This is an optimization exercise on Yosys and OpenROAD, whose aim is small area, a short achievable clock period and few clock cycles, not a production implementation. Function was checked by simulation only, so behaviour that the tests miss may differ from the original. The series may have gaps, and a smaller design here may also do less where the tests do not look.

$ cat flow/design.v
module Multiplier(
  input  [65:0] s, c,
  input  [66:0] r0, r1, r2, r3,
  input  [3:0]  ng,
  output [73:0] so, co
);
  wire x0 = c[0] ^ s[0] ^ ng[0];
  wire y0 = (c[0] & s[0]) | (c[0] & ng[0]) | (s[0] & ng[0]);
  wire x1 = c[1] ^ s[1] ^ y0;
  wire y1 = (c[1] & s[1]) | (c[1] & y0) | (s[1] & y0);
  wire x2 = c[2] ^ s[2] ^ ng[1];
  wire y2 = (c[2] & s[2]) | (c[2] & ng[1]) | (s[2] & ng[1]);
  wire x3 = r0[2] ^ r1[0] ^ x2;
  wire y3 = (r0[2] & r1[0]) | (r0[2] & x2) | (r1[0] & x2);
  wire x4 = c[3] ^ s[3] ^ y2;
  wire y4 = (c[3] & s[3]) | (c[3] & y2) | (s[3] & y2);
  wire x5 = r0[3] ^ r1[1] ^ y3;
  wire y5 = (r0[3] & r1[1]) | (r0[3] & y3) | (r1[1] & y3);
  wire x6 = c[4] ^ s[4] ^ ng[2];
  wire y6 = (c[4] & s[4]) | (c[4] & ng[2]) | (s[4] & ng[2]);
  wire x7 = r0[4] ^ r1[2] ^ r2[0];
  wire y7 = (r0[4] & r1[2]) | (r0[4] & r2[0]) | (r1[2] & r2[0]);
  wire x8 = x6 ^ y4 ^ x7;
  wire y8 = (x6 & y4) | (x6 & x7) | (y4 & x7);
  wire x9 = c[5] ^ s[5] ^ y6;
  wire y9 = (c[5] & s[5]) | (c[5] & y6) | (s[5] & y6);
  wire x10 = r0[5] ^ r1[3] ^ r2[1];
  wire y10 = (r0[5] & r1[3]) | (r0[5] & r2[1]) | (r1[3] & r2[1]);
  wire x11 = y7 ^ x9 ^ x10;
  wire y11 = (y7 & x9) | (y7 & x10) | (x9 & x10);
  wire x12 = c[6] ^ s[6] ^ ng[3];
  wire y12 = (c[6] & s[6]) | (c[6] & ng[3]) | (s[6] & ng[3]);
  wire x13 = r0[6] ^ r1[4] ^ r2[2];
  wire y13 = (r0[6] & r1[4]) | (r0[6] & r2[2]) | (r1[4] & r2[2]);
  wire x14 = r3[0] ^ x12 ^ y9;
  wire y14 = (r3[0] & x12) | (r3[0] & y9) | (x12 & y9);
  wire x15 = y10 ^ x13 ^ x14;
  wire y15 = (y10 & x13) | (y10 & x14) | (x13 & x14);
  wire x16 = c[7] ^ s[7] ^ y12;
  wire y16 = (c[7] & s[7]) | (c[7] & y12) | (s[7] & y12);
  wire x17 = r0[7] ^ r1[5] ^ r2[3];
  wire y17 = (r0[7] & r1[5]) | (r0[7] & r2[3]) | (r1[5] & r2[3]);
  wire x18 = r3[1] ^ y13 ^ x16;
  wire y18 = (r3[1] & y13) | (r3[1] & x16) | (y13 & x16);
  wire x19 = x17 ^ y14 ^ x18;
  wire y19 = (x17 & y14) | (x17 & x18) | (y14 & x18);
  wire x20 = c[8] ^ s[8] ^ r0[8];
  wire y20 = (c[8] & s[8]) | (c[8] & r0[8]) | (s[8] & r0[8]);
  wire x21 = r1[6] ^ r2[4] ^ r3[2];
  wire y21 = (r1[6] & r2[4]) | (r1[6] & r3[2]) | (r2[4] & r3[2]);
  wire x22 = y16 ^ y17 ^ x20;
  wire y22 = (y16 & y17) | (y16 & x20) | (y17 & x20);
  wire x23 = x21 ^ y18 ^ x22;
  wire y23 = (x21 & y18) | (x21 & x22) | (y18 & x22);
  wire x24 = c[9] ^ s[9] ^ r0[9];
  wire y24 = (c[9] & s[9]) | (c[9] & r0[9]) | (s[9] & r0[9]);
  wire x25 = r1[7] ^ r2[5] ^ r3[3];
  wire y25 = (r1[7] & r2[5]) | (r1[7] & r3[3]) | (r2[5] & r3[3]);
  wire x26 = y20 ^ y21 ^ x24;
  wire y26 = (y20 & y21) | (y20 & x24) | (y21 & x24);
  wire x27 = x25 ^ y22 ^ x26;
  wire y27 = (x25 & y22) | (x25 & x26) | (y22 & x26);
  wire x28 = c[10] ^ s[10] ^ r0[10];
  wire y28 = (c[10] & s[10]) | (c[10] & r0[10]) | (s[10] & r0[10]);
  wire x29 = r1[8] ^ r2[6] ^ r3[4];
  wire y29 = (r1[8] & r2[6]) | (r1[8] & r3[4]) | (r2[6] & r3[4]);
  wire x30 = y24 ^ y25 ^ x28;
  wire y30 = (y24 & y25) | (y24 & x28) | (y25 & x28);
  wire x31 = x29 ^ y26 ^ x30;
  wire y31 = (x29 & y26) | (x29 & x30) | (y26 & x30);
  wire x32 = c[11] ^ s[11] ^ r0[11];
  wire y32 = (c[11] & s[11]) | (c[11] & r0[11]) | (s[11] & r0[11]);
  wire x33 = r1[9] ^ r2[7] ^ r3[5];
  wire y33 = (r1[9] & r2[7]) | (r1[9] & r3[5]) | (r2[7] & r3[5]);
  wire x34 = y28 ^ y29 ^ x32;
  wire y34 = (y28 & y29) | (y28 & x32) | (y29 & x32);
  wire x35 = x33 ^ y30 ^ x34;
  wire y35 = (x33 & y30) | (x33 & x34) | (y30 & x34);
  wire x36 = c[12] ^ s[12] ^ r0[12];
  wire y36 = (c[12] & s[12]) | (c[12] & r0[12]) | (s[12] & r0[12]);
  wire x37 = r1[10] ^ r2[8] ^ r3[6];
  wire y37 = (r1[10] & r2[8]) | (r1[10] & r3[6]) | (r2[8] & r3[6]);
  wire x38 = y32 ^ y33 ^ x36;
  wire y38 = (y32 & y33) | (y32 & x36) | (y33 & x36);
  wire x39 = x37 ^ y34 ^ x38;
  wire y39 = (x37 & y34) | (x37 & x38) | (y34 & x38);
  wire x40 = c[13] ^ s[13] ^ r0[13];
  wire y40 = (c[13] & s[13]) | (c[13] & r0[13]) | (s[13] & r0[13]);
  wire x41 = r1[11] ^ r2[9] ^ r3[7];
  wire y41 = (r1[11] & r2[9]) | (r1[11] & r3[7]) | (r2[9] & r3[7]);
  wire x42 = y36 ^ y37 ^ x40;
  wire y42 = (y36 & y37) | (y36 & x40) | (y37 & x40);
  wire x43 = x41 ^ y38 ^ x42;
  wire y43 = (x41 & y38) | (x41 & x42) | (y38 & x42);
  wire x44 = c[14] ^ s[14] ^ r0[14];
  wire y44 = (c[14] & s[14]) | (c[14] & r0[14]) | (s[14] & r0[14]);
  wire x45 = r1[12] ^ r2[10] ^ r3[8];
  wire y45 = (r1[12] & r2[10]) | (r1[12] & r3[8]) | (r2[10] & r3[8]);
  wire x46 = y40 ^ y41 ^ x44;
  wire y46 = (y40 & y41) | (y40 & x44) | (y41 & x44);
  wire x47 = x45 ^ y42 ^ x46;
  wire y47 = (x45 & y42) | (x45 & x46) | (y42 & x46);
  wire x48 = c[15] ^ s[15] ^ r0[15];
  wire y48 = (c[15] & s[15]) | (c[15] & r0[15]) | (s[15] & r0[15]);
  wire x49 = r1[13] ^ r2[11] ^ r3[9];
  wire y49 = (r1[13] & r2[11]) | (r1[13] & r3[9]) | (r2[11] & r3[9]);
  wire x50 = y44 ^ y45 ^ x48;
  wire y50 = (y44 & y45) | (y44 & x48) | (y45 & x48);
  wire x51 = x49 ^ y46 ^ x50;
  wire y51 = (x49 & y46) | (x49 & x50) | (y46 & x50);
  wire x52 = c[16] ^ s[16] ^ r0[16];
  wire y52 = (c[16] & s[16]) | (c[16] & r0[16]) | (s[16] & r0[16]);
  wire x53 = r1[14] ^ r2[12] ^ r3[10];
  wire y53 = (r1[14] & r2[12]) | (r1[14] & r3[10]) | (r2[12] & r3[10]);
  wire x54 = y48 ^ y49 ^ x52;
  wire y54 = (y48 & y49) | (y48 & x52) | (y49 & x52);
  wire x55 = x53 ^ y50 ^ x54;
  wire y55 = (x53 & y50) | (x53 & x54) | (y50 & x54);
  wire x56 = c[17] ^ s[17] ^ r0[17];
  wire y56 = (c[17] & s[17]) | (c[17] & r0[17]) | (s[17] & r0[17]);
  wire x57 = r1[15] ^ r2[13] ^ r3[11];
  wire y57 = (r1[15] & r2[13]) | (r1[15] & r3[11]) | (r2[13] & r3[11]);
  wire x58 = y52 ^ y53 ^ x56;
  wire y58 = (y52 & y53) | (y52 & x56) | (y53 & x56);
  wire x59 = x57 ^ y54 ^ x58;
  wire y59 = (x57 & y54) | (x57 & x58) | (y54 & x58);
  wire x60 = c[18] ^ s[18] ^ r0[18];
  wire y60 = (c[18] & s[18]) | (c[18] & r0[18]) | (s[18] & r0[18]);
  wire x61 = r1[16] ^ r2[14] ^ r3[12];
  wire y61 = (r1[16] & r2[14]) | (r1[16] & r3[12]) | (r2[14] & r3[12]);
  wire x62 = y56 ^ y57 ^ x60;
  wire y62 = (y56 & y57) | (y56 & x60) | (y57 & x60);
  wire x63 = x61 ^ y58 ^ x62;
  wire y63 = (x61 & y58) | (x61 & x62) | (y58 & x62);
  wire x64 = c[19] ^ s[19] ^ r0[19];
  wire y64 = (c[19] & s[19]) | (c[19] & r0[19]) | (s[19] & r0[19]);
  wire x65 = r1[17] ^ r2[15] ^ r3[13];
  wire y65 = (r1[17] & r2[15]) | (r1[17] & r3[13]) | (r2[15] & r3[13]);
  wire x66 = y60 ^ y61 ^ x64;
  wire y66 = (y60 & y61) | (y60 & x64) | (y61 & x64);
  wire x67 = x65 ^ y62 ^ x66;
  wire y67 = (x65 & y62) | (x65 & x66) | (y62 & x66);
  wire x68 = c[20] ^ s[20] ^ r0[20];
  wire y68 = (c[20] & s[20]) | (c[20] & r0[20]) | (s[20] & r0[20]);
  wire x69 = r1[18] ^ r2[16] ^ r3[14];
  wire y69 = (r1[18] & r2[16]) | (r1[18] & r3[14]) | (r2[16] & r3[14]);
  wire x70 = y64 ^ y65 ^ x68;
  wire y70 = (y64 & y65) | (y64 & x68) | (y65 & x68);
  wire x71 = x69 ^ y66 ^ x70;
  wire y71 = (x69 & y66) | (x69 & x70) | (y66 & x70);
  wire x72 = c[21] ^ s[21] ^ r0[21];
  wire y72 = (c[21] & s[21]) | (c[21] & r0[21]) | (s[21] & r0[21]);
  wire x73 = r1[19] ^ r2[17] ^ r3[15];
  wire y73 = (r1[19] & r2[17]) | (r1[19] & r3[15]) | (r2[17] & r3[15]);
  wire x74 = y68 ^ y69 ^ x72;
  wire y74 = (y68 & y69) | (y68 & x72) | (y69 & x72);
  wire x75 = x73 ^ y70 ^ x74;
  wire y75 = (x73 & y70) | (x73 & x74) | (y70 & x74);
  wire x76 = c[22] ^ s[22] ^ r0[22];
  wire y76 = (c[22] & s[22]) | (c[22] & r0[22]) | (s[22] & r0[22]);
  wire x77 = r1[20] ^ r2[18] ^ r3[16];
  wire y77 = (r1[20] & r2[18]) | (r1[20] & r3[16]) | (r2[18] & r3[16]);
  wire x78 = y72 ^ y73 ^ x76;
  wire y78 = (y72 & y73) | (y72 & x76) | (y73 & x76);
  wire x79 = x77 ^ y74 ^ x78;
  wire y79 = (x77 & y74) | (x77 & x78) | (y74 & x78);
  wire x80 = c[23] ^ s[23] ^ r0[23];
  wire y80 = (c[23] & s[23]) | (c[23] & r0[23]) | (s[23] & r0[23]);
  wire x81 = r1[21] ^ r2[19] ^ r3[17];
  wire y81 = (r1[21] & r2[19]) | (r1[21] & r3[17]) | (r2[19] & r3[17]);
  wire x82 = y76 ^ y77 ^ x80;
  wire y82 = (y76 & y77) | (y76 & x80) | (y77 & x80);
  wire x83 = x81 ^ y78 ^ x82;
  wire y83 = (x81 & y78) | (x81 & x82) | (y78 & x82);
  wire x84 = c[24] ^ s[24] ^ r0[24];
  wire y84 = (c[24] & s[24]) | (c[24] & r0[24]) | (s[24] & r0[24]);
  wire x85 = r1[22] ^ r2[20] ^ r3[18];
  wire y85 = (r1[22] & r2[20]) | (r1[22] & r3[18]) | (r2[20] & r3[18]);
  wire x86 = y80 ^ y81 ^ x84;
  wire y86 = (y80 & y81) | (y80 & x84) | (y81 & x84);
  wire x87 = x85 ^ y82 ^ x86;
  wire y87 = (x85 & y82) | (x85 & x86) | (y82 & x86);
  wire x88 = c[25] ^ s[25] ^ r0[25];
  wire y88 = (c[25] & s[25]) | (c[25] & r0[25]) | (s[25] & r0[25]);
  wire x89 = r1[23] ^ r2[21] ^ r3[19];
  wire y89 = (r1[23] & r2[21]) | (r1[23] & r3[19]) | (r2[21] & r3[19]);
  wire x90 = y84 ^ y85 ^ x88;
  wire y90 = (y84 & y85) | (y84 & x88) | (y85 & x88);
  wire x91 = x89 ^ y86 ^ x90;
  wire y91 = (x89 & y86) | (x89 & x90) | (y86 & x90);
  wire x92 = c[26] ^ s[26] ^ r0[26];
  wire y92 = (c[26] & s[26]) | (c[26] & r0[26]) | (s[26] & r0[26]);
  wire x93 = r1[24] ^ r2[22] ^ r3[20];
  wire y93 = (r1[24] & r2[22]) | (r1[24] & r3[20]) | (r2[22] & r3[20]);
  wire x94 = y88 ^ y89 ^ x92;
  wire y94 = (y88 & y89) | (y88 & x92) | (y89 & x92);
  wire x95 = x93 ^ y90 ^ x94;
  wire y95 = (x93 & y90) | (x93 & x94) | (y90 & x94);
  wire x96 = c[27] ^ s[27] ^ r0[27];
  wire y96 = (c[27] & s[27]) | (c[27] & r0[27]) | (s[27] & r0[27]);
  wire x97 = r1[25] ^ r2[23] ^ r3[21];
  wire y97 = (r1[25] & r2[23]) | (r1[25] & r3[21]) | (r2[23] & r3[21]);
  wire x98 = y92 ^ y93 ^ x96;
  wire y98 = (y92 & y93) | (y92 & x96) | (y93 & x96);
  wire x99 = x97 ^ y94 ^ x98;
  wire y99 = (x97 & y94) | (x97 & x98) | (y94 & x98);
  wire x100 = c[28] ^ s[28] ^ r0[28];
  wire y100 = (c[28] & s[28]) | (c[28] & r0[28]) | (s[28] & r0[28]);
  wire x101 = r1[26] ^ r2[24] ^ r3[22];
  wire y101 = (r1[26] & r2[24]) | (r1[26] & r3[22]) | (r2[24] & r3[22]);
  wire x102 = y96 ^ y97 ^ x100;
  wire y102 = (y96 & y97) | (y96 & x100) | (y97 & x100);
  wire x103 = x101 ^ y98 ^ x102;
  wire y103 = (x101 & y98) | (x101 & x102) | (y98 & x102);
  wire x104 = c[29] ^ s[29] ^ r0[29];
  wire y104 = (c[29] & s[29]) | (c[29] & r0[29]) | (s[29] & r0[29]);
  wire x105 = r1[27] ^ r2[25] ^ r3[23];
  wire y105 = (r1[27] & r2[25]) | (r1[27] & r3[23]) | (r2[25] & r3[23]);
  wire x106 = y100 ^ y101 ^ x104;
  wire y106 = (y100 & y101) | (y100 & x104) | (y101 & x104);
  wire x107 = x105 ^ y102 ^ x106;
  wire y107 = (x105 & y102) | (x105 & x106) | (y102 & x106);
  wire x108 = c[30] ^ s[30] ^ r0[30];
  wire y108 = (c[30] & s[30]) | (c[30] & r0[30]) | (s[30] & r0[30]);
  wire x109 = r1[28] ^ r2[26] ^ r3[24];
  wire y109 = (r1[28] & r2[26]) | (r1[28] & r3[24]) | (r2[26] & r3[24]);
  wire x110 = y104 ^ y105 ^ x108;
  wire y110 = (y104 & y105) | (y104 & x108) | (y105 & x108);
  wire x111 = x109 ^ y106 ^ x110;
  wire y111 = (x109 & y106) | (x109 & x110) | (y106 & x110);
  wire x112 = c[31] ^ s[31] ^ r0[31];
  wire y112 = (c[31] & s[31]) | (c[31] & r0[31]) | (s[31] & r0[31]);
  wire x113 = r1[29] ^ r2[27] ^ r3[25];
  wire y113 = (r1[29] & r2[27]) | (r1[29] & r3[25]) | (r2[27] & r3[25]);
  wire x114 = y108 ^ y109 ^ x112;
  wire y114 = (y108 & y109) | (y108 & x112) | (y109 & x112);
  wire x115 = x113 ^ y110 ^ x114;
  wire y115 = (x113 & y110) | (x113 & x114) | (y110 & x114);
  wire x116 = c[32] ^ s[32] ^ r0[32];
  wire y116 = (c[32] & s[32]) | (c[32] & r0[32]) | (s[32] & r0[32]);
  wire x117 = r1[30] ^ r2[28] ^ r3[26];
  wire y117 = (r1[30] & r2[28]) | (r1[30] & r3[26]) | (r2[28] & r3[26]);
  wire x118 = y112 ^ y113 ^ x116;
  wire y118 = (y112 & y113) | (y112 & x116) | (y113 & x116);
  wire x119 = x117 ^ y114 ^ x118;
  wire y119 = (x117 & y114) | (x117 & x118) | (y114 & x118);
  wire x120 = c[33] ^ s[33] ^ r0[33];
  wire y120 = (c[33] & s[33]) | (c[33] & r0[33]) | (s[33] & r0[33]);
  wire x121 = r1[31] ^ r2[29] ^ r3[27];
  wire y121 = (r1[31] & r2[29]) | (r1[31] & r3[27]) | (r2[29] & r3[27]);
  wire x122 = y116 ^ y117 ^ x120;
  wire y122 = (y116 & y117) | (y116 & x120) | (y117 & x120);
  wire x123 = x121 ^ y118 ^ x122;
  wire y123 = (x121 & y118) | (x121 & x122) | (y118 & x122);
  wire x124 = c[34] ^ s[34] ^ r0[34];
  wire y124 = (c[34] & s[34]) | (c[34] & r0[34]) | (s[34] & r0[34]);
  wire x125 = r1[32] ^ r2[30] ^ r3[28];
  wire y125 = (r1[32] & r2[30]) | (r1[32] & r3[28]) | (r2[30] & r3[28]);
  wire x126 = y120 ^ y121 ^ x124;
  wire y126 = (y120 & y121) | (y120 & x124) | (y121 & x124);
  wire x127 = x125 ^ y122 ^ x126;
  wire y127 = (x125 & y122) | (x125 & x126) | (y122 & x126);
  wire x128 = c[35] ^ s[35] ^ r0[35];
  wire y128 = (c[35] & s[35]) | (c[35] & r0[35]) | (s[35] & r0[35]);
  wire x129 = r1[33] ^ r2[31] ^ r3[29];
  wire y129 = (r1[33] & r2[31]) | (r1[33] & r3[29]) | (r2[31] & r3[29]);
  wire x130 = y124 ^ y125 ^ x128;
  wire y130 = (y124 & y125) | (y124 & x128) | (y125 & x128);
  wire x131 = x129 ^ y126 ^ x130;
  wire y131 = (x129 & y126) | (x129 & x130) | (y126 & x130);
  wire x132 = c[36] ^ s[36] ^ r0[36];
  wire y132 = (c[36] & s[36]) | (c[36] & r0[36]) | (s[36] & r0[36]);
  wire x133 = r1[34] ^ r2[32] ^ r3[30];
  wire y133 = (r1[34] & r2[32]) | (r1[34] & r3[30]) | (r2[32] & r3[30]);
  wire x134 = y128 ^ y129 ^ x132;
  wire y134 = (y128 & y129) | (y128 & x132) | (y129 & x132);
  wire x135 = x133 ^ y130 ^ x134;
  wire y135 = (x133 & y130) | (x133 & x134) | (y130 & x134);
  wire x136 = c[37] ^ s[37] ^ r0[37];
  wire y136 = (c[37] & s[37]) | (c[37] & r0[37]) | (s[37] & r0[37]);
  wire x137 = r1[35] ^ r2[33] ^ r3[31];
  wire y137 = (r1[35] & r2[33]) | (r1[35] & r3[31]) | (r2[33] & r3[31]);
  wire x138 = y132 ^ y133 ^ x136;
  wire y138 = (y132 & y133) | (y132 & x136) | (y133 & x136);
  wire x139 = x137 ^ y134 ^ x138;
  wire y139 = (x137 & y134) | (x137 & x138) | (y134 & x138);
  wire x140 = c[38] ^ s[38] ^ r0[38];
  wire y140 = (c[38] & s[38]) | (c[38] & r0[38]) | (s[38] & r0[38]);
  wire x141 = r1[36] ^ r2[34] ^ r3[32];
  wire y141 = (r1[36] & r2[34]) | (r1[36] & r3[32]) | (r2[34] & r3[32]);
  wire x142 = y136 ^ y137 ^ x140;
  wire y142 = (y136 & y137) | (y136 & x140) | (y137 & x140);
  wire x143 = x141 ^ y138 ^ x142;
  wire y143 = (x141 & y138) | (x141 & x142) | (y138 & x142);
  wire x144 = c[39] ^ s[39] ^ r0[39];
  wire y144 = (c[39] & s[39]) | (c[39] & r0[39]) | (s[39] & r0[39]);
  wire x145 = r1[37] ^ r2[35] ^ r3[33];
  wire y145 = (r1[37] & r2[35]) | (r1[37] & r3[33]) | (r2[35] & r3[33]);
  wire x146 = y140 ^ y141 ^ x144;
  wire y146 = (y140 & y141) | (y140 & x144) | (y141 & x144);
  wire x147 = x145 ^ y142 ^ x146;
  wire y147 = (x145 & y142) | (x145 & x146) | (y142 & x146);
  wire x148 = c[40] ^ s[40] ^ r0[40];
  wire y148 = (c[40] & s[40]) | (c[40] & r0[40]) | (s[40] & r0[40]);
  wire x149 = r1[38] ^ r2[36] ^ r3[34];
  wire y149 = (r1[38] & r2[36]) | (r1[38] & r3[34]) | (r2[36] & r3[34]);
  wire x150 = y144 ^ y145 ^ x148;
  wire y150 = (y144 & y145) | (y144 & x148) | (y145 & x148);
  wire x151 = x149 ^ y146 ^ x150;
  wire y151 = (x149 & y146) | (x149 & x150) | (y146 & x150);
  wire x152 = c[41] ^ s[41] ^ r0[41];
  wire y152 = (c[41] & s[41]) | (c[41] & r0[41]) | (s[41] & r0[41]);
  wire x153 = r1[39] ^ r2[37] ^ r3[35];
  wire y153 = (r1[39] & r2[37]) | (r1[39] & r3[35]) | (r2[37] & r3[35]);
  wire x154 = y148 ^ y149 ^ x152;
  wire y154 = (y148 & y149) | (y148 & x152) | (y149 & x152);
  wire x155 = x153 ^ y150 ^ x154;
  wire y155 = (x153 & y150) | (x153 & x154) | (y150 & x154);
  wire x156 = c[42] ^ s[42] ^ r0[42];
  wire y156 = (c[42] & s[42]) | (c[42] & r0[42]) | (s[42] & r0[42]);
  wire x157 = r1[40] ^ r2[38] ^ r3[36];
  wire y157 = (r1[40] & r2[38]) | (r1[40] & r3[36]) | (r2[38] & r3[36]);
  wire x158 = y152 ^ y153 ^ x156;
  wire y158 = (y152 & y153) | (y152 & x156) | (y153 & x156);
  wire x159 = x157 ^ y154 ^ x158;
  wire y159 = (x157 & y154) | (x157 & x158) | (y154 & x158);
  wire x160 = c[43] ^ s[43] ^ r0[43];
  wire y160 = (c[43] & s[43]) | (c[43] & r0[43]) | (s[43] & r0[43]);
  wire x161 = r1[41] ^ r2[39] ^ r3[37];
  wire y161 = (r1[41] & r2[39]) | (r1[41] & r3[37]) | (r2[39] & r3[37]);
  wire x162 = y156 ^ y157 ^ x160;
  wire y162 = (y156 & y157) | (y156 & x160) | (y157 & x160);
  wire x163 = x161 ^ y158 ^ x162;
  wire y163 = (x161 & y158) | (x161 & x162) | (y158 & x162);
  wire x164 = c[44] ^ s[44] ^ r0[44];
  wire y164 = (c[44] & s[44]) | (c[44] & r0[44]) | (s[44] & r0[44]);
  wire x165 = r1[42] ^ r2[40] ^ r3[38];
  wire y165 = (r1[42] & r2[40]) | (r1[42] & r3[38]) | (r2[40] & r3[38]);
  wire x166 = y160 ^ y161 ^ x164;
  wire y166 = (y160 & y161) | (y160 & x164) | (y161 & x164);
  wire x167 = x165 ^ y162 ^ x166;
  wire y167 = (x165 & y162) | (x165 & x166) | (y162 & x166);
  wire x168 = c[45] ^ s[45] ^ r0[45];
  wire y168 = (c[45] & s[45]) | (c[45] & r0[45]) | (s[45] & r0[45]);
  wire x169 = r1[43] ^ r2[41] ^ r3[39];
  wire y169 = (r1[43] & r2[41]) | (r1[43] & r3[39]) | (r2[41] & r3[39]);
  wire x170 = y164 ^ y165 ^ x168;
  wire y170 = (y164 & y165) | (y164 & x168) | (y165 & x168);
  wire x171 = x169 ^ y166 ^ x170;
  wire y171 = (x169 & y166) | (x169 & x170) | (y166 & x170);
  wire x172 = c[46] ^ s[46] ^ r0[46];
  wire y172 = (c[46] & s[46]) | (c[46] & r0[46]) | (s[46] & r0[46]);
  wire x173 = r1[44] ^ r2[42] ^ r3[40];
  wire y173 = (r1[44] & r2[42]) | (r1[44] & r3[40]) | (r2[42] & r3[40]);
  wire x174 = y168 ^ y169 ^ x172;
  wire y174 = (y168 & y169) | (y168 & x172) | (y169 & x172);
  wire x175 = x173 ^ y170 ^ x174;
  wire y175 = (x173 & y170) | (x173 & x174) | (y170 & x174);
  wire x176 = c[47] ^ s[47] ^ r0[47];
  wire y176 = (c[47] & s[47]) | (c[47] & r0[47]) | (s[47] & r0[47]);
  wire x177 = r1[45] ^ r2[43] ^ r3[41];
  wire y177 = (r1[45] & r2[43]) | (r1[45] & r3[41]) | (r2[43] & r3[41]);
  wire x178 = y172 ^ y173 ^ x176;
  wire y178 = (y172 & y173) | (y172 & x176) | (y173 & x176);
  wire x179 = x177 ^ y174 ^ x178;
  wire y179 = (x177 & y174) | (x177 & x178) | (y174 & x178);
  wire x180 = c[48] ^ s[48] ^ r0[48];
  wire y180 = (c[48] & s[48]) | (c[48] & r0[48]) | (s[48] & r0[48]);
  wire x181 = r1[46] ^ r2[44] ^ r3[42];
  wire y181 = (r1[46] & r2[44]) | (r1[46] & r3[42]) | (r2[44] & r3[42]);
  wire x182 = y176 ^ y177 ^ x180;
  wire y182 = (y176 & y177) | (y176 & x180) | (y177 & x180);
  wire x183 = x181 ^ y178 ^ x182;
  wire y183 = (x181 & y178) | (x181 & x182) | (y178 & x182);
  wire x184 = c[49] ^ s[49] ^ r0[49];
  wire y184 = (c[49] & s[49]) | (c[49] & r0[49]) | (s[49] & r0[49]);
  wire x185 = r1[47] ^ r2[45] ^ r3[43];
  wire y185 = (r1[47] & r2[45]) | (r1[47] & r3[43]) | (r2[45] & r3[43]);
  wire x186 = y180 ^ y181 ^ x184;
  wire y186 = (y180 & y181) | (y180 & x184) | (y181 & x184);
  wire x187 = x185 ^ y182 ^ x186;
  wire y187 = (x185 & y182) | (x185 & x186) | (y182 & x186);
  wire x188 = c[50] ^ s[50] ^ r0[50];
  wire y188 = (c[50] & s[50]) | (c[50] & r0[50]) | (s[50] & r0[50]);
  wire x189 = r1[48] ^ r2[46] ^ r3[44];
  wire y189 = (r1[48] & r2[46]) | (r1[48] & r3[44]) | (r2[46] & r3[44]);
  wire x190 = y184 ^ y185 ^ x188;
  wire y190 = (y184 & y185) | (y184 & x188) | (y185 & x188);
  wire x191 = x189 ^ y186 ^ x190;
  wire y191 = (x189 & y186) | (x189 & x190) | (y186 & x190);
  wire x192 = c[51] ^ s[51] ^ r0[51];
  wire y192 = (c[51] & s[51]) | (c[51] & r0[51]) | (s[51] & r0[51]);
  wire x193 = r1[49] ^ r2[47] ^ r3[45];
  wire y193 = (r1[49] & r2[47]) | (r1[49] & r3[45]) | (r2[47] & r3[45]);
  wire x194 = y188 ^ y189 ^ x192;
  wire y194 = (y188 & y189) | (y188 & x192) | (y189 & x192);
  wire x195 = x193 ^ y190 ^ x194;
  wire y195 = (x193 & y190) | (x193 & x194) | (y190 & x194);
  wire x196 = c[52] ^ s[52] ^ r0[52];
  wire y196 = (c[52] & s[52]) | (c[52] & r0[52]) | (s[52] & r0[52]);
  wire x197 = r1[50] ^ r2[48] ^ r3[46];
  wire y197 = (r1[50] & r2[48]) | (r1[50] & r3[46]) | (r2[48] & r3[46]);
  wire x198 = y192 ^ y193 ^ x196;
  wire y198 = (y192 & y193) | (y192 & x196) | (y193 & x196);
  wire x199 = x197 ^ y194 ^ x198;
  wire y199 = (x197 & y194) | (x197 & x198) | (y194 & x198);
  wire x200 = c[53] ^ s[53] ^ r0[53];
  wire y200 = (c[53] & s[53]) | (c[53] & r0[53]) | (s[53] & r0[53]);
  wire x201 = r1[51] ^ r2[49] ^ r3[47];
  wire y201 = (r1[51] & r2[49]) | (r1[51] & r3[47]) | (r2[49] & r3[47]);
  wire x202 = y196 ^ y197 ^ x200;
  wire y202 = (y196 & y197) | (y196 & x200) | (y197 & x200);
  wire x203 = x201 ^ y198 ^ x202;
  wire y203 = (x201 & y198) | (x201 & x202) | (y198 & x202);
  wire x204 = c[54] ^ s[54] ^ r0[54];
  wire y204 = (c[54] & s[54]) | (c[54] & r0[54]) | (s[54] & r0[54]);
  wire x205 = r1[52] ^ r2[50] ^ r3[48];
  wire y205 = (r1[52] & r2[50]) | (r1[52] & r3[48]) | (r2[50] & r3[48]);
  wire x206 = y200 ^ y201 ^ x204;
  wire y206 = (y200 & y201) | (y200 & x204) | (y201 & x204);
  wire x207 = x205 ^ y202 ^ x206;
  wire y207 = (x205 & y202) | (x205 & x206) | (y202 & x206);
  wire x208 = c[55] ^ s[55] ^ r0[55];
  wire y208 = (c[55] & s[55]) | (c[55] & r0[55]) | (s[55] & r0[55]);
  wire x209 = r1[53] ^ r2[51] ^ r3[49];
  wire y209 = (r1[53] & r2[51]) | (r1[53] & r3[49]) | (r2[51] & r3[49]);
  wire x210 = y204 ^ y205 ^ x208;
  wire y210 = (y204 & y205) | (y204 & x208) | (y205 & x208);
  wire x211 = x209 ^ y206 ^ x210;
  wire y211 = (x209 & y206) | (x209 & x210) | (y206 & x210);
  wire x212 = c[56] ^ s[56] ^ r0[56];
  wire y212 = (c[56] & s[56]) | (c[56] & r0[56]) | (s[56] & r0[56]);
  wire x213 = r1[54] ^ r2[52] ^ r3[50];
  wire y213 = (r1[54] & r2[52]) | (r1[54] & r3[50]) | (r2[52] & r3[50]);
  wire x214 = y208 ^ y209 ^ x212;
  wire y214 = (y208 & y209) | (y208 & x212) | (y209 & x212);
  wire x215 = x213 ^ y210 ^ x214;
  wire y215 = (x213 & y210) | (x213 & x214) | (y210 & x214);
  wire x216 = c[57] ^ s[57] ^ r0[57];
  wire y216 = (c[57] & s[57]) | (c[57] & r0[57]) | (s[57] & r0[57]);
  wire x217 = r1[55] ^ r2[53] ^ r3[51];
  wire y217 = (r1[55] & r2[53]) | (r1[55] & r3[51]) | (r2[53] & r3[51]);
  wire x218 = y212 ^ y213 ^ x216;
  wire y218 = (y212 & y213) | (y212 & x216) | (y213 & x216);
  wire x219 = x217 ^ y214 ^ x218;
  wire y219 = (x217 & y214) | (x217 & x218) | (y214 & x218);
  wire x220 = c[58] ^ s[58] ^ r0[58];
  wire y220 = (c[58] & s[58]) | (c[58] & r0[58]) | (s[58] & r0[58]);
  wire x221 = r1[56] ^ r2[54] ^ r3[52];
  wire y221 = (r1[56] & r2[54]) | (r1[56] & r3[52]) | (r2[54] & r3[52]);
  wire x222 = y216 ^ y217 ^ x220;
  wire y222 = (y216 & y217) | (y216 & x220) | (y217 & x220);
  wire x223 = x221 ^ y218 ^ x222;
  wire y223 = (x221 & y218) | (x221 & x222) | (y218 & x222);
  wire x224 = c[59] ^ s[59] ^ r0[59];
  wire y224 = (c[59] & s[59]) | (c[59] & r0[59]) | (s[59] & r0[59]);
  wire x225 = r1[57] ^ r2[55] ^ r3[53];
  wire y225 = (r1[57] & r2[55]) | (r1[57] & r3[53]) | (r2[55] & r3[53]);
  wire x226 = y220 ^ y221 ^ x224;
  wire y226 = (y220 & y221) | (y220 & x224) | (y221 & x224);
  wire x227 = x225 ^ y222 ^ x226;
  wire y227 = (x225 & y222) | (x225 & x226) | (y222 & x226);
  wire x228 = c[60] ^ s[60] ^ r0[60];
  wire y228 = (c[60] & s[60]) | (c[60] & r0[60]) | (s[60] & r0[60]);
  wire x229 = r1[58] ^ r2[56] ^ r3[54];
  wire y229 = (r1[58] & r2[56]) | (r1[58] & r3[54]) | (r2[56] & r3[54]);
  wire x230 = y224 ^ y225 ^ x228;
  wire y230 = (y224 & y225) | (y224 & x228) | (y225 & x228);
  wire x231 = x229 ^ y226 ^ x230;
  wire y231 = (x229 & y226) | (x229 & x230) | (y226 & x230);
  wire x232 = c[61] ^ s[61] ^ r0[61];
  wire y232 = (c[61] & s[61]) | (c[61] & r0[61]) | (s[61] & r0[61]);
  wire x233 = r1[59] ^ r2[57] ^ r3[55];
  wire y233 = (r1[59] & r2[57]) | (r1[59] & r3[55]) | (r2[57] & r3[55]);
  wire x234 = y228 ^ y229 ^ x232;
  wire y234 = (y228 & y229) | (y228 & x232) | (y229 & x232);
  wire x235 = x233 ^ y230 ^ x234;
  wire y235 = (x233 & y230) | (x233 & x234) | (y230 & x234);
  wire x236 = c[62] ^ s[62] ^ r0[62];
  wire y236 = (c[62] & s[62]) | (c[62] & r0[62]) | (s[62] & r0[62]);
  wire x237 = r1[60] ^ r2[58] ^ r3[56];
  wire y237 = (r1[60] & r2[58]) | (r1[60] & r3[56]) | (r2[58] & r3[56]);
  wire x238 = y232 ^ y233 ^ x236;
  wire y238 = (y232 & y233) | (y232 & x236) | (y233 & x236);
  wire x239 = x237 ^ y234 ^ x238;
  wire y239 = (x237 & y234) | (x237 & x238) | (y234 & x238);
  wire x240 = c[63] ^ s[63] ^ r0[63];
  wire y240 = (c[63] & s[63]) | (c[63] & r0[63]) | (s[63] & r0[63]);
  wire x241 = r1[61] ^ r2[59] ^ r3[57];
  wire y241 = (r1[61] & r2[59]) | (r1[61] & r3[57]) | (r2[59] & r3[57]);
  wire x242 = y236 ^ y237 ^ x240;
  wire y242 = (y236 & y237) | (y236 & x240) | (y237 & x240);
  wire x243 = x241 ^ y238 ^ x242;
  wire y243 = (x241 & y238) | (x241 & x242) | (y238 & x242);
  wire x244 = c[64] ^ s[64] ^ r0[64];
  wire y244 = (c[64] & s[64]) | (c[64] & r0[64]) | (s[64] & r0[64]);
  wire x245 = r1[62] ^ r2[60] ^ r3[58];
  wire y245 = (r1[62] & r2[60]) | (r1[62] & r3[58]) | (r2[60] & r3[58]);
  wire x246 = y240 ^ y241 ^ x244;
  wire y246 = (y240 & y241) | (y240 & x244) | (y241 & x244);
  wire x247 = x245 ^ y242 ^ x246;
  wire y247 = (x245 & y242) | (x245 & x246) | (y242 & x246);
  wire x248 = c[65] ^ s[65] ^ r0[65];
  wire y248 = (c[65] & s[65]) | (c[65] & r0[65]) | (s[65] & r0[65]);
  wire x249 = r1[63] ^ r2[61] ^ r3[59];
  wire y249 = (r1[63] & r2[61]) | (r1[63] & r3[59]) | (r2[61] & r3[59]);
  wire x250 = y244 ^ y245 ^ x248;
  wire y250 = (y244 & y245) | (y244 & x248) | (y245 & x248);
  wire x251 = x249 ^ y246 ^ x250;
  wire y251 = (x249 & y246) | (x249 & x250) | (y246 & x250);
  wire x252 = r0[66] ^ r1[64] ^ r2[62];
  wire y252 = (r0[66] & r1[64]) | (r0[66] & r2[62]) | (r1[64] & r2[62]);
  wire x253 = r3[60] ^ y248 ^ y249;
  wire y253 = (r3[60] & y248) | (r3[60] & y249) | (y248 & y249);
  wire x254 = x252 ^ x253 ^ y250;
  wire y254 = (x252 & x253) | (x252 & y250) | (x253 & y250);
  wire x255 = r1[65] ^ r2[63] ^ r3[61];
  wire y255 = (r1[65] & r2[63]) | (r1[65] & r3[61]) | (r2[63] & r3[61]);
  wire x256 = y252 ^ x255 ^ y253;
  wire y256 = (y252 & x255) | (y252 & y253) | (x255 & y253);
  wire x257 = r1[66] ^ r2[64] ^ r3[62];
  wire y257 = (r1[66] & r2[64]) | (r1[66] & r3[62]) | (r2[64] & r3[62]);
  wire x258 = y255 ^ x257 ^ y256;
  wire y258 = (y255 & x257) | (y255 & y256) | (x257 & y256);
  wire x259 = r2[65] ^ r3[63] ^ y257;
  wire y259 = (r2[65] & r3[63]) | (r2[65] & y257) | (r3[63] & y257);
  wire x260 = r2[66] ^ r3[64] ^ y259;
  wire y260 = (r2[66] & r3[64]) | (r2[66] & y259) | (r3[64] & y259);
  assign so[0] = r0[0];
  assign co[0] = x0;
  assign so[1] = r0[1];
  assign co[1] = x1;
  assign so[2] = y1;
  assign co[2] = x3;
  assign so[3] = x4;
  assign co[3] = x5;
  assign so[4] = y5;
  assign co[4] = x8;
  assign so[5] = y8;
  assign co[5] = x11;
  assign so[6] = y11;
  assign co[6] = x15;
  assign so[7] = y15;
  assign co[7] = x19;
  assign so[8] = y19;
  assign co[8] = x23;
  assign so[9] = y23;
  assign co[9] = x27;
  assign so[10] = y27;
  assign co[10] = x31;
  assign so[11] = y31;
  assign co[11] = x35;
  assign so[12] = y35;
  assign co[12] = x39;
  assign so[13] = y39;
  assign co[13] = x43;
  assign so[14] = y43;
  assign co[14] = x47;
  assign so[15] = y47;
  assign co[15] = x51;
  assign so[16] = y51;
  assign co[16] = x55;
  assign so[17] = y55;
  assign co[17] = x59;
  assign so[18] = y59;
  assign co[18] = x63;
  assign so[19] = y63;
  assign co[19] = x67;
  assign so[20] = y67;
  assign co[20] = x71;
  assign so[21] = y71;
  assign co[21] = x75;
  assign so[22] = y75;
  assign co[22] = x79;
  assign so[23] = y79;
  assign co[23] = x83;
  assign so[24] = y83;
  assign co[24] = x87;
  assign so[25] = y87;
  assign co[25] = x91;
  assign so[26] = y91;
  assign co[26] = x95;
  assign so[27] = y95;
  assign co[27] = x99;
  assign so[28] = y99;
  assign co[28] = x103;
  assign so[29] = y103;
  assign co[29] = x107;
  assign so[30] = y107;
  assign co[30] = x111;
  assign so[31] = y111;
  assign co[31] = x115;
  assign so[32] = y115;
  assign co[32] = x119;
  assign so[33] = y119;
  assign co[33] = x123;
  assign so[34] = y123;
  assign co[34] = x127;
  assign so[35] = y127;
  assign co[35] = x131;
  assign so[36] = y131;
  assign co[36] = x135;
  assign so[37] = y135;
  assign co[37] = x139;
  assign so[38] = y139;
  assign co[38] = x143;
  assign so[39] = y143;
  assign co[39] = x147;
  assign so[40] = y147;
  assign co[40] = x151;
  assign so[41] = y151;
  assign co[41] = x155;
  assign so[42] = y155;
  assign co[42] = x159;
  assign so[43] = y159;
  assign co[43] = x163;
  assign so[44] = y163;
  assign co[44] = x167;
  assign so[45] = y167;
  assign co[45] = x171;
  assign so[46] = y171;
  assign co[46] = x175;
  assign so[47] = y175;
  assign co[47] = x179;
  assign so[48] = y179;
  assign co[48] = x183;
  assign so[49] = y183;
  assign co[49] = x187;
  assign so[50] = y187;
  assign co[50] = x191;
  assign so[51] = y191;
  assign co[51] = x195;
  assign so[52] = y195;
  assign co[52] = x199;
  assign so[53] = y199;
  assign co[53] = x203;
  assign so[54] = y203;
  assign co[54] = x207;
  assign so[55] = y207;
  assign co[55] = x211;
  assign so[56] = y211;
  assign co[56] = x215;
  assign so[57] = y215;
  assign co[57] = x219;
  assign so[58] = y219;
  assign co[58] = x223;
  assign so[59] = y223;
  assign co[59] = x227;
  assign so[60] = y227;
  assign co[60] = x231;
  assign so[61] = y231;
  assign co[61] = x235;
  assign so[62] = y235;
  assign co[62] = x239;
  assign so[63] = y239;
  assign co[63] = x243;
  assign so[64] = y243;
  assign co[64] = x247;
  assign so[65] = y247;
  assign co[65] = x251;
  assign so[66] = x254;
  assign co[66] = y251;
  assign so[67] = x256;
  assign co[67] = y254;
  assign so[68] = x258;
  assign co[68] = 1'b0;
  assign so[69] = x259;
  assign co[69] = y258;
  assign so[70] = x260;
  assign co[70] = 1'b0;
  assign so[71] = r3[65];
  assign co[71] = y260;
  assign so[72] = r3[66];
  assign co[72] = 1'b0;
  assign so[73] = 1'b0;
  assign co[73] = 1'b0;
endmodule
module MDU(
  input         clock,
                reset,
                io_in_valid,
  input  [63:0] io_in_bits_src1,
                io_in_bits_src2,
  input  [6:0]  io_in_bits_func,
  output        io_out_valid,
  output [63:0] io_out_bits
);
  localparam IDLE = 0, MUL = 1, MFIN = 2, PREP = 3, ALIGN = 4, ITER = 5, DFIN = 6;
  reg  [6:0]  st;
  reg         vld;
  reg  [64:0] A;
  reg  [63:0] B;
  reg  [65:0] S, C;
  reg  [6:0]  cnt;
  reg         cy;       
  reg         fhigh;    
  reg         fword;    
  reg         fsign;    
  reg         frem;     
  reg  [3:0]  bone, btwo, bneg;   
  reg         msa;      
  reg         msb;      
  reg         fsel;     
  reg         finv;     
  reg         fmq;      
  reg         fdq;      
  reg         aneg;     
  reg         qneg;     
  assign io_out_valid = vld;
  assign io_out_bits  = C[63:0];
  function automatic [63:0] sext32(input [63:0] x);
    sext32 = {{32{x[31]}}, x[31:0]};
  endfunction
  function automatic [6:0] width64(input [63:0] x);
    reg [63:0]  v, nv;
    reg [383:0] p, np;   
    integer k, i;
    begin
      v = x;
      p = 384'd0;
      for (k = 0; k < 6; k = k + 1) begin
        nv = 64'd0;
        np = 384'd0;
        for (i = 0; i < 32; i = i + 1) begin
          nv[i] = v[2*i+1] | v[2*i];
          np[i*(k+1) +: 7] = v[2*i+1] ? ((p[(2*i+1)*k +: 6] & ((7'd1 << k) - 7'd1)) | (7'd1 << k))
                                      :  (p[(2*i)*k +: 6] & ((7'd1 << k) - 7'd1));
        end
        v = nv;
        p = np;
      end
      width64 = v[0] ? {1'b0, p[5:0]} + 7'd1 : 7'd0;
    end
  endfunction
  wire [3:0]  f      = io_in_bits_func[3:0];
  wire        in_div = f[2];
  wire        in_w   = f[3];
  wire        in_sgn = ~f[0];
  wire [63:0] in_a_div = in_w ? {{32{in_sgn & io_in_bits_src1[31]}}, io_in_bits_src1[31:0]}
                              : io_in_bits_src1;
  wire [63:0] in_b_div = in_w ? {{32{in_sgn & io_in_bits_src2[31]}}, io_in_bits_src2[31:0]}
                              : io_in_bits_src2;
  wire [63:0] in_b_mul = in_w ? sext32(io_in_bits_src2) : io_in_bits_src2;
  function automatic [11:0] booth4(input [8:0] w);
    integer k;
    reg b0, b1, b2;
    begin
      for (k = 0; k < 4; k = k + 1) begin
        b0 = w[2*k]; b1 = w[2*k+1]; b2 = w[2*k+2];
        booth4[k]     = b1 ^ b0;                                 
        booth4[4+k]   = (b2 & ~b1 & ~b0) | (~b2 & b1 & b0);      
        booth4[8+k]   = b2 & ~(b1 & b0);                         
      end
    end
  endfunction
  wire        ninth = fhigh & cnt[3];
  wire [64:0] As    = {msa & A[63], A[63:0]};
  wire [66:0] row [0:3];
  genvar j;
  generate
    for (j = 0; j < 4; j = j + 1) begin : booth
      wire [65:0] m = ({66{bone[j]}} & {As[64], As}) | ({66{btwo[j]}} & {As, 1'b0});
      wire [65:0] x = m ^ {66{bneg[j]}};
      assign row[j] = {~x[65], x};
    end
  endgenerate
  localparam [66:0] NBIAS4 = {5'd0, 62'h2AAA_AAAA_AAAA_AAAB};
  wire [66:0] row1 = ninth ? NBIAS4 : row[1];
  wire [73:0] so, co;
  Multiplier csa (
    .s(S), .c(C), .r0(row[0]), .r1(row1), .r2(row[2]), .r3(row[3]),
    .ng(bneg), .so(so), .co(co)
  );
  wire [8:0]  lowsum = {1'b0, so[7:0]} + {1'b0, co[7:0]} + {8'd0, cy};
  wire        mlast  = fhigh ? ninth : ((&B[63:7]) | ~(|B[63:7]));
  wire        bfill  = fhigh ? (msb & B[63]) : B[63];
  wire [63:0] Bnext  = {{8{bfill}}, B[63:8]};
  wire        p_aneg = fsign & B[63];
  wire        p_bneg = fsign & A[63];
  wire [63:0] p_absb = p_bneg ? (~A[63:0] + 64'd1) : A[63:0];
  wire [6:0]  p_wa   = p_aneg ? width64(~B) + 7'd1 : width64(B);
  wire [6:0]  p_wb   = p_bneg ? width64(~A[63:0]) : width64(A[63:0]);
  wire [7:0]  p_d    = {1'b0, p_wa} - {1'b0, p_wb};
  wire        p_bz   = ~(|A[63:0]);
  wire        p_q0   = p_d[7];
  wire [63:0] p_rema = fword ? sext32(B) : B;
  wire [65:0] it_sum = S + ({1'b0, A} ^ {66{~S[65]}}) + {65'd0, ~S[65]};
  wire        it_q1  = ~it_sum[65];
  wire [63:0] it_q   = {B[62:0], it_q1};
  wire [63:0] it_res = frem ? it_sum[63:0] : it_q;
  wire [63:0] fa_p   = (fsel ? B : S[63:0]) ^ {64{finv}};
  wire [63:0] fa_q   = fmq ? C[63:0] : fdq ? (A[63:0] ^ {64{aneg}}) : 64'd0;
  wire [1:0]  fa_c   = fmq ? {1'b0, cy} : {1'b0, finv} + {1'b0, fdq & aneg};
  wire [63:0] fa_sum = fa_p + fa_q + {62'd0, fa_c};
  always @(posedge clock) begin
    if (reset) begin
      st   <= 7'd1 << IDLE;
      vld  <= 1'b0;
      fsel <= 1'b0;
      finv <= 1'b0;
      fmq  <= 1'b0;
      fdq  <= 1'b0;
    end else begin
      vld  <= 1'b0;
      fsel <= 1'b0;
      finv <= 1'b0;
      fmq  <= 1'b0;
      fdq  <= 1'b0;
      st   <= 7'd0;
      if (st[IDLE]) begin
        if (io_in_valid & ~vld) begin
          if (in_div) begin
            st[PREP] <= 1'b1;
            fsel     <= 1'b1;
            finv     <= in_sgn & in_a_div[63];
          end else
            st[MUL] <= 1'b1;
        end else
          st[IDLE] <= 1'b1;
      end
      if (st[MUL]) begin
        if (mlast) begin
          st[MFIN] <= 1'b1;
          fmq      <= 1'b1;
        end else
          st[MUL] <= 1'b1;
      end
      if (st[MFIN]) begin
        vld      <= 1'b1;
        st[IDLE] <= 1'b1;
      end
      if (st[PREP]) begin
        if (p_bz | p_q0) begin
          vld      <= 1'b1;
          st[IDLE] <= 1'b1;
        end else if (p_d[6:0] == 7'd0)
          st[ITER] <= 1'b1;
        else
          st[ALIGN] <= 1'b1;
      end
      if (st[ALIGN]) st[ITER] <= 1'b1;
      if (st[ITER]) begin
        if (cnt == 7'd0) begin
          if (frem ? (aneg | it_sum[65]) : qneg) begin
            st[DFIN] <= 1'b1;
            fsel     <= ~frem;
            finv     <= frem ? aneg : qneg;
            fdq      <= frem & it_sum[65];
          end else begin
            vld      <= 1'b1;
            st[IDLE] <= 1'b1;
          end
        end else
          st[ITER] <= 1'b1;
      end
      if (st[DFIN]) begin
        vld      <= 1'b1;
        st[IDLE] <= 1'b1;
      end
    end
  end
  always @(posedge clock) begin
    if (st[IDLE]) begin
      cnt   <= 7'd0;
      cy    <= 1'b0;
      S     <= 66'd0;
      C     <= 66'd0;
      fword <= in_w;
      fsign <= in_sgn;
      frem  <= f[1];
      fhigh <= ~in_w & (f[1] | f[0]);
      msa   <= f[1] ^ f[0];
      msb   <= ~f[1] & f[0];
      {bneg, btwo, bone} <= booth4({in_b_mul[7:0], 1'b0});
      if (in_div) begin
        A <= {1'b0, in_b_div};
        B <= in_a_div;
      end else begin
        A <= {1'b0, io_in_bits_src1};
        B <= in_b_mul;
      end
    end
    if (st[MUL]) begin
      if (fhigh & ~ninth) begin
        S  <= so[73:8];
        C  <= co[73:8];
        cy <= lowsum[8];
      end else begin
        S  <= so[65:0];
        C  <= co[65:0];
      end
      if (~fhigh)
        A <= {1'b0, A[55:0], 8'd0};
      B   <= Bnext;
      {bneg, btwo, bone} <= booth4(B[15:7]);
      cnt <= cnt + 7'd1;
    end
    if (st[MFIN] | st[DFIN]) C <= {2'b0, fword ? sext32(fa_sum) : fa_sum};
    if (st[PREP]) begin
      aneg <= p_aneg;
      qneg <= p_aneg ^ p_bneg;
      cnt  <= p_d[6:0];
      S    <= {2'b0, fa_sum};
      A    <= {1'b0, p_absb};
      B    <= 64'd0;
      C    <= {2'b0, frem ? p_rema : {64{p_bz}}};
    end
    if (st[ALIGN]) A <= A << cnt;
    if (st[ITER]) begin
      S <= it_sum;
      B <= it_q;
      if (cnt != 7'd0) A <= A >> 1;
      C   <= {2'b0, fword ? sext32(it_res) : it_res};
      cnt <= cnt - 7'd1;
    end
  end
endmodule
$ cat flow/constraint.sdc
create_clock -name core_clock -period 13.0 [get_ports {clock}]
set_input_delay 2.6000 -clock core_clock [delete_from_list [all_inputs] [get_ports {clock}]]
set_output_delay 2.6000 -clock core_clock [all_outputs]
set_load 0.01 [all_outputs]
$ cat flow/config.mk
export PLATFORM = sky130hd
export DESIGN_NAME = MDU
export DESIGN_NICKNAME = MDU
export VERILOG_FILES = /design/flow/design.v
export SDC_FILE = /design/flow/constraint.sdc
export NUM_CORES = 4
export LEC_CHECK = 0
export ABC_CLOCK_PERIOD_IN_PS = 4000
export CAP_MARGIN = 20
export CORE_MARGIN = 2
export CORE_UTILIZATION = 40
export SLEW_MARGIN = 20
$ cat flow/standard.sh
#!/bin/bash
# synth_recipe.tcl (not shown) runs the flow's synth.tcl, then flattens the netlist and writes it again
# the make line also repeats each setting of config.mk as NAME=value (left out here)
make -C /OpenROAD-flow-scripts/flow DESIGN_CONFIG=/design/flow/config.mk WORK_HOME=/design/flow/orfs CLKGATE_MAP_FILE= SYNTH_SCRIPT=/design/flow/synth_recipe.tcl "${@:-finish}"
$ cat flow/flow/run.sh
#!/bin/bash
set -euo pipefail
bash standard.sh SETUP_SLACK_MARGIN=8 finish > standard_flow.log 2>&1
==> results.py, run 1 <==
metrics = {
    "sta": {
        "max_freq_mhz": 192,
        "whs_ns": 0.470,
    },
    "worst_setup_path": {
        "endpoint": "C[58]",
        "timing.rr.end": "C[58]",
        "crit_path_start": "S[65]",
        "reg2regPathDepth": 13,
        "path_cells": "buf_12 -> xnor2_1 -> ha_1 -> a21o_1 -> a41oi_2 -> a21oi_1 -> o31a_1 -> o211a_1 -> or4_1 -> a31o_2 -> nand2_2 -> a211oi_1 -> nor4_1",
    },
    "yosys": {
        "yosys_warnings": 1,
        "synthesis.area_sq_mm": 0.0526,
        "synth_ff_type": "edfxtp_1",
        "yosys.area.top_type": "edfxtp_1",
        "seq_area_frac_synth_pct": 15.6,
        "syn_inst": 6792,
        "synth_top_area_share_pct": 12.6,
    },
    "die": {
        "dieWidth_um": 367,
        "start_util_pct": 40.2,
    },
    "hold_path": {
        "min_to": "A[11]",
    },
    "finish": {
        "drive_gt1_share_pct": 9.14,
        "seqCellArea_sq_mm": 0.00825,
    },
    "routing": {
        "viasPerCell": 6.77,
    },
    "global_routing": {
        "grt_pass1_wl_um": 382000,
    },
    "placed_design": {
        "gp_congestion": 1.02,
        "numPortBuffers": 199,
    },
    "status": {
        "status": "finished clean",
    },
    "clocking": {
        "clock-sinks": 300,
    },
}
Testbench counts for the RTL of run 1, summed over its fixed seeds: cycles 15,935.
==> run 1: metal layers <==
layer  wire [um]  track usage (%)
met2      111000             56.3
met3       39900             11.7
met1      102000             50.8
met4       16600             18.3
met5         218            0.321
==> run 1: logic make-up after synthesis <==
kind of cell / after synthesis / share of synthesized area (%)
buffers and inverters: 1082 / 8.23
XOR/XNOR: 655 / 10.9
AND/OR/NAND/NOR: 1815 / 15.6
adder cells (fa/ha/maj): 491 / 15.5
flip-flops: 300 / 15.6
AO/OA/AOI/OAI: 2083 / 26.1
multiplexers: 366 / 8.10
==> run 1: repair_timing <==
item | in CTS | in global routing
pin swaps | 14 | 26
resized for setup | 114 | 90
endpoints found under the setup margin | 146 | 63
setup buffers | 77 | 27
cloned | 3 | 1
==> run 1: cell type report <==
cell class | count | share of cell area (%)
multi-input cells | 5412 | 70.2
repair buffers | 484 | 7.59
flip-flops and latches | 300 | 14.1
well taps | 1755 | 3.76
clock inverters | 24 | 0.315
clock buffers | 49 | 1.82
inverters | 340 | 2.19
==> run 1: flip-flops by register name, summed over array words and instances, names as in the netlist, 4 cells and up <==
register	cells
A	65
B	64
C	66
S	66
bneg	4
bone	4
btwo	4
cnt	7
st	6
Fig. 1: run 1, ports around the boundary
Pins as bars across the die edge, other pins in gray.
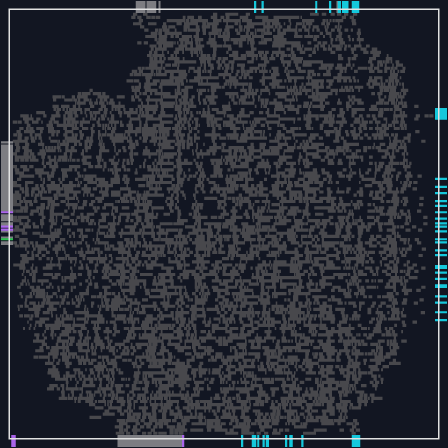
`io_in_bits_func` -> purple  # pins 7, direction input, edge 4 bottom, 3 left
`io_out_bits` -> cyan  # pins 64, direction output, edge 31 right, 18 bottom, 15 top
`io_in_valid` -> green  # pins 1, direction input, edge left
all pins by edge = 82 bottom, 57 left, 33 top, 31 right

Fig. 2: run 1, path with the least slack
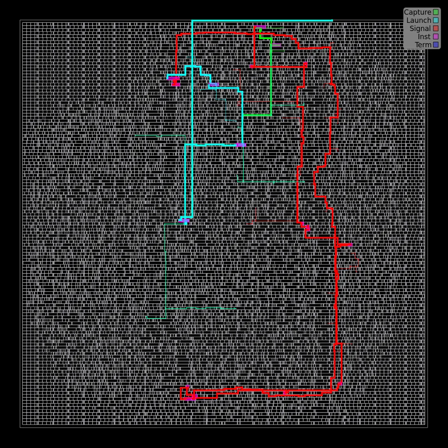
fin crit period: 5.20 ns
final worst slack: 7.80 ns

Fig. 3: run 1, cell classes on the final placement
The bar under the picture is 100 um long. Fill, decap, tap and diode cells in gray.
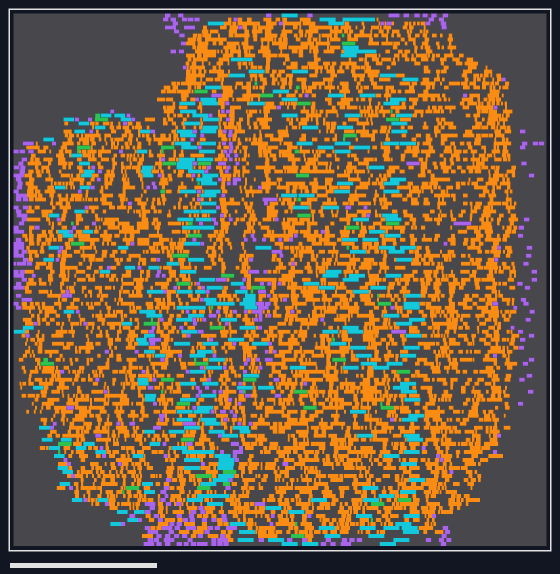
clock drivers and dummy loads -> green  # cells 73, share of their area 2.2%
registers -> cyan  # cells 300, share of their area 15%
remaining logic cells -> orange  # cells 5752, share of their area 75%
remaining buffers and delay cells -> purple  # cells 484, share of their area 7.9%

==> run 1 -> run 2 <==
--- a/flow/design.v
+++ b/flow/design.v
@@ -685,8 +685,9 @@
   output        io_out_valid,
   output [63:0] io_out_bits
 );
-  localparam IDLE = 0, MUL = 1, MFIN = 2, PREP = 3, ALIGN = 4, ITER = 5, DFIN = 6;
-  reg  [6:0]  st;
+  localparam IDLE = 0, MUL = 1, MFIN = 2, PREP = 3, ALIGN = 4, ITER = 5, DFIN = 6,
+             MFAST = 7;
+  reg  [7:0]  st;
   reg         vld;
   reg  [64:0] A;
   reg  [63:0] B;
@@ -703,7 +704,8 @@
   reg         fsel;     
   reg         finv;     
   reg         fmq;      
-  reg         fdq;      
+  reg         nA, nB;   
+  reg         fres;     
   reg         aneg;     
   reg         qneg;     
   assign io_out_valid = vld;
@@ -766,6 +768,8 @@
   endgenerate
   localparam [66:0] NBIAS4 = {5'd0, 62'h2AAA_AAAA_AAAA_AAAB};
   wire [66:0] row1 = ninth ? NBIAS4 : row[1];
+  wire [7:0]  hsum  = {1'b0, wA} + {1'b0, wB};
+  wire        hfast = fhigh & (cnt == 7'd0) & (hsum <= 8'd62);
   wire [73:0] so, co;
   Multiplier csa (
     .s(S), .c(C), .r0(row[0]), .r1(row1), .r2(row[2]), .r3(row[3]),
@@ -775,11 +779,12 @@
   wire        mlast  = fhigh ? ninth : ((&B[63:7]) | ~(|B[63:7]));
   wire        bfill  = fhigh ? (msb & B[63]) : B[63];
   wire [63:0] Bnext  = {{8{bfill}}, B[63:8]};
-  wire        p_aneg = fsign & B[63];
-  wire        p_bneg = fsign & A[63];
-  wire [63:0] p_absb = p_bneg ? (~A[63:0] + 64'd1) : A[63:0];
-  wire [6:0]  p_wa   = p_aneg ? width64(~B) + 7'd1 : width64(B);
-  wire [6:0]  p_wb   = p_bneg ? width64(~A[63:0]) : width64(A[63:0]);
+  wire        p_aneg = nB;
+  wire        p_bneg = nA;
+  wire [6:0]  wB     = width64(B ^ {64{nB}});
+  wire [6:0]  wA     = width64(A[63:0] ^ {64{nA}});
+  wire [6:0]  p_wa   = wB + {6'd0, nB};
+  wire [6:0]  p_wb   = wA;
   wire [7:0]  p_d    = {1'b0, p_wa} - {1'b0, p_wb};
   wire        p_bz   = ~(|A[63:0]);
   wire        p_q0   = p_d[7];
@@ -787,26 +792,23 @@
   wire [65:0] it_sum = S + ({1'b0, A} ^ {66{~S[65]}}) + {65'd0, ~S[65]};
   wire        it_q1  = ~it_sum[65];
   wire [63:0] it_q   = {B[62:0], it_q1};
-  wire [63:0] it_res = frem ? it_sum[63:0] : it_q;
   wire [63:0] fa_p   = (fsel ? B : S[63:0]) ^ {64{finv}};
-  wire [63:0] fa_q   = fmq ? C[63:0] : fdq ? (A[63:0] ^ {64{aneg}}) : 64'd0;
-  wire [1:0]  fa_c   = fmq ? {1'b0, cy} : {1'b0, finv} + {1'b0, fdq & aneg};
-  wire [63:0] fa_sum = fa_p + fa_q + {62'd0, fa_c};
+  wire [63:0] fa_q   = fmq ? C[63:0] : 64'd0;
+  wire        fa_c   = fmq ? cy : finv;
+  wire [63:0] fa_sum = fa_p + fa_q + {63'd0, fa_c};
   always @(posedge clock) begin
     if (reset) begin
-      st   <= 7'd1 << IDLE;
+      st   <= 8'd1 << IDLE;
       vld  <= 1'b0;
       fsel <= 1'b0;
       finv <= 1'b0;
       fmq  <= 1'b0;
-      fdq  <= 1'b0;
     end else begin
       vld  <= 1'b0;
       fsel <= 1'b0;
       finv <= 1'b0;
       fmq  <= 1'b0;
-      fdq  <= 1'b0;
-      st   <= 7'd0;
+      st   <= 8'd0;
       if (st[IDLE]) begin
         if (io_in_valid & ~vld) begin
           if (in_div) begin
@@ -819,13 +821,15 @@
           st[IDLE] <= 1'b1;
       end
       if (st[MUL]) begin
-        if (mlast) begin
+        if (hfast)
+          st[MFAST] <= 1'b1;
+        else if (mlast) begin
           st[MFIN] <= 1'b1;
           fmq      <= 1'b1;
         end else
           st[MUL] <= 1'b1;
       end
-      if (st[MFIN]) begin
+      if (st[MFIN] | st[MFAST]) begin
         vld      <= 1'b1;
         st[IDLE] <= 1'b1;
       end
@@ -841,11 +845,10 @@
       if (st[ALIGN]) st[ITER] <= 1'b1;
       if (st[ITER]) begin
         if (cnt == 7'd0) begin
-          if (frem ? (aneg | it_sum[65]) : qneg) begin
+          if (frem | qneg) begin
             st[DFIN] <= 1'b1;
             fsel     <= ~frem;
             finv     <= frem ? aneg : qneg;
-            fdq      <= frem & it_sum[65];
           end else begin
             vld      <= 1'b1;
             st[IDLE] <= 1'b1;
@@ -854,8 +857,14 @@
           st[ITER] <= 1'b1;
       end
       if (st[DFIN]) begin
-        vld      <= 1'b1;
-        st[IDLE] <= 1'b1;
+        if (frem & S[65])
+          st[DFIN] <= 1'b1;   
+        else begin
+          vld      <= 1'b1;
+          st[IDLE] <= 1'b1;
+        end
+        fsel <= fsel;
+        finv <= finv;
       end
     end
   end
@@ -863,7 +872,7 @@
     if (st[IDLE]) begin
       cnt   <= 7'd0;
       cy    <= 1'b0;
-      S     <= 66'd0;
+      S     <= {in_div & ~(in_sgn & in_b_div[63]), 65'd0};
       C     <= 66'd0;
       fword <= in_w;
       fsign <= in_sgn;
@@ -871,6 +880,13 @@
       fhigh <= ~in_w & (f[1] | f[0]);
       msa   <= f[1] ^ f[0];
       msb   <= ~f[1] & f[0];
+      if (in_div) begin
+        nA <= in_sgn & in_b_div[63];
+        nB <= in_sgn & in_a_div[63];
+      end else begin
+        nA <= (f[1] ^ f[0]) & io_in_bits_src1[63];
+        nB <= ~f[1] & f[0] & io_in_bits_src2[63];
+      end
       {bneg, btwo, bone} <= booth4({in_b_mul[7:0], 1'b0});
       if (in_div) begin
         A <= {1'b0, in_b_div};
@@ -893,15 +909,18 @@
         A <= {1'b0, A[55:0], 8'd0};
       B   <= Bnext;
       {bneg, btwo, bone} <= booth4(B[15:7]);
+      fres <= (nA ^ nB) & (|A[63:0]) & (|B);
       cnt <= cnt + 7'd1;
     end
     if (st[MFIN] | st[DFIN]) C <= {2'b0, fword ? sext32(fa_sum) : fa_sum};
+    if (st[DFIN]) S <= it_sum;   
+    if (st[MFAST]) C <= {2'b0, {64{fres}}};
     if (st[PREP]) begin
       aneg <= p_aneg;
       qneg <= p_aneg ^ p_bneg;
       cnt  <= p_d[6:0];
       S    <= {2'b0, fa_sum};
-      A    <= {1'b0, p_absb};
+      A    <= {1'b0, it_sum[63:0]};
       B    <= 64'd0;
       C    <= {2'b0, frem ? p_rema : {64{p_bz}}};
     end
@@ -910,7 +929,7 @@
       S <= it_sum;
       B <= it_q;
       if (cnt != 7'd0) A <= A >> 1;
-      C   <= {2'b0, fword ? sext32(it_res) : it_res};
+      C   <= {2'b0, fword ? sext32(it_q) : it_q};
       cnt <= cnt - 7'd1;
     end
   end
--- a/flow/config.mk
+++ b/flow/config.mk
@@ -8,5 +8,6 @@
 export ABC_CLOCK_PERIOD_IN_PS = 4000
 export CAP_MARGIN = 20
 export CORE_MARGIN = 2
-export CORE_UTILIZATION = 40
+export CORE_UTILIZATION = 60
+export PLACE_DENSITY = 0.72
 export SLEW_MARGIN = 20
==> run 2 against run 1 <==
Effect of this change: still clean; first-iteration DRC count grew 6.4%; routed wire length decreased by 9.4%; clock skew shrank 0.018 ns; synthesized cell count is 6.6% lower; global-route usage grew 17 points; clock-buffer cell count grew 7; sequential share of layout area up 1.2 points; worst hold slack gained 0.063 ns; die area decreased by 37%; highest routed layer unchanged.
==> results.py, run 2 <==
metrics = {
    "finish": {
        "nonClkBufAreaFrac_pct": 7.96,
        "largest_class": "multi-input combinational cells",
        "flops_and_latches": 302,
        "signal_buffers": 474,
        "seq_share_pct": 15.3,
        "nClkBuffers": 56,
        "clk_share_pct": 2.60,
        "multi_input_area_share_pct": 69.5,
        "top_regs": "C (66), S (66), A (65)",
    },
    "routing": {
        "dr_wl_met3_um": 47600,
        "met1_length_um": 82700,
    },
    "yosys": {
        "yosys_warnings": 1,
        "synth_ff_type": "edfxtp_1",
        "synth_top_family_by_area": "compound AO/OA/AOI/OAI gates",
        "synth_compound_area_share_pct": 26.2,
        "synth-simple-area-share_pct": 16.3,
        "syn_inst": 6346,
        "synthAdderAreaFrac_pct": 15.0,
        "seq_area_frac_synth_pct": 16.8,
    },
    "worst_setup_path": {
        "crit_path_start": "B[57]",
        "endpoint": "vld",
        "timing.rr.end": "vld",
    },
    "clocking": {
        "clock-sinks": 302,
        "cts_resized": 91,
        "post_cts_buffers": 67,
    },
    "die": {
        "taps": 1070,
        "dieWidth_um": 291,
        "start_util_pct": 60.4,
    },
    "status": {
        "status": "finished clean",
    },
    "sta": {
        "max_freq_mhz": 197,
    },
    "placed_design": {
        "numPortBuffers": 199,
    },
}
Testbench counts for the RTL of run 2, summed over its fixed seeds: cycles 15,629.
[run 2: cell types whose count changed after synthesis, moves of 24 or more]
cell and change:
xnor2_1 -106, nor2_1 -75, ha_1 -58, and2_1 +52, nand2_1 -48, mux2i_1 -42
nor2b_1 +36, a32oi_1 +34, a211oi_1 -29, o21ai_0 -29, a221oi_1 -28, a31oi_1 -26
a22oi_1 +25, buf_1 -24
[run 2: through the flow]
step | util (%) | area (sq um) | setup slack, ns
detailed placement | 62.5 | 51200 | 6.63
floorplan | - | 49400 | 8.07
finish | 66.5 | 54400 | 7.91
CTS | 65.5 | 53600 | 7.99
global route | 66.5 | 54400 | 7.80
global placement | 62.5 | 51200 | 6.71
[run 2: tightest hold or removal path, cell delays in order (launching register included)]
cell      delay (ns)
dfxtp_1         0.33
nand3b_1        0.08
o21ai_0         0.07
[run 2: per-layer routing]
layer / vias to the layer above / GRT usage (%)
met3: 1368 / 29.1
met4: 18 / 33.3
met1: 25600 / 68.7
li1: 22200 / -
met5: - / 0.681
met2: 5569 / 74.8
Fig. 4: run 2, path with the least slack
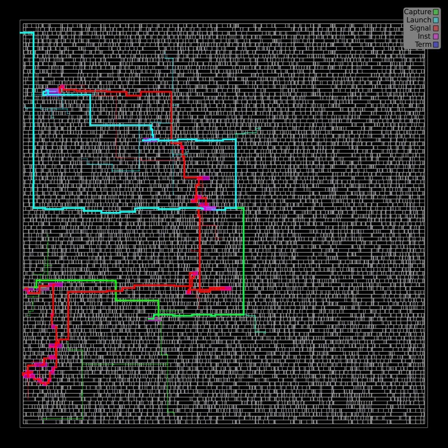
setup TNS: 0 ns
fin crit period: 5.09 ns
Layout Utilization: 66.5%

Fig. 5: run 2, cell classes on the final placement
The bar under the picture is 100 um long. Fill, decap, tap and diode cells in gray.
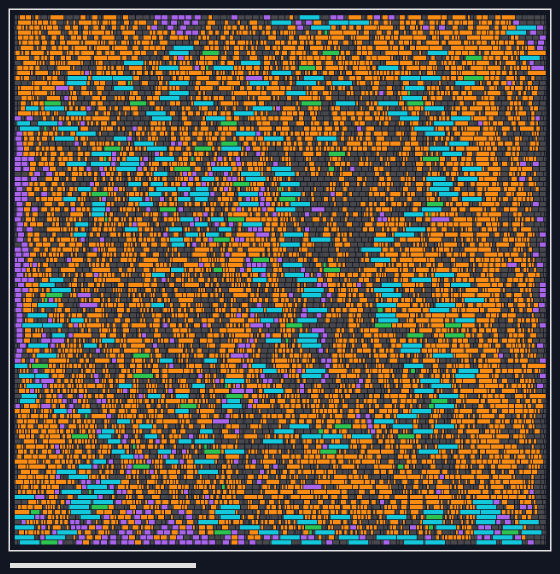
remaining logic cells -> orange  # cells 5319, share of their area 74%
registers -> cyan  # cells 302, share of their area 16%
remaining buffers and delay cells -> purple  # cells 474, share of their area 8.2%
clock drivers and dummy loads -> green  # cells 78, share of their area 2.7%

==> run 2 -> run 3 <==
--- a/flow/config.mk
+++ b/flow/config.mk
@@ -8,6 +8,5 @@
 export ABC_CLOCK_PERIOD_IN_PS = 4000
 export CAP_MARGIN = 20
 export CORE_MARGIN = 2
-export CORE_UTILIZATION = 60
-export PLACE_DENSITY = 0.72
+export CORE_UTILIZATION = 40
 export SLEW_MARGIN = 20
==> run 3 against run 2 <==
Effect of this change: register-to-register slack improved by 0.08 ns; core utilization decreased by 21 points; sequential share of layout area fell by 0.33 points; global-route usage decreased by 16 points; flip-flop and latch count is the same; maximum frequency rose by 1.3%; critical path type is now in -> reg; critical endpoint is now A[24]; largest cell class unchanged.
==> results.py, run 3 <==
metrics = {
    "yosys": {
        "yosysUniqueCellTypes": 101,
        "syn_inst": 6346,
        "seq_area_frac_synth_pct": 16.8,
        "yosys.area.top_type": "edfxtp_1",
        "yosys_warnings": 1,
        "synth_ff_type": "edfxtp_1",
        "synth_top_area_share_pct": 13.6,
    },
    "finish": {
        "nClkBuffers": 54,
        "multi_input_area_share_pct": 68.4,
        "top_regs": "C (66), S (66), A (65)",
        "drive_gt1_share_pct": 10.4,
        "signal_buffers": 495,
        "multi_input_gates": 5002,
        "flops_and_latches": 302,
        "clk_share_pct": 2.71,
        "fillers": 12200,
        "seqCellArea_sq_mm": 0.00831,
        "final_cell_mix": "nand2_1, a21oi_1, o21ai_0, xnor2_1, nor2_1",
        "inv_count": 317,
        "nonClkBufAreaFrac_pct": 8.18,
        "seq_share_pct": 14.9,
        "largest_class": "multi-input combinational cells",
        "final_area_sq_mm": 0.0556,
    },
    "routing": {
        "met2WireLength_um": 102000,
        "met1_length_um": 95500,
        "dr_wl_met3_um": 43400,
        "viasPerCell": 6.86,
    },
    "die": {
        "dieWidth_um": 355,
        "taps": 1625,
    },
    "global_routing": {
        "grt_use_met2_pct": 54.9,
        "grt-busiest-layer": "met2",
        "met3_usage_pct": 15.8,
    },
    "placed_design": {
        "dpl_cell_area_sq_mm": 0.0520,
        "dpl.cell_count": 7632,
        "post-dp-hpwl_um": 185000,
        "pre_cts_ws_ns": 6.71,
        "numPortBuffers": 199,
        "gp_congestion": 1.05,
    },
    "clocking": {
        "post_cts_buffers": 70,
        "cts_resized": 113,
        "clock-sinks": 302,
    },
    "worst_setup_path": {
        "r2r_setup_slack_ns": 7.99,
        "endpoint": "A[24]",
        "reg2regPathDepth": 12,
        "timing.rr.end": "C[33]",
        "crit_path_start": "io_in_bits_func[2]",
    },
    "status": {
        "status": "finished clean",
    },
    "hold_path": {
        "min_to": "cy",
    },
    "sta": {
        "fin_tns_setup_ns": 0,
    },
}
run 3: cell types whose count changed in the layout (fill, tap and decap cells not counted), sizes merged:
cell / change
diode: -7
clkinvlp: -1
bufinv: +3
inv: -2
buf: +20
clkbuf: -2
bufbuf: +1
clkinv: +3
run 3: kinds of logic (layout without fill, tap and decap cells):
group	Yosys count	in the layout	share of synthesized area (%)
other	0	1	0
XOR/XNOR	537	537	9.52
AND/OR/NAND/NOR	1739	1739	16.3
adder cells (fa/ha/maj)	433	433	15.0
flip-flops	302	302	16.8
AO/OA/AOI/OAI	1962	1962	26.2
buffers and inverters	1042	891	8.51
multiplexers	331	331	7.76
run 3: metrics by stage:
stage	hold WS, ns	utilization [%]
6_report	0.546	45.5
2_1_floorplan	0.453	-
5_1_grt	0.561	45.5
3_3_place_gp	0.519	42.6
3_5_place_dp	0.524	42.6
4_1_cts	0.544	44.8
run 3: critical path, stage by stage:
cell and delay, ns:
clkbuf_8 0.57, buf_8 0.47, mux2i_2 0.68, a211oi_1 0.16, a21oi_1 0.16, nor2_1 0.07
a21oi_1 0.32, o22ai_1 0.19, nand2_1 0.11, o21ai_0 0.08
Fig. 6: run 3, cell classes on the final placement
The bar under the picture is 100 um long. Fill, decap, tap and diode cells in gray.
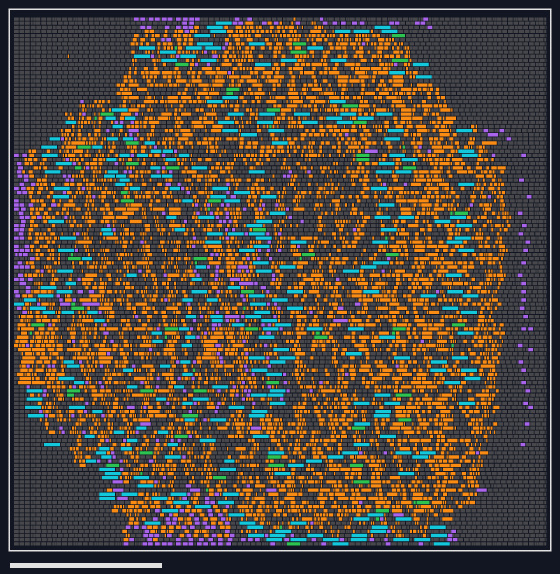
clock drivers and dummy loads -> green  # cells 79, share of their area 2.8%
remaining logic cells -> orange  # cells 5319, share of their area 73%
registers -> cyan  # cells 302, share of their area 16%
remaining buffers and delay cells -> purple  # cells 495, share of their area 8.5%

Fig. 7: run 3, path with the least slack
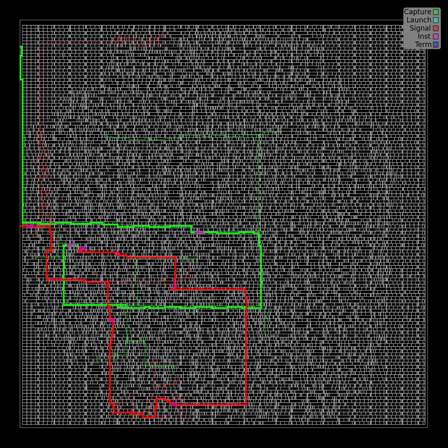
final worst slack: 7.98 ns
fin crit period: 5.02 ns
final std cells w/o fill: 7821
Layout Utilization: 45.5%

==> run 3 -> run 4 <==
--- a/flow/design.v
+++ b/flow/design.v
@@ -869,6 +869,10 @@
     end
   end
   always @(posedge clock) begin
+    S <= {2'b0, fa_sum};
+    C <= {2'b0, fword ? sext32(fa_sum) : fa_sum};
+    B <= Bnext;
+    {bneg, btwo, bone} <= booth4(B[15:7]);
     if (st[IDLE]) begin
       cnt   <= 7'd0;
       cy    <= 1'b0;
@@ -907,24 +911,23 @@
       end
       if (~fhigh)
         A <= {1'b0, A[55:0], 8'd0};
-      B   <= Bnext;
-      {bneg, btwo, bone} <= booth4(B[15:7]);
       fres <= (nA ^ nB) & (|A[63:0]) & (|B);
       cnt <= cnt + 7'd1;
     end
-    if (st[MFIN] | st[DFIN]) C <= {2'b0, fword ? sext32(fa_sum) : fa_sum};
     if (st[DFIN]) S <= it_sum;   
     if (st[MFAST]) C <= {2'b0, {64{fres}}};
     if (st[PREP]) begin
       aneg <= p_aneg;
       qneg <= p_aneg ^ p_bneg;
       cnt  <= p_d[6:0];
-      S    <= {2'b0, fa_sum};
       A    <= {1'b0, it_sum[63:0]};
       B    <= 64'd0;
       C    <= {2'b0, frem ? p_rema : {64{p_bz}}};
     end
-    if (st[ALIGN]) A <= A << cnt;
+    if (st[ALIGN]) begin
+      A <= A << cnt;
+      B <= 64'd0;
+    end
     if (st[ITER]) begin
       S <= it_sum;
       B <= it_q;
==> run 4 against run 3 <==
Effect of this change: still clean; via count fell by 1.9%; global-route usage rose by 0.44 points; critical path type is now reg -> reg; largest cell class unchanged.
==> results.py, run 4 <==
metrics = {
    "routing": {
        "viasPerCell": 6.78,
        "top_layer": "met5",
        "met2WireLength_um": 101000,
        "dr_wl_met3_um": 40000,
    },
    "worst_setup_path": {
        "path_cells": "or4_1 -> o22ai_2 -> nand2_1 -> inv_2 -> nand2_1 -> a211o_1 -> a32oi_4 -> ha_4 -> nor3b_1 -> ha_1 -> nor3_1 -> a31o_2 -> a22oi_2 -> o32ai_2 -> nand4_1 -> a31oi_1 -> nor2_1",
        "critPathMaxStageDelay_ns": 0.73,
        "crit_buf_inv": 1,
        "cp_top_family": "simple AND/OR/NAND/NOR gates",
        "path_common_cell": "nand2_1",
    },
    "die": {
        "dieWidth_um": 347,
    },
    "clocking": {
        "post_cts_buffers": 25,
        "cts_resized": 129,
    },
    "yosys": {
        "synthAdderAreaFrac_pct": 15.7,
        "synthMuxAreaShare_pct": 7.34,
        "synth_xor_area_share_pct": 9.89,
        "synth_ff_type": "dfxtp_1",
        "synth_top_family_by_area": "compound AO/OA/AOI/OAI gates",
        "yosys_warnings": 1,
    },
    "global_routing": {
        "grt_pass1_wl_um": 355000,
        "met3_usage_pct": 15.5,
        "use_met1_pct": 52.2,
    },
    "placed_design": {
        "numPortBuffers": 199,
        "dpl_cell_area_sq_mm": 0.0496,
        "pre_cts_ws_ns": 6.68,
        "post-dp-hpwl_um": 188000,
    },
    "finish": {
        "instances_no_fill": 7757,
        "fin_util_pct": 45.3,
        "final_area_sq_mm": 0.0528,
        "fillers": 11700,
    },
    "status": {
        "status": "finished clean",
    },
}
Testbench counts for the RTL of run 4, summed over its fixed seeds: cycles 15,629.
[run 4: cell types whose count changed after synthesis, moves of 19 or more]
cell	previous run	this run
inv_1	314	263
a221oi_1	35	68
edfxtp_1	223	17
o21ai_0	405	452
a32oi_1	75	2
a211oi_1	77	40
nor2_1	406	425
nand2b_1	72	49
a22oi_1	301	270
nand2_1	712	827
mux2i_1	257	221
dfxtp_1	79	285
a21oi_1	481	548
[run 4: final cells by class]
class / instances / area (sq um) / area share [%]
inverter: 270 / 1010 / 1.92
sequential: 302 / 6330 / 12.0
tap: 1524 / 1910 / 3.61
multi-input combinational: 5137 / 37900 / 71.8
clock buffer: 58 / 1220 / 2.32
antenna: 2 / 5.00 / 0.00948
clock inverter: 15 / 211 / 0.401
timing repair buffer: 449 / 4180 / 7.92
[run 4: path summary, 6_finish.rpt]
kind | depth (start not counted) | start | end | slack, ns
max reg2reg | 17 | B[52] | st[1] | 7.91
min reg2reg | 2 | cy | cy | 0.54
max | 17 | B[52] | st[1] | 7.91
min | 2 | cy | cy | 0.54
Fig. 8: run 4, ports around the boundary
Pins as bars across the die edge, other pins in gray.
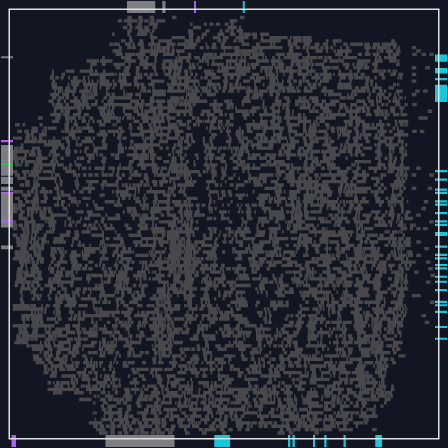
`io_in_valid` -> green  # pins 1, direction input, edge left
`io_out_bits` -> cyan  # pins 64, direction output, edge 42 right, 21 bottom, 1 top
`io_in_bits_func` -> purple  # pins 7, direction input, edge 3 left, 3 bottom, 1 top

Fig. 9: run 4, cell classes on the final placement
The bar under the picture is 100 um long. Fill, decap, tap and diode cells in gray.
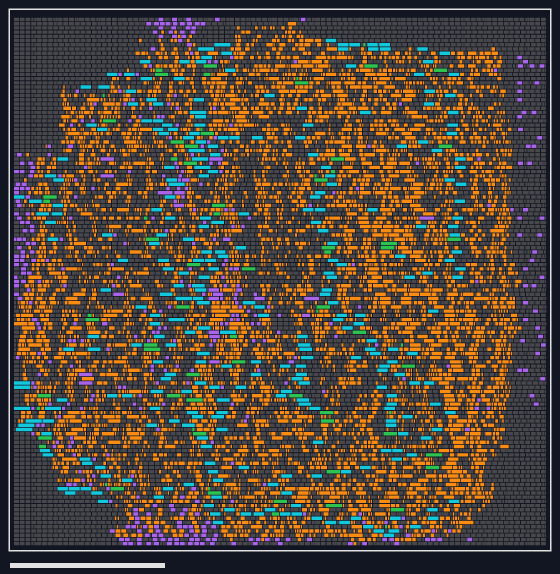
remaining buffers and delay cells -> purple  # cells 449, share of their area 8.2%
remaining logic cells -> orange  # cells 5407, share of their area 77%
clock drivers and dummy loads -> green  # cells 73, share of their area 2.8%
registers -> cyan  # cells 302, share of their area 12%

==> run 4 -> run 5 <==
--- a/flow/design.v
+++ b/flow/design.v
@@ -788,7 +788,6 @@
   wire [7:0]  p_d    = {1'b0, p_wa} - {1'b0, p_wb};
   wire        p_bz   = ~(|A[63:0]);
   wire        p_q0   = p_d[7];
-  wire [63:0] p_rema = fword ? sext32(B) : B;
   wire [65:0] it_sum = S + ({1'b0, A} ^ {66{~S[65]}}) + {65'd0, ~S[65]};
   wire        it_q1  = ~it_sum[65];
   wire [63:0] it_q   = {B[62:0], it_q1};
@@ -796,6 +795,7 @@
   wire [63:0] fa_q   = fmq ? C[63:0] : 64'd0;
   wire        fa_c   = fmq ? cy : finv;
   wire [63:0] fa_sum = fa_p + fa_q + {63'd0, fa_c};
+  wire [63:0] c_res = st[ITER] ? it_q : st[PREP] ? (frem ? B : {64{p_bz}}) : fa_sum;
   always @(posedge clock) begin
     if (reset) begin
       st   <= 8'd1 << IDLE;
@@ -870,7 +870,7 @@
   end
   always @(posedge clock) begin
     S <= {2'b0, fa_sum};
-    C <= {2'b0, fword ? sext32(fa_sum) : fa_sum};
+    C <= {2'b0, fword ? sext32(c_res) : c_res};
     B <= Bnext;
     {bneg, btwo, bone} <= booth4(B[15:7]);
     if (st[IDLE]) begin
@@ -922,7 +922,6 @@
       cnt  <= p_d[6:0];
       A    <= {1'b0, it_sum[63:0]};
       B    <= 64'd0;
-      C    <= {2'b0, frem ? p_rema : {64{p_bz}}};
     end
     if (st[ALIGN]) begin
       A <= A << cnt;
@@ -932,7 +931,6 @@
       S <= it_sum;
       B <= it_q;
       if (cnt != 7'd0) A <= A >> 1;
-      C   <= {2'b0, fword ? sext32(it_q) : it_q};
       cnt <= cnt - 7'd1;
     end
   end
==> run 5 against run 4 <==
Effect of this change: still clean; core utilization is 0.24 points lower; worst hold slack worse by 0.0034 ns; global-route usage is 3.5 points higher; worst setup slack better by 0.046 ns; design area is 1.1% higher; via count is 1.3% higher; clock skew is 0.024 ns higher; routed wire length is 8.3% higher; synthesized cell count is 0.64% higher; clock-buffer cell count is 2 lower; critical path type unchanged.
==> results.py, run 5 <==
metrics = {
    "status": {
        "status": "finished clean",
    },
    "finish": {
        "multi_input_area_share_pct": 72.2,
        "seq_share_pct": 11.9,
        "inv_count": 267,
        "fin_util_pct": 45.1,
        "largest_class": "multi-input combinational cells",
        "areaGrowthSynthToFinish_pct": 11.4,
        "clk_share_pct": 2.84,
        "final_area_sq_mm": 0.0534,
        "drive_gt1_share_pct": 10.2,
        "instances_no_fill": 7834,
        "signal_buffers": 423,
        "multi_input_gates": 5154,
        "diodes": 10,
        "fillers": 12000,
        "multiInputGateArea_sq_mm": 0.0385,
        "top_regs": "C (66), S (66), A (65)",
    },
    "placed_design": {
        "dpl_cell_area_sq_mm": 0.0503,
        "pre_cts_ws_ns": 6.53,
        "numPortBuffers": 199,
        "post-dp-hpwl_um": 209000,
        "dpl.cell_count": 7686,
        "gp_congestion": 1.07,
    },
    "yosys": {
        "synthesis.area_sq_mm": 0.0479,
        "yosys.area.top_type": "dfxtp_1",
        "syn_inst": 6451,
        "yosysUniqueCellTypes": 107,
        "synth_ff_type": "dfxtp_1",
        "yosys_warnings": 1,
    },
    "global_routing": {
        "met3_usage_pct": 12.5,
        "grt_pass1_wl_um": 384000,
        "grt_use_met2_pct": 62.2,
        "use_met1_pct": 56.9,
    },
    "worst_setup_path": {
        "r2r_setup_slack_ns": 7.96,
        "r2r-start": "A[50]",
        "crit_buf_inv": 2,
        "crit_slowest_cell": "nor4_1",
        "critPathMaxStageDelay_ns": 1.02,
        "cp.depth": 12,
        "path_cells": "buf_4 -> nor2_1 -> nand2_1 -> nor4_1 -> nand3_4 -> a21oi_4 -> a21oi_2 -> a211oi_2 -> and2_1 -> buf_4 -> nand2_1 -> o21ai_0",
        "reg2regPathDepth": 12,
        "endpoint": "C[45]",
    },
    "hold_path": {
        "min_to": "cy",
        "hp-start": "cy",
        "holdPathStages": 2,
    },
    "die": {
        "start_util_pct": 40.5,
        "ios": 203,
        "dieWidth_um": 350,
        "taps": 1600,
    },
    "sta": {
        "period_minus_slack_ns": 5.04,
        "max_freq_mhz": 198,
        "fin_tns_setup_ns": 0,
        "whs_ns": 0.537,
        "setup_ws_ns": 7.96,
    },
    "clocking": {
        "clock-sinks": 302,
    },
    "routing": {
        "viasPerCell": 6.80,
    },
}
Testbench counts for the RTL of run 5, summed over its fixed seeds: cycles 15,629.
[run 5: cell types whose count changed after synthesis, sizes merged, moves of 20 or more]
cell / change
o22a: +20
nand4: +21
a211oi: +32
o21ai: -93
nor2: +38
clkbuf: +21
nor2b: -20
o221ai: +39
nand2: -35
a21oi: -56
[run 5: timing repair]
item,4_1_cts,5_1_grt
setup endpoints to repair,101,51
gates cloned,3,1
hold endpoints to repair,0,0
hold buffers,0,0
setup buffers,30,25
resized for setup,125,120
pin swaps,19,52
[run 5: cell families after synthesis]
logic type,Yosys count,share of synthesized area (%)
and+or+nand+nor,1903,18.2
AOI/OAI and AO/OA,1994,27.7
xor gates and xnor gates,527,9.65
DFF,302,13.0
adders and majority gates,433,15.5
muxes,297,7.62
buffers and inverters,995,8.41
[run 5: tightest hold or removal path, cell delays in order, from the launching register on]
cell      delay, ns
dfxtp_1        0.33
nand3b_1       0.08
o21ai_0        0.07
[run 5: metal layers]
layer | wire length (um) | share of wire [%]
met5 | 101 | 0.037
met4 | 22200 | 8.1
met3 | 34000 | 12
met2 | 112000 | 41
met1 | 106000 | 39
Fig. 10: run 5, cell classes on the final placement
The bar under the picture is 100 um long. Fill, decap, tap and diode cells in gray.
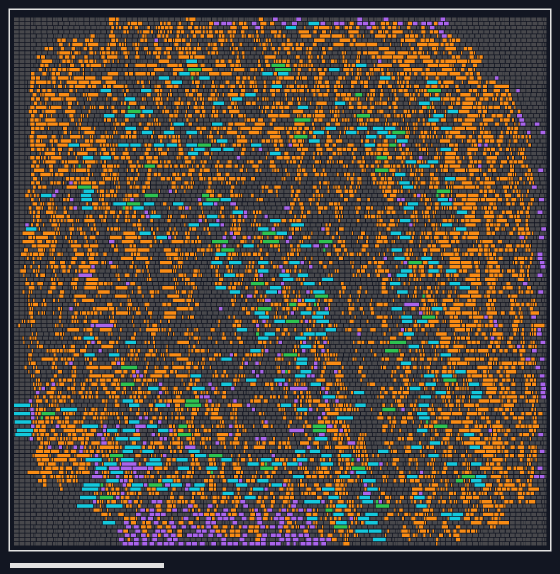
remaining buffers and delay cells -> purple  # cells 423, share of their area 7.7%
clock drivers and dummy loads -> green  # cells 78, share of their area 2.9%
registers -> cyan  # cells 302, share of their area 12%
remaining logic cells -> orange  # cells 5421, share of their area 77%

Fig. 11: run 5, metal layers overlaid
Only two layers are drawn.
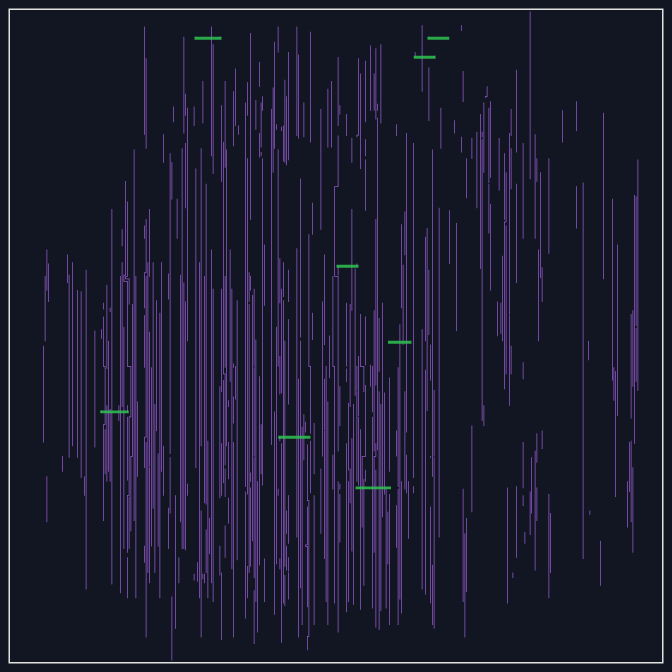
M5 -> green  # wire length 101 um
M4 -> purple  # wire length 22.2 mm

==> run 5 -> run 6 <==
--- a/flow/design.v
+++ b/flow/design.v
@@ -837,9 +837,7 @@
         if (p_bz | p_q0) begin
           vld      <= 1'b1;
           st[IDLE] <= 1'b1;
-        end else if (p_d[6:0] == 7'd0)
-          st[ITER] <= 1'b1;
-        else
+        end else
           st[ALIGN] <= 1'b1;
       end
       if (st[ALIGN]) st[ITER] <= 1'b1;
==> run 6 against run 5 <==
Effect of this change: sequential share of layout area rose by 0.21 points; clock-buffer cell count rose by 1; critical path depth rose by 9; still clean on timing, DRC and antenna; clock skew fell by 0.025 ns; worst hold slack improved by 0.042 ns; die area fell by 1.5%; worst setup slack improved by 0.052 ns.
==> results.py, run 6 <==
metrics = {
    "finish": {
        "fillers": 11800,
        "largest_class": "multi-input combinational cells",
        "instances_no_fill": 7632,
        "diodes": 10,
        "signal_buffers": 415,
        "nClkBuffers": 57,
        "seq_share_pct": 12.1,
    },
    "status": {
        "status": "finished clean",
    },
    "hold_path": {
        "holdPathStages": 2,
    },
    "placed_design": {
        "pre_cts_ws_ns": 6.81,
        "dpl_cell_area_sq_mm": 0.0496,
        "numPortBuffers": 199,
    },
    "routing": {
        "top_layer": "met5",
    },
    "die": {
        "ios": 203,
        "start_util_pct": 40.5,
    },
    "sta": {
        "max_freq_mhz": 200,
        "whs_ns": 0.579,
        "fin_tns_setup_ns": 0,
    },
    "yosys": {
        "synth_top_area_share_pct": 12.1,
    },
    "global_routing": {
        "use_met1_pct": 54.2,
        "met3_usage_pct": 12.7,
    },
    "worst_setup_path": {
        "reg2regPathDepth": 21,
        "r2r_setup_slack_ns": 8.01,
    },
    "clocking": {
        "cts_resized": 81,
    },
}
Testbench counts for the RTL of run 6, summed over its fixed seeds: cycles 15,713.
==> run 6: cell count changes in the layout (fill, tap and decap cells not counted), sizes merged, moves of 22 or more <==
cell and delta:
a211oi -28, a21oi +60, nand2 -61, nand4 -22, nor2 -72, o21ai +66
==> run 6: worst max-delay path: stages, from the launching register on <==
cell,delay (ns)
dfxtp_2,0.58
nand4_1,0.41
mux2i_1,0.33
and4_4,0.31
nand2b_4,0.12
a31oi_4,0.23
a22oi_2,0.19
ha_1,0.29
xor2_2,0.20
and2b_2,0.28
buf_4,0.15
ha_4,0.23
a21o_1,0.22
nor2_1,0.09
mux2i_1,0.08
o21ai_1,0.18
a31oi_1,0.11
o21bai_1,0.14
a21oi_1,0.09
o2111a_1,0.28
o32a_1,0.30
nor2_1,0.08
==> run 6: logic make-up after synthesis <==
group                      synth area share [%]
AOI/OAI and AO/OA                          28.6
xor gates and xnor gates                   9.79
adders and majority gates                  15.7
buffers and inverters                      8.33
DFF                                        13.2
muxes                                      7.87
and+or+nand+nor                            16.5
Fig. 12: run 6, ports around the boundary
Pins as bars across the die edge, other pins in gray.
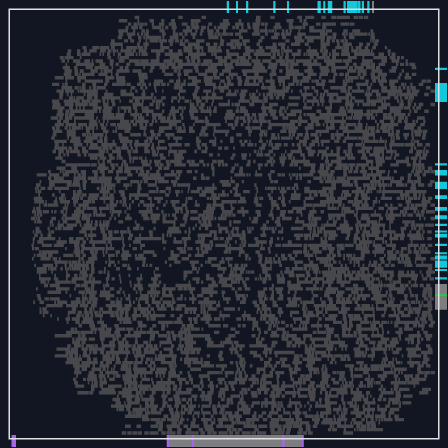
`io_in_bits_func` -> purple  # pins 7, direction input, edge bottom
`io_out_bits` -> cyan  # pins 64, direction output, edge 40 right, 24 top
`io_in_valid` -> green  # pins 1, direction input, edge right

Fig. 13: run 6, path with the least slack
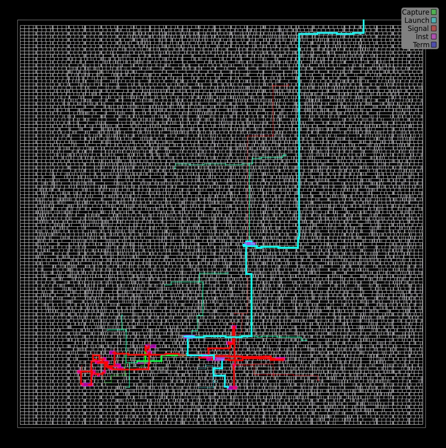
final worst slack: 8.01 ns
Layout Utilization: 44.8%

==> run 6 -> run 7 <==
--- a/flow/design.v
+++ b/flow/design.v
@@ -837,7 +837,9 @@
         if (p_bz | p_q0) begin
           vld      <= 1'b1;
           st[IDLE] <= 1'b1;
-        end else
+        end else if (p_d[6:0] == 7'd0)
+          st[ITER] <= 1'b1;
+        else
           st[ALIGN] <= 1'b1;
       end
       if (st[ALIGN]) st[ITER] <= 1'b1;
--- a/flow/config.mk
+++ b/flow/config.mk
@@ -5,6 +5,7 @@
 export SDC_FILE = /design/flow/constraint.sdc
 export NUM_CORES = 4
 export LEC_CHECK = 0
+export ABC_AREA = 1
 export ABC_CLOCK_PERIOD_IN_PS = 4000
 export CAP_MARGIN = 20
 export CORE_MARGIN = 2
==> run 7 against run 6 <==
Effect of this change: core utilization shrank 0.45 points; routed wire length grew 25%; still clean on timing, DRC and antenna; worst setup slack lost 0.19 ns.
==> results.py, run 7 <==
metrics = {
    "status": {
        "status": "finished clean",
    },
    "die": {
        "start_util_pct": 40.3,
        "ios": 203,
    },
    "finish": {
        "multiInputGateArea_sq_mm": 0.0377,
        "fillers": 13500,
        "clk_share_pct": 2.86,
        "final_cell_mix": "nand2_1, inv_1, o21ai_0",
        "multi_input_area_share_pct": 68.6,
        "largest_class": "multi-input combinational cells",
        "inv_count": 979,
        "multi_input_gates": 6369,
        "top_regs": "C (66), S (66), A (65)",
        "nonClkBufAreaFrac_pct": 6.56,
    },
    "clocking": {
        "cts_resized": 23,
        "cts_hold_buffers": 0,
    },
    "routing": {
        "top_layer": "met5",
    },
    "worst_setup_path": {
        "r2r_setup_slack_ns": 7.82,
    },
    "yosys": {
        "synth_top_area_share_pct": 15.5,
        "synthesis.area_sq_mm": 0.0499,
        "yosysUniqueCellTypes": 61,
        "synthMuxAreaShare_pct": 0.441,
    },
    "sta": {
        "max_freq_mhz": 193,
        "fin_tns_setup_ns": 0,
    },
    "placed_design": {
        "dpl.cell_count": 9640,
        "numPortBuffers": 199,
        "post-dp-hpwl_um": 257000,
    },
}
Testbench counts for the RTL of run 7, summed over its fixed seeds: cycles 15,629.
==> run 7: through the flow <==
stage          worst slack, ns  util [%]
6_report                  7.82      44.4
5_1_grt                   7.81      44.3
4_1_cts                   7.98      43.9
3_5_place_dp              6.99      42.5
3_3_place_gp              7.03      42.5
2_1_floorplan             8.89         -
==> run 7: critical path, stage by stage, from the launching register on <==
cell     delay, ns
dfxtp_1       0.58
inv_1         0.80
nand4_1       0.18
nor2_1        0.14
nand3_1       0.17
nor2_1        0.30
nand2_2       0.38
nand2_2       0.30
buf_4         0.69
o21ai_0       0.19
o22ai_1       0.97
nand2_1       0.11
nand3_1       0.12
nand2_1       0.06
nand2_1       0.07
==> run 7: path summary, 6_finish.rpt <==
kind,startpoint,endpoint,cells after the start
min reg2reg,st[6],st[6],2
max reg2reg,A[24],C[11],14
max,A[24],C[11],14
min,st[6],st[6],2
==> run 7: cells by family (layout without fill, tap and decap cells) <==
family / count (synthesis) / after routing
buffers and inverters: 1577 / 1449
other: 0 / 32
and+or+nand+nor: 3459 / 3459
muxes: 22 / 22
DFF: 302 / 302
adders and majority gates: 433 / 433
xor gates and xnor gates: 389 / 389
AOI/OAI and AO/OA: 2066 / 2066
Fig. 14: run 7, ports around the boundary
Pins as bars across the die edge, other pins in gray.
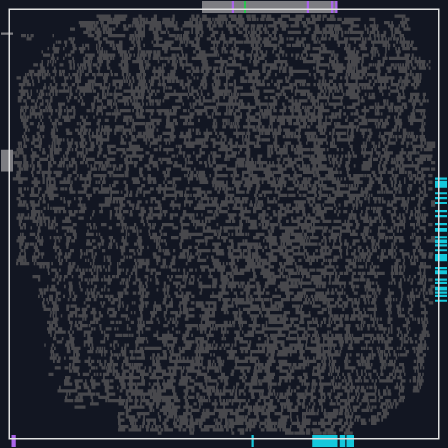
`io_in_valid` -> green  # pins 1, direction input, edge top
`io_in_bits_func` -> purple  # pins 7, direction input, edge 4 top, 3 bottom
`io_out_bits` -> cyan  # pins 64, direction output, edge 32 bottom, 32 right
all pins by edge = 122 top, 35 bottom, 32 right, 14 left

Fig. 15: run 7, path with the least slack
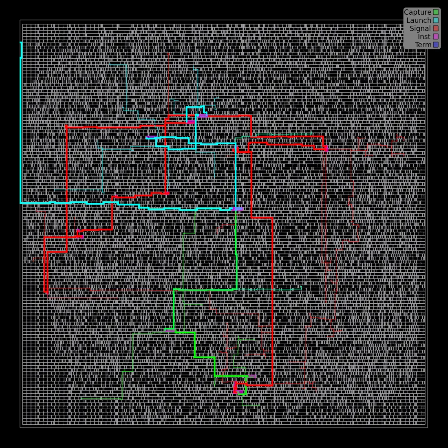
Layout Utilization: 44.4%
final std cells w/o fill: 9789
final worst slack: 7.82 ns
fin crit period: 5.18 ns


==> notes/layouts.md <==
Pictures saved along the way, in no particular order.

Ports around the boundary.
Pins as bars across the die edge, other pins in gray.
picture 1
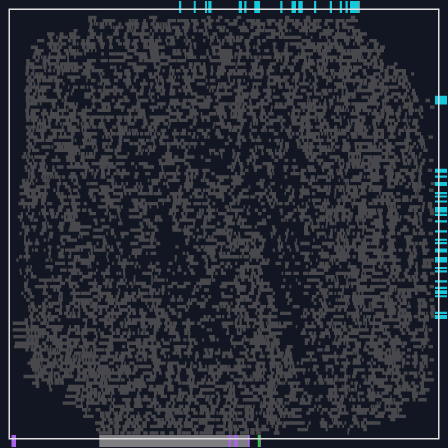
picture 2
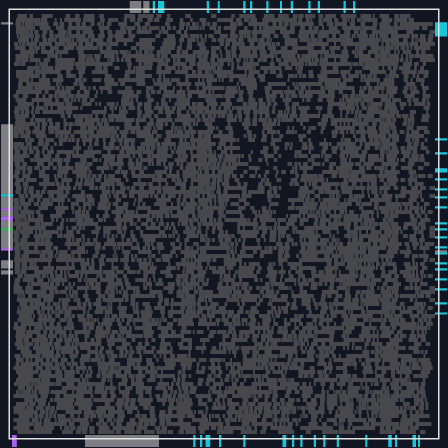
picture 3
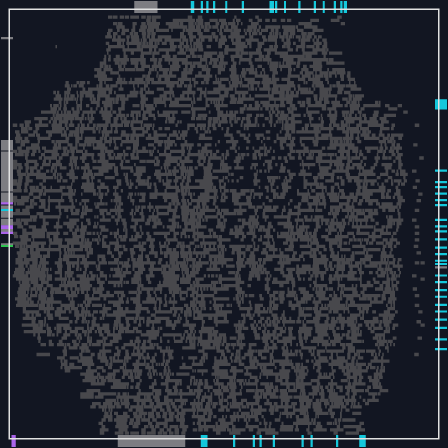
picture 1 -> run 5
picture 2 -> run 2
picture 3 -> run 3

Key to picture 1:
`io_in_bits_func` -> purple  # pins 7, direction input, edge bottom
`io_out_bits` -> cyan  # pins 64, direction output, edge 36 right, 28 top
`io_in_valid` -> green  # pins 1, direction input, edge bottom


==> screenshots <==
Metal layers overlaid.
Only two layers are drawn.
panel A
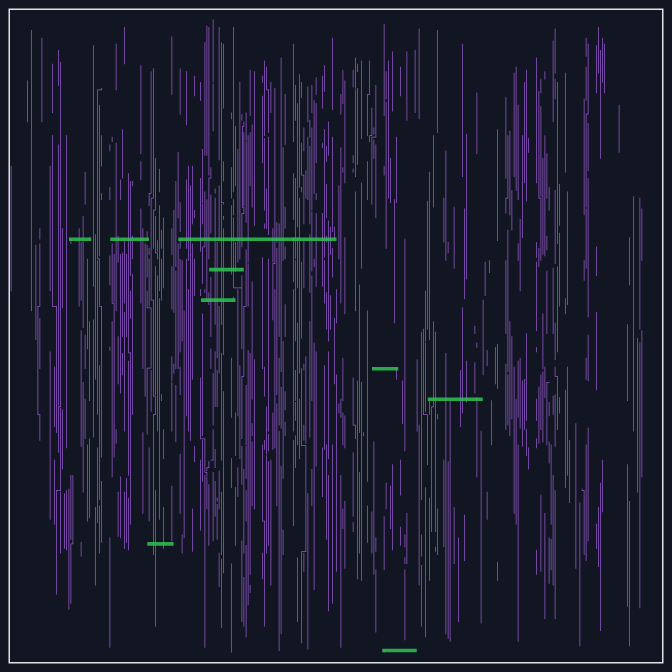
panel B
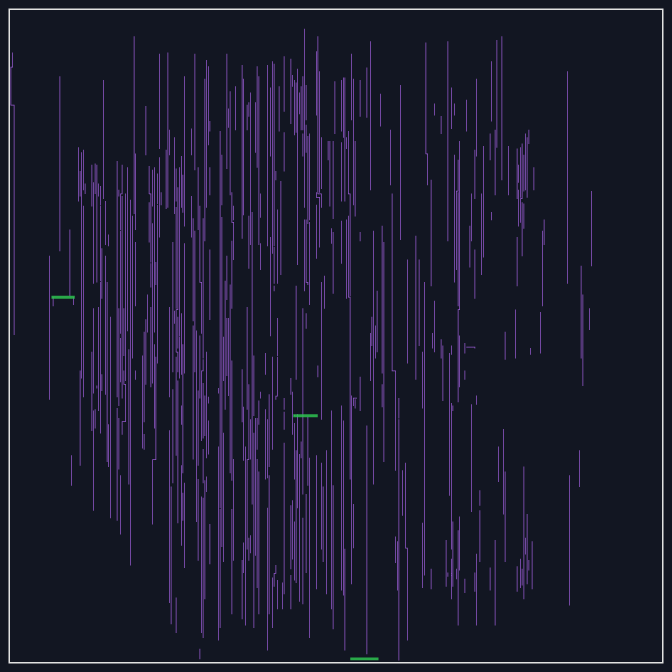
panel C
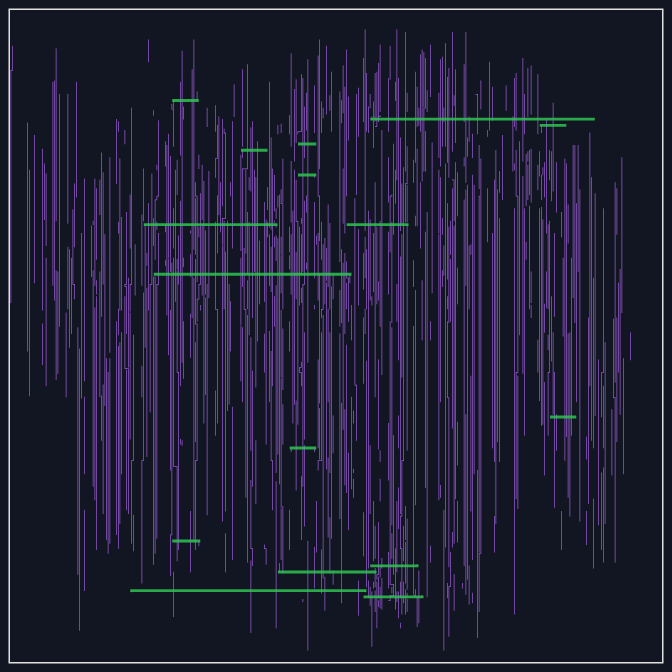
panel D
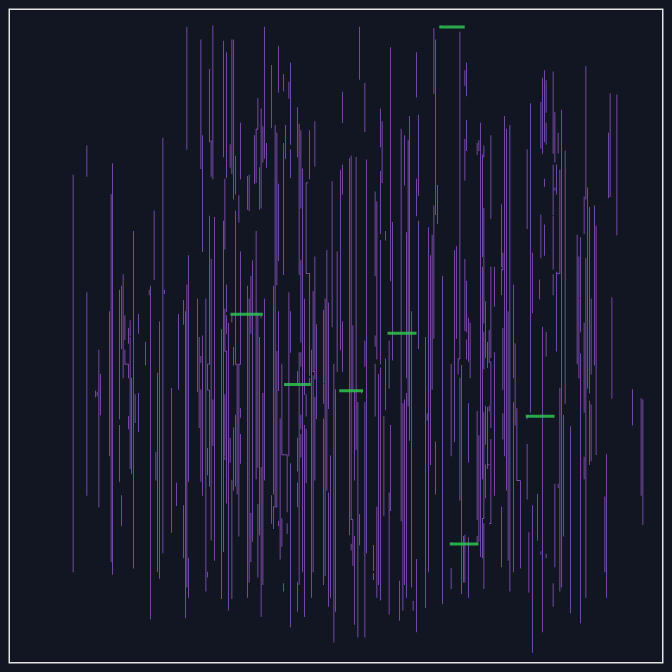
panel E
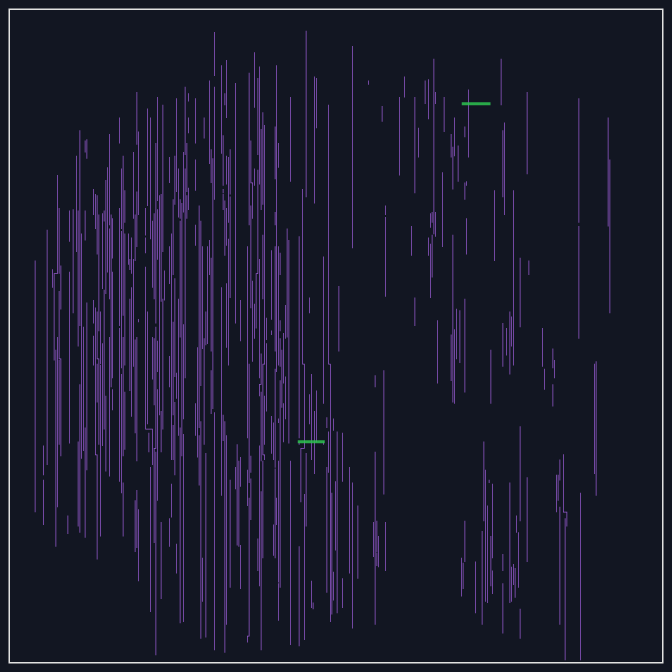
panel F
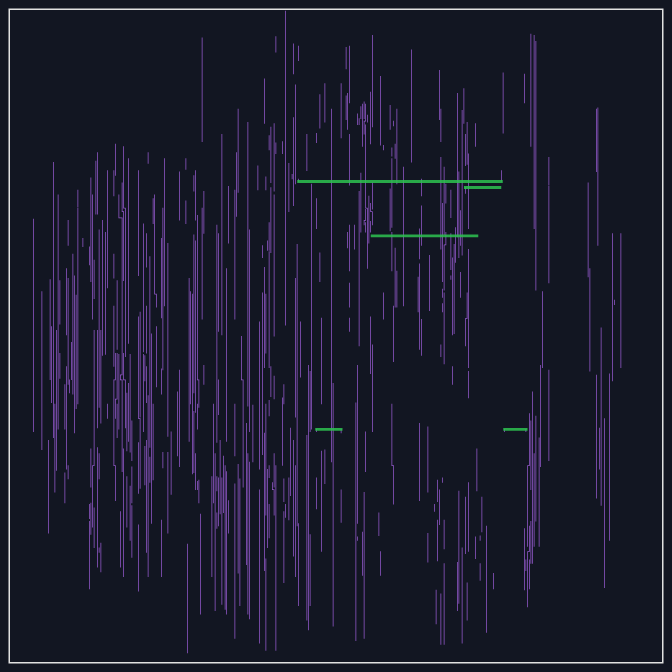
| from | picture |
|---|---|
| run 2 | panel A |
| run 3 | panel B |
| run 6 | panel D |
| run 1 | panel F |
| run 4 | panel E |
| run 7 | panel C |

Key to panel A:
M4 -> purple  # wire length 21.3 mm
M5 -> green  # wire length 178 um

## afterwards: timing with drivers on the ports
The flow's constraints put no driver on any port. The routed layouts listed below were extracted and timed again, unchanged, in two steps. Step 1, drivers: a clkbuf_16 drives clock and a buf_2 each remaining input, both assumed. Step 2 also shifts input and output timing later by t, the mid clock arrival at the registers, as if the neighbouring blocks saw the same clock. Three values: no drivers, after step 1, after step 2; two values: the first two.
run	shift t [ns]	setup slack, ns	slew at the worst register clock pin (ns)
run 1	0.688	7.803 / 7.803 / 7.456	0.07 / 0.07
run 2	0.685	7.914 / 7.914 / 7.408	0.07 / 0.07
run 3	0.734	7.976 / 7.992 / 7.283	0.08 / 0.08
run 4	0.686	7.913 / 7.913 / 7.469	0.07 / 0.07
run 5	0.734	7.959 / 7.959 / 7.321	0.07 / 0.07
run 6	0.686	8.011 / 8.011 / 7.398	0.08 / 0.08
run 7	0.740	7.820 / 7.820 / 7.279	0.07 / 0.07
After both steps setup and hold are still met in every run listed. For run 3, which loses most, drivers alone change the setup slack by +0.016 ns; drivers and shift together by -0.693 ns.
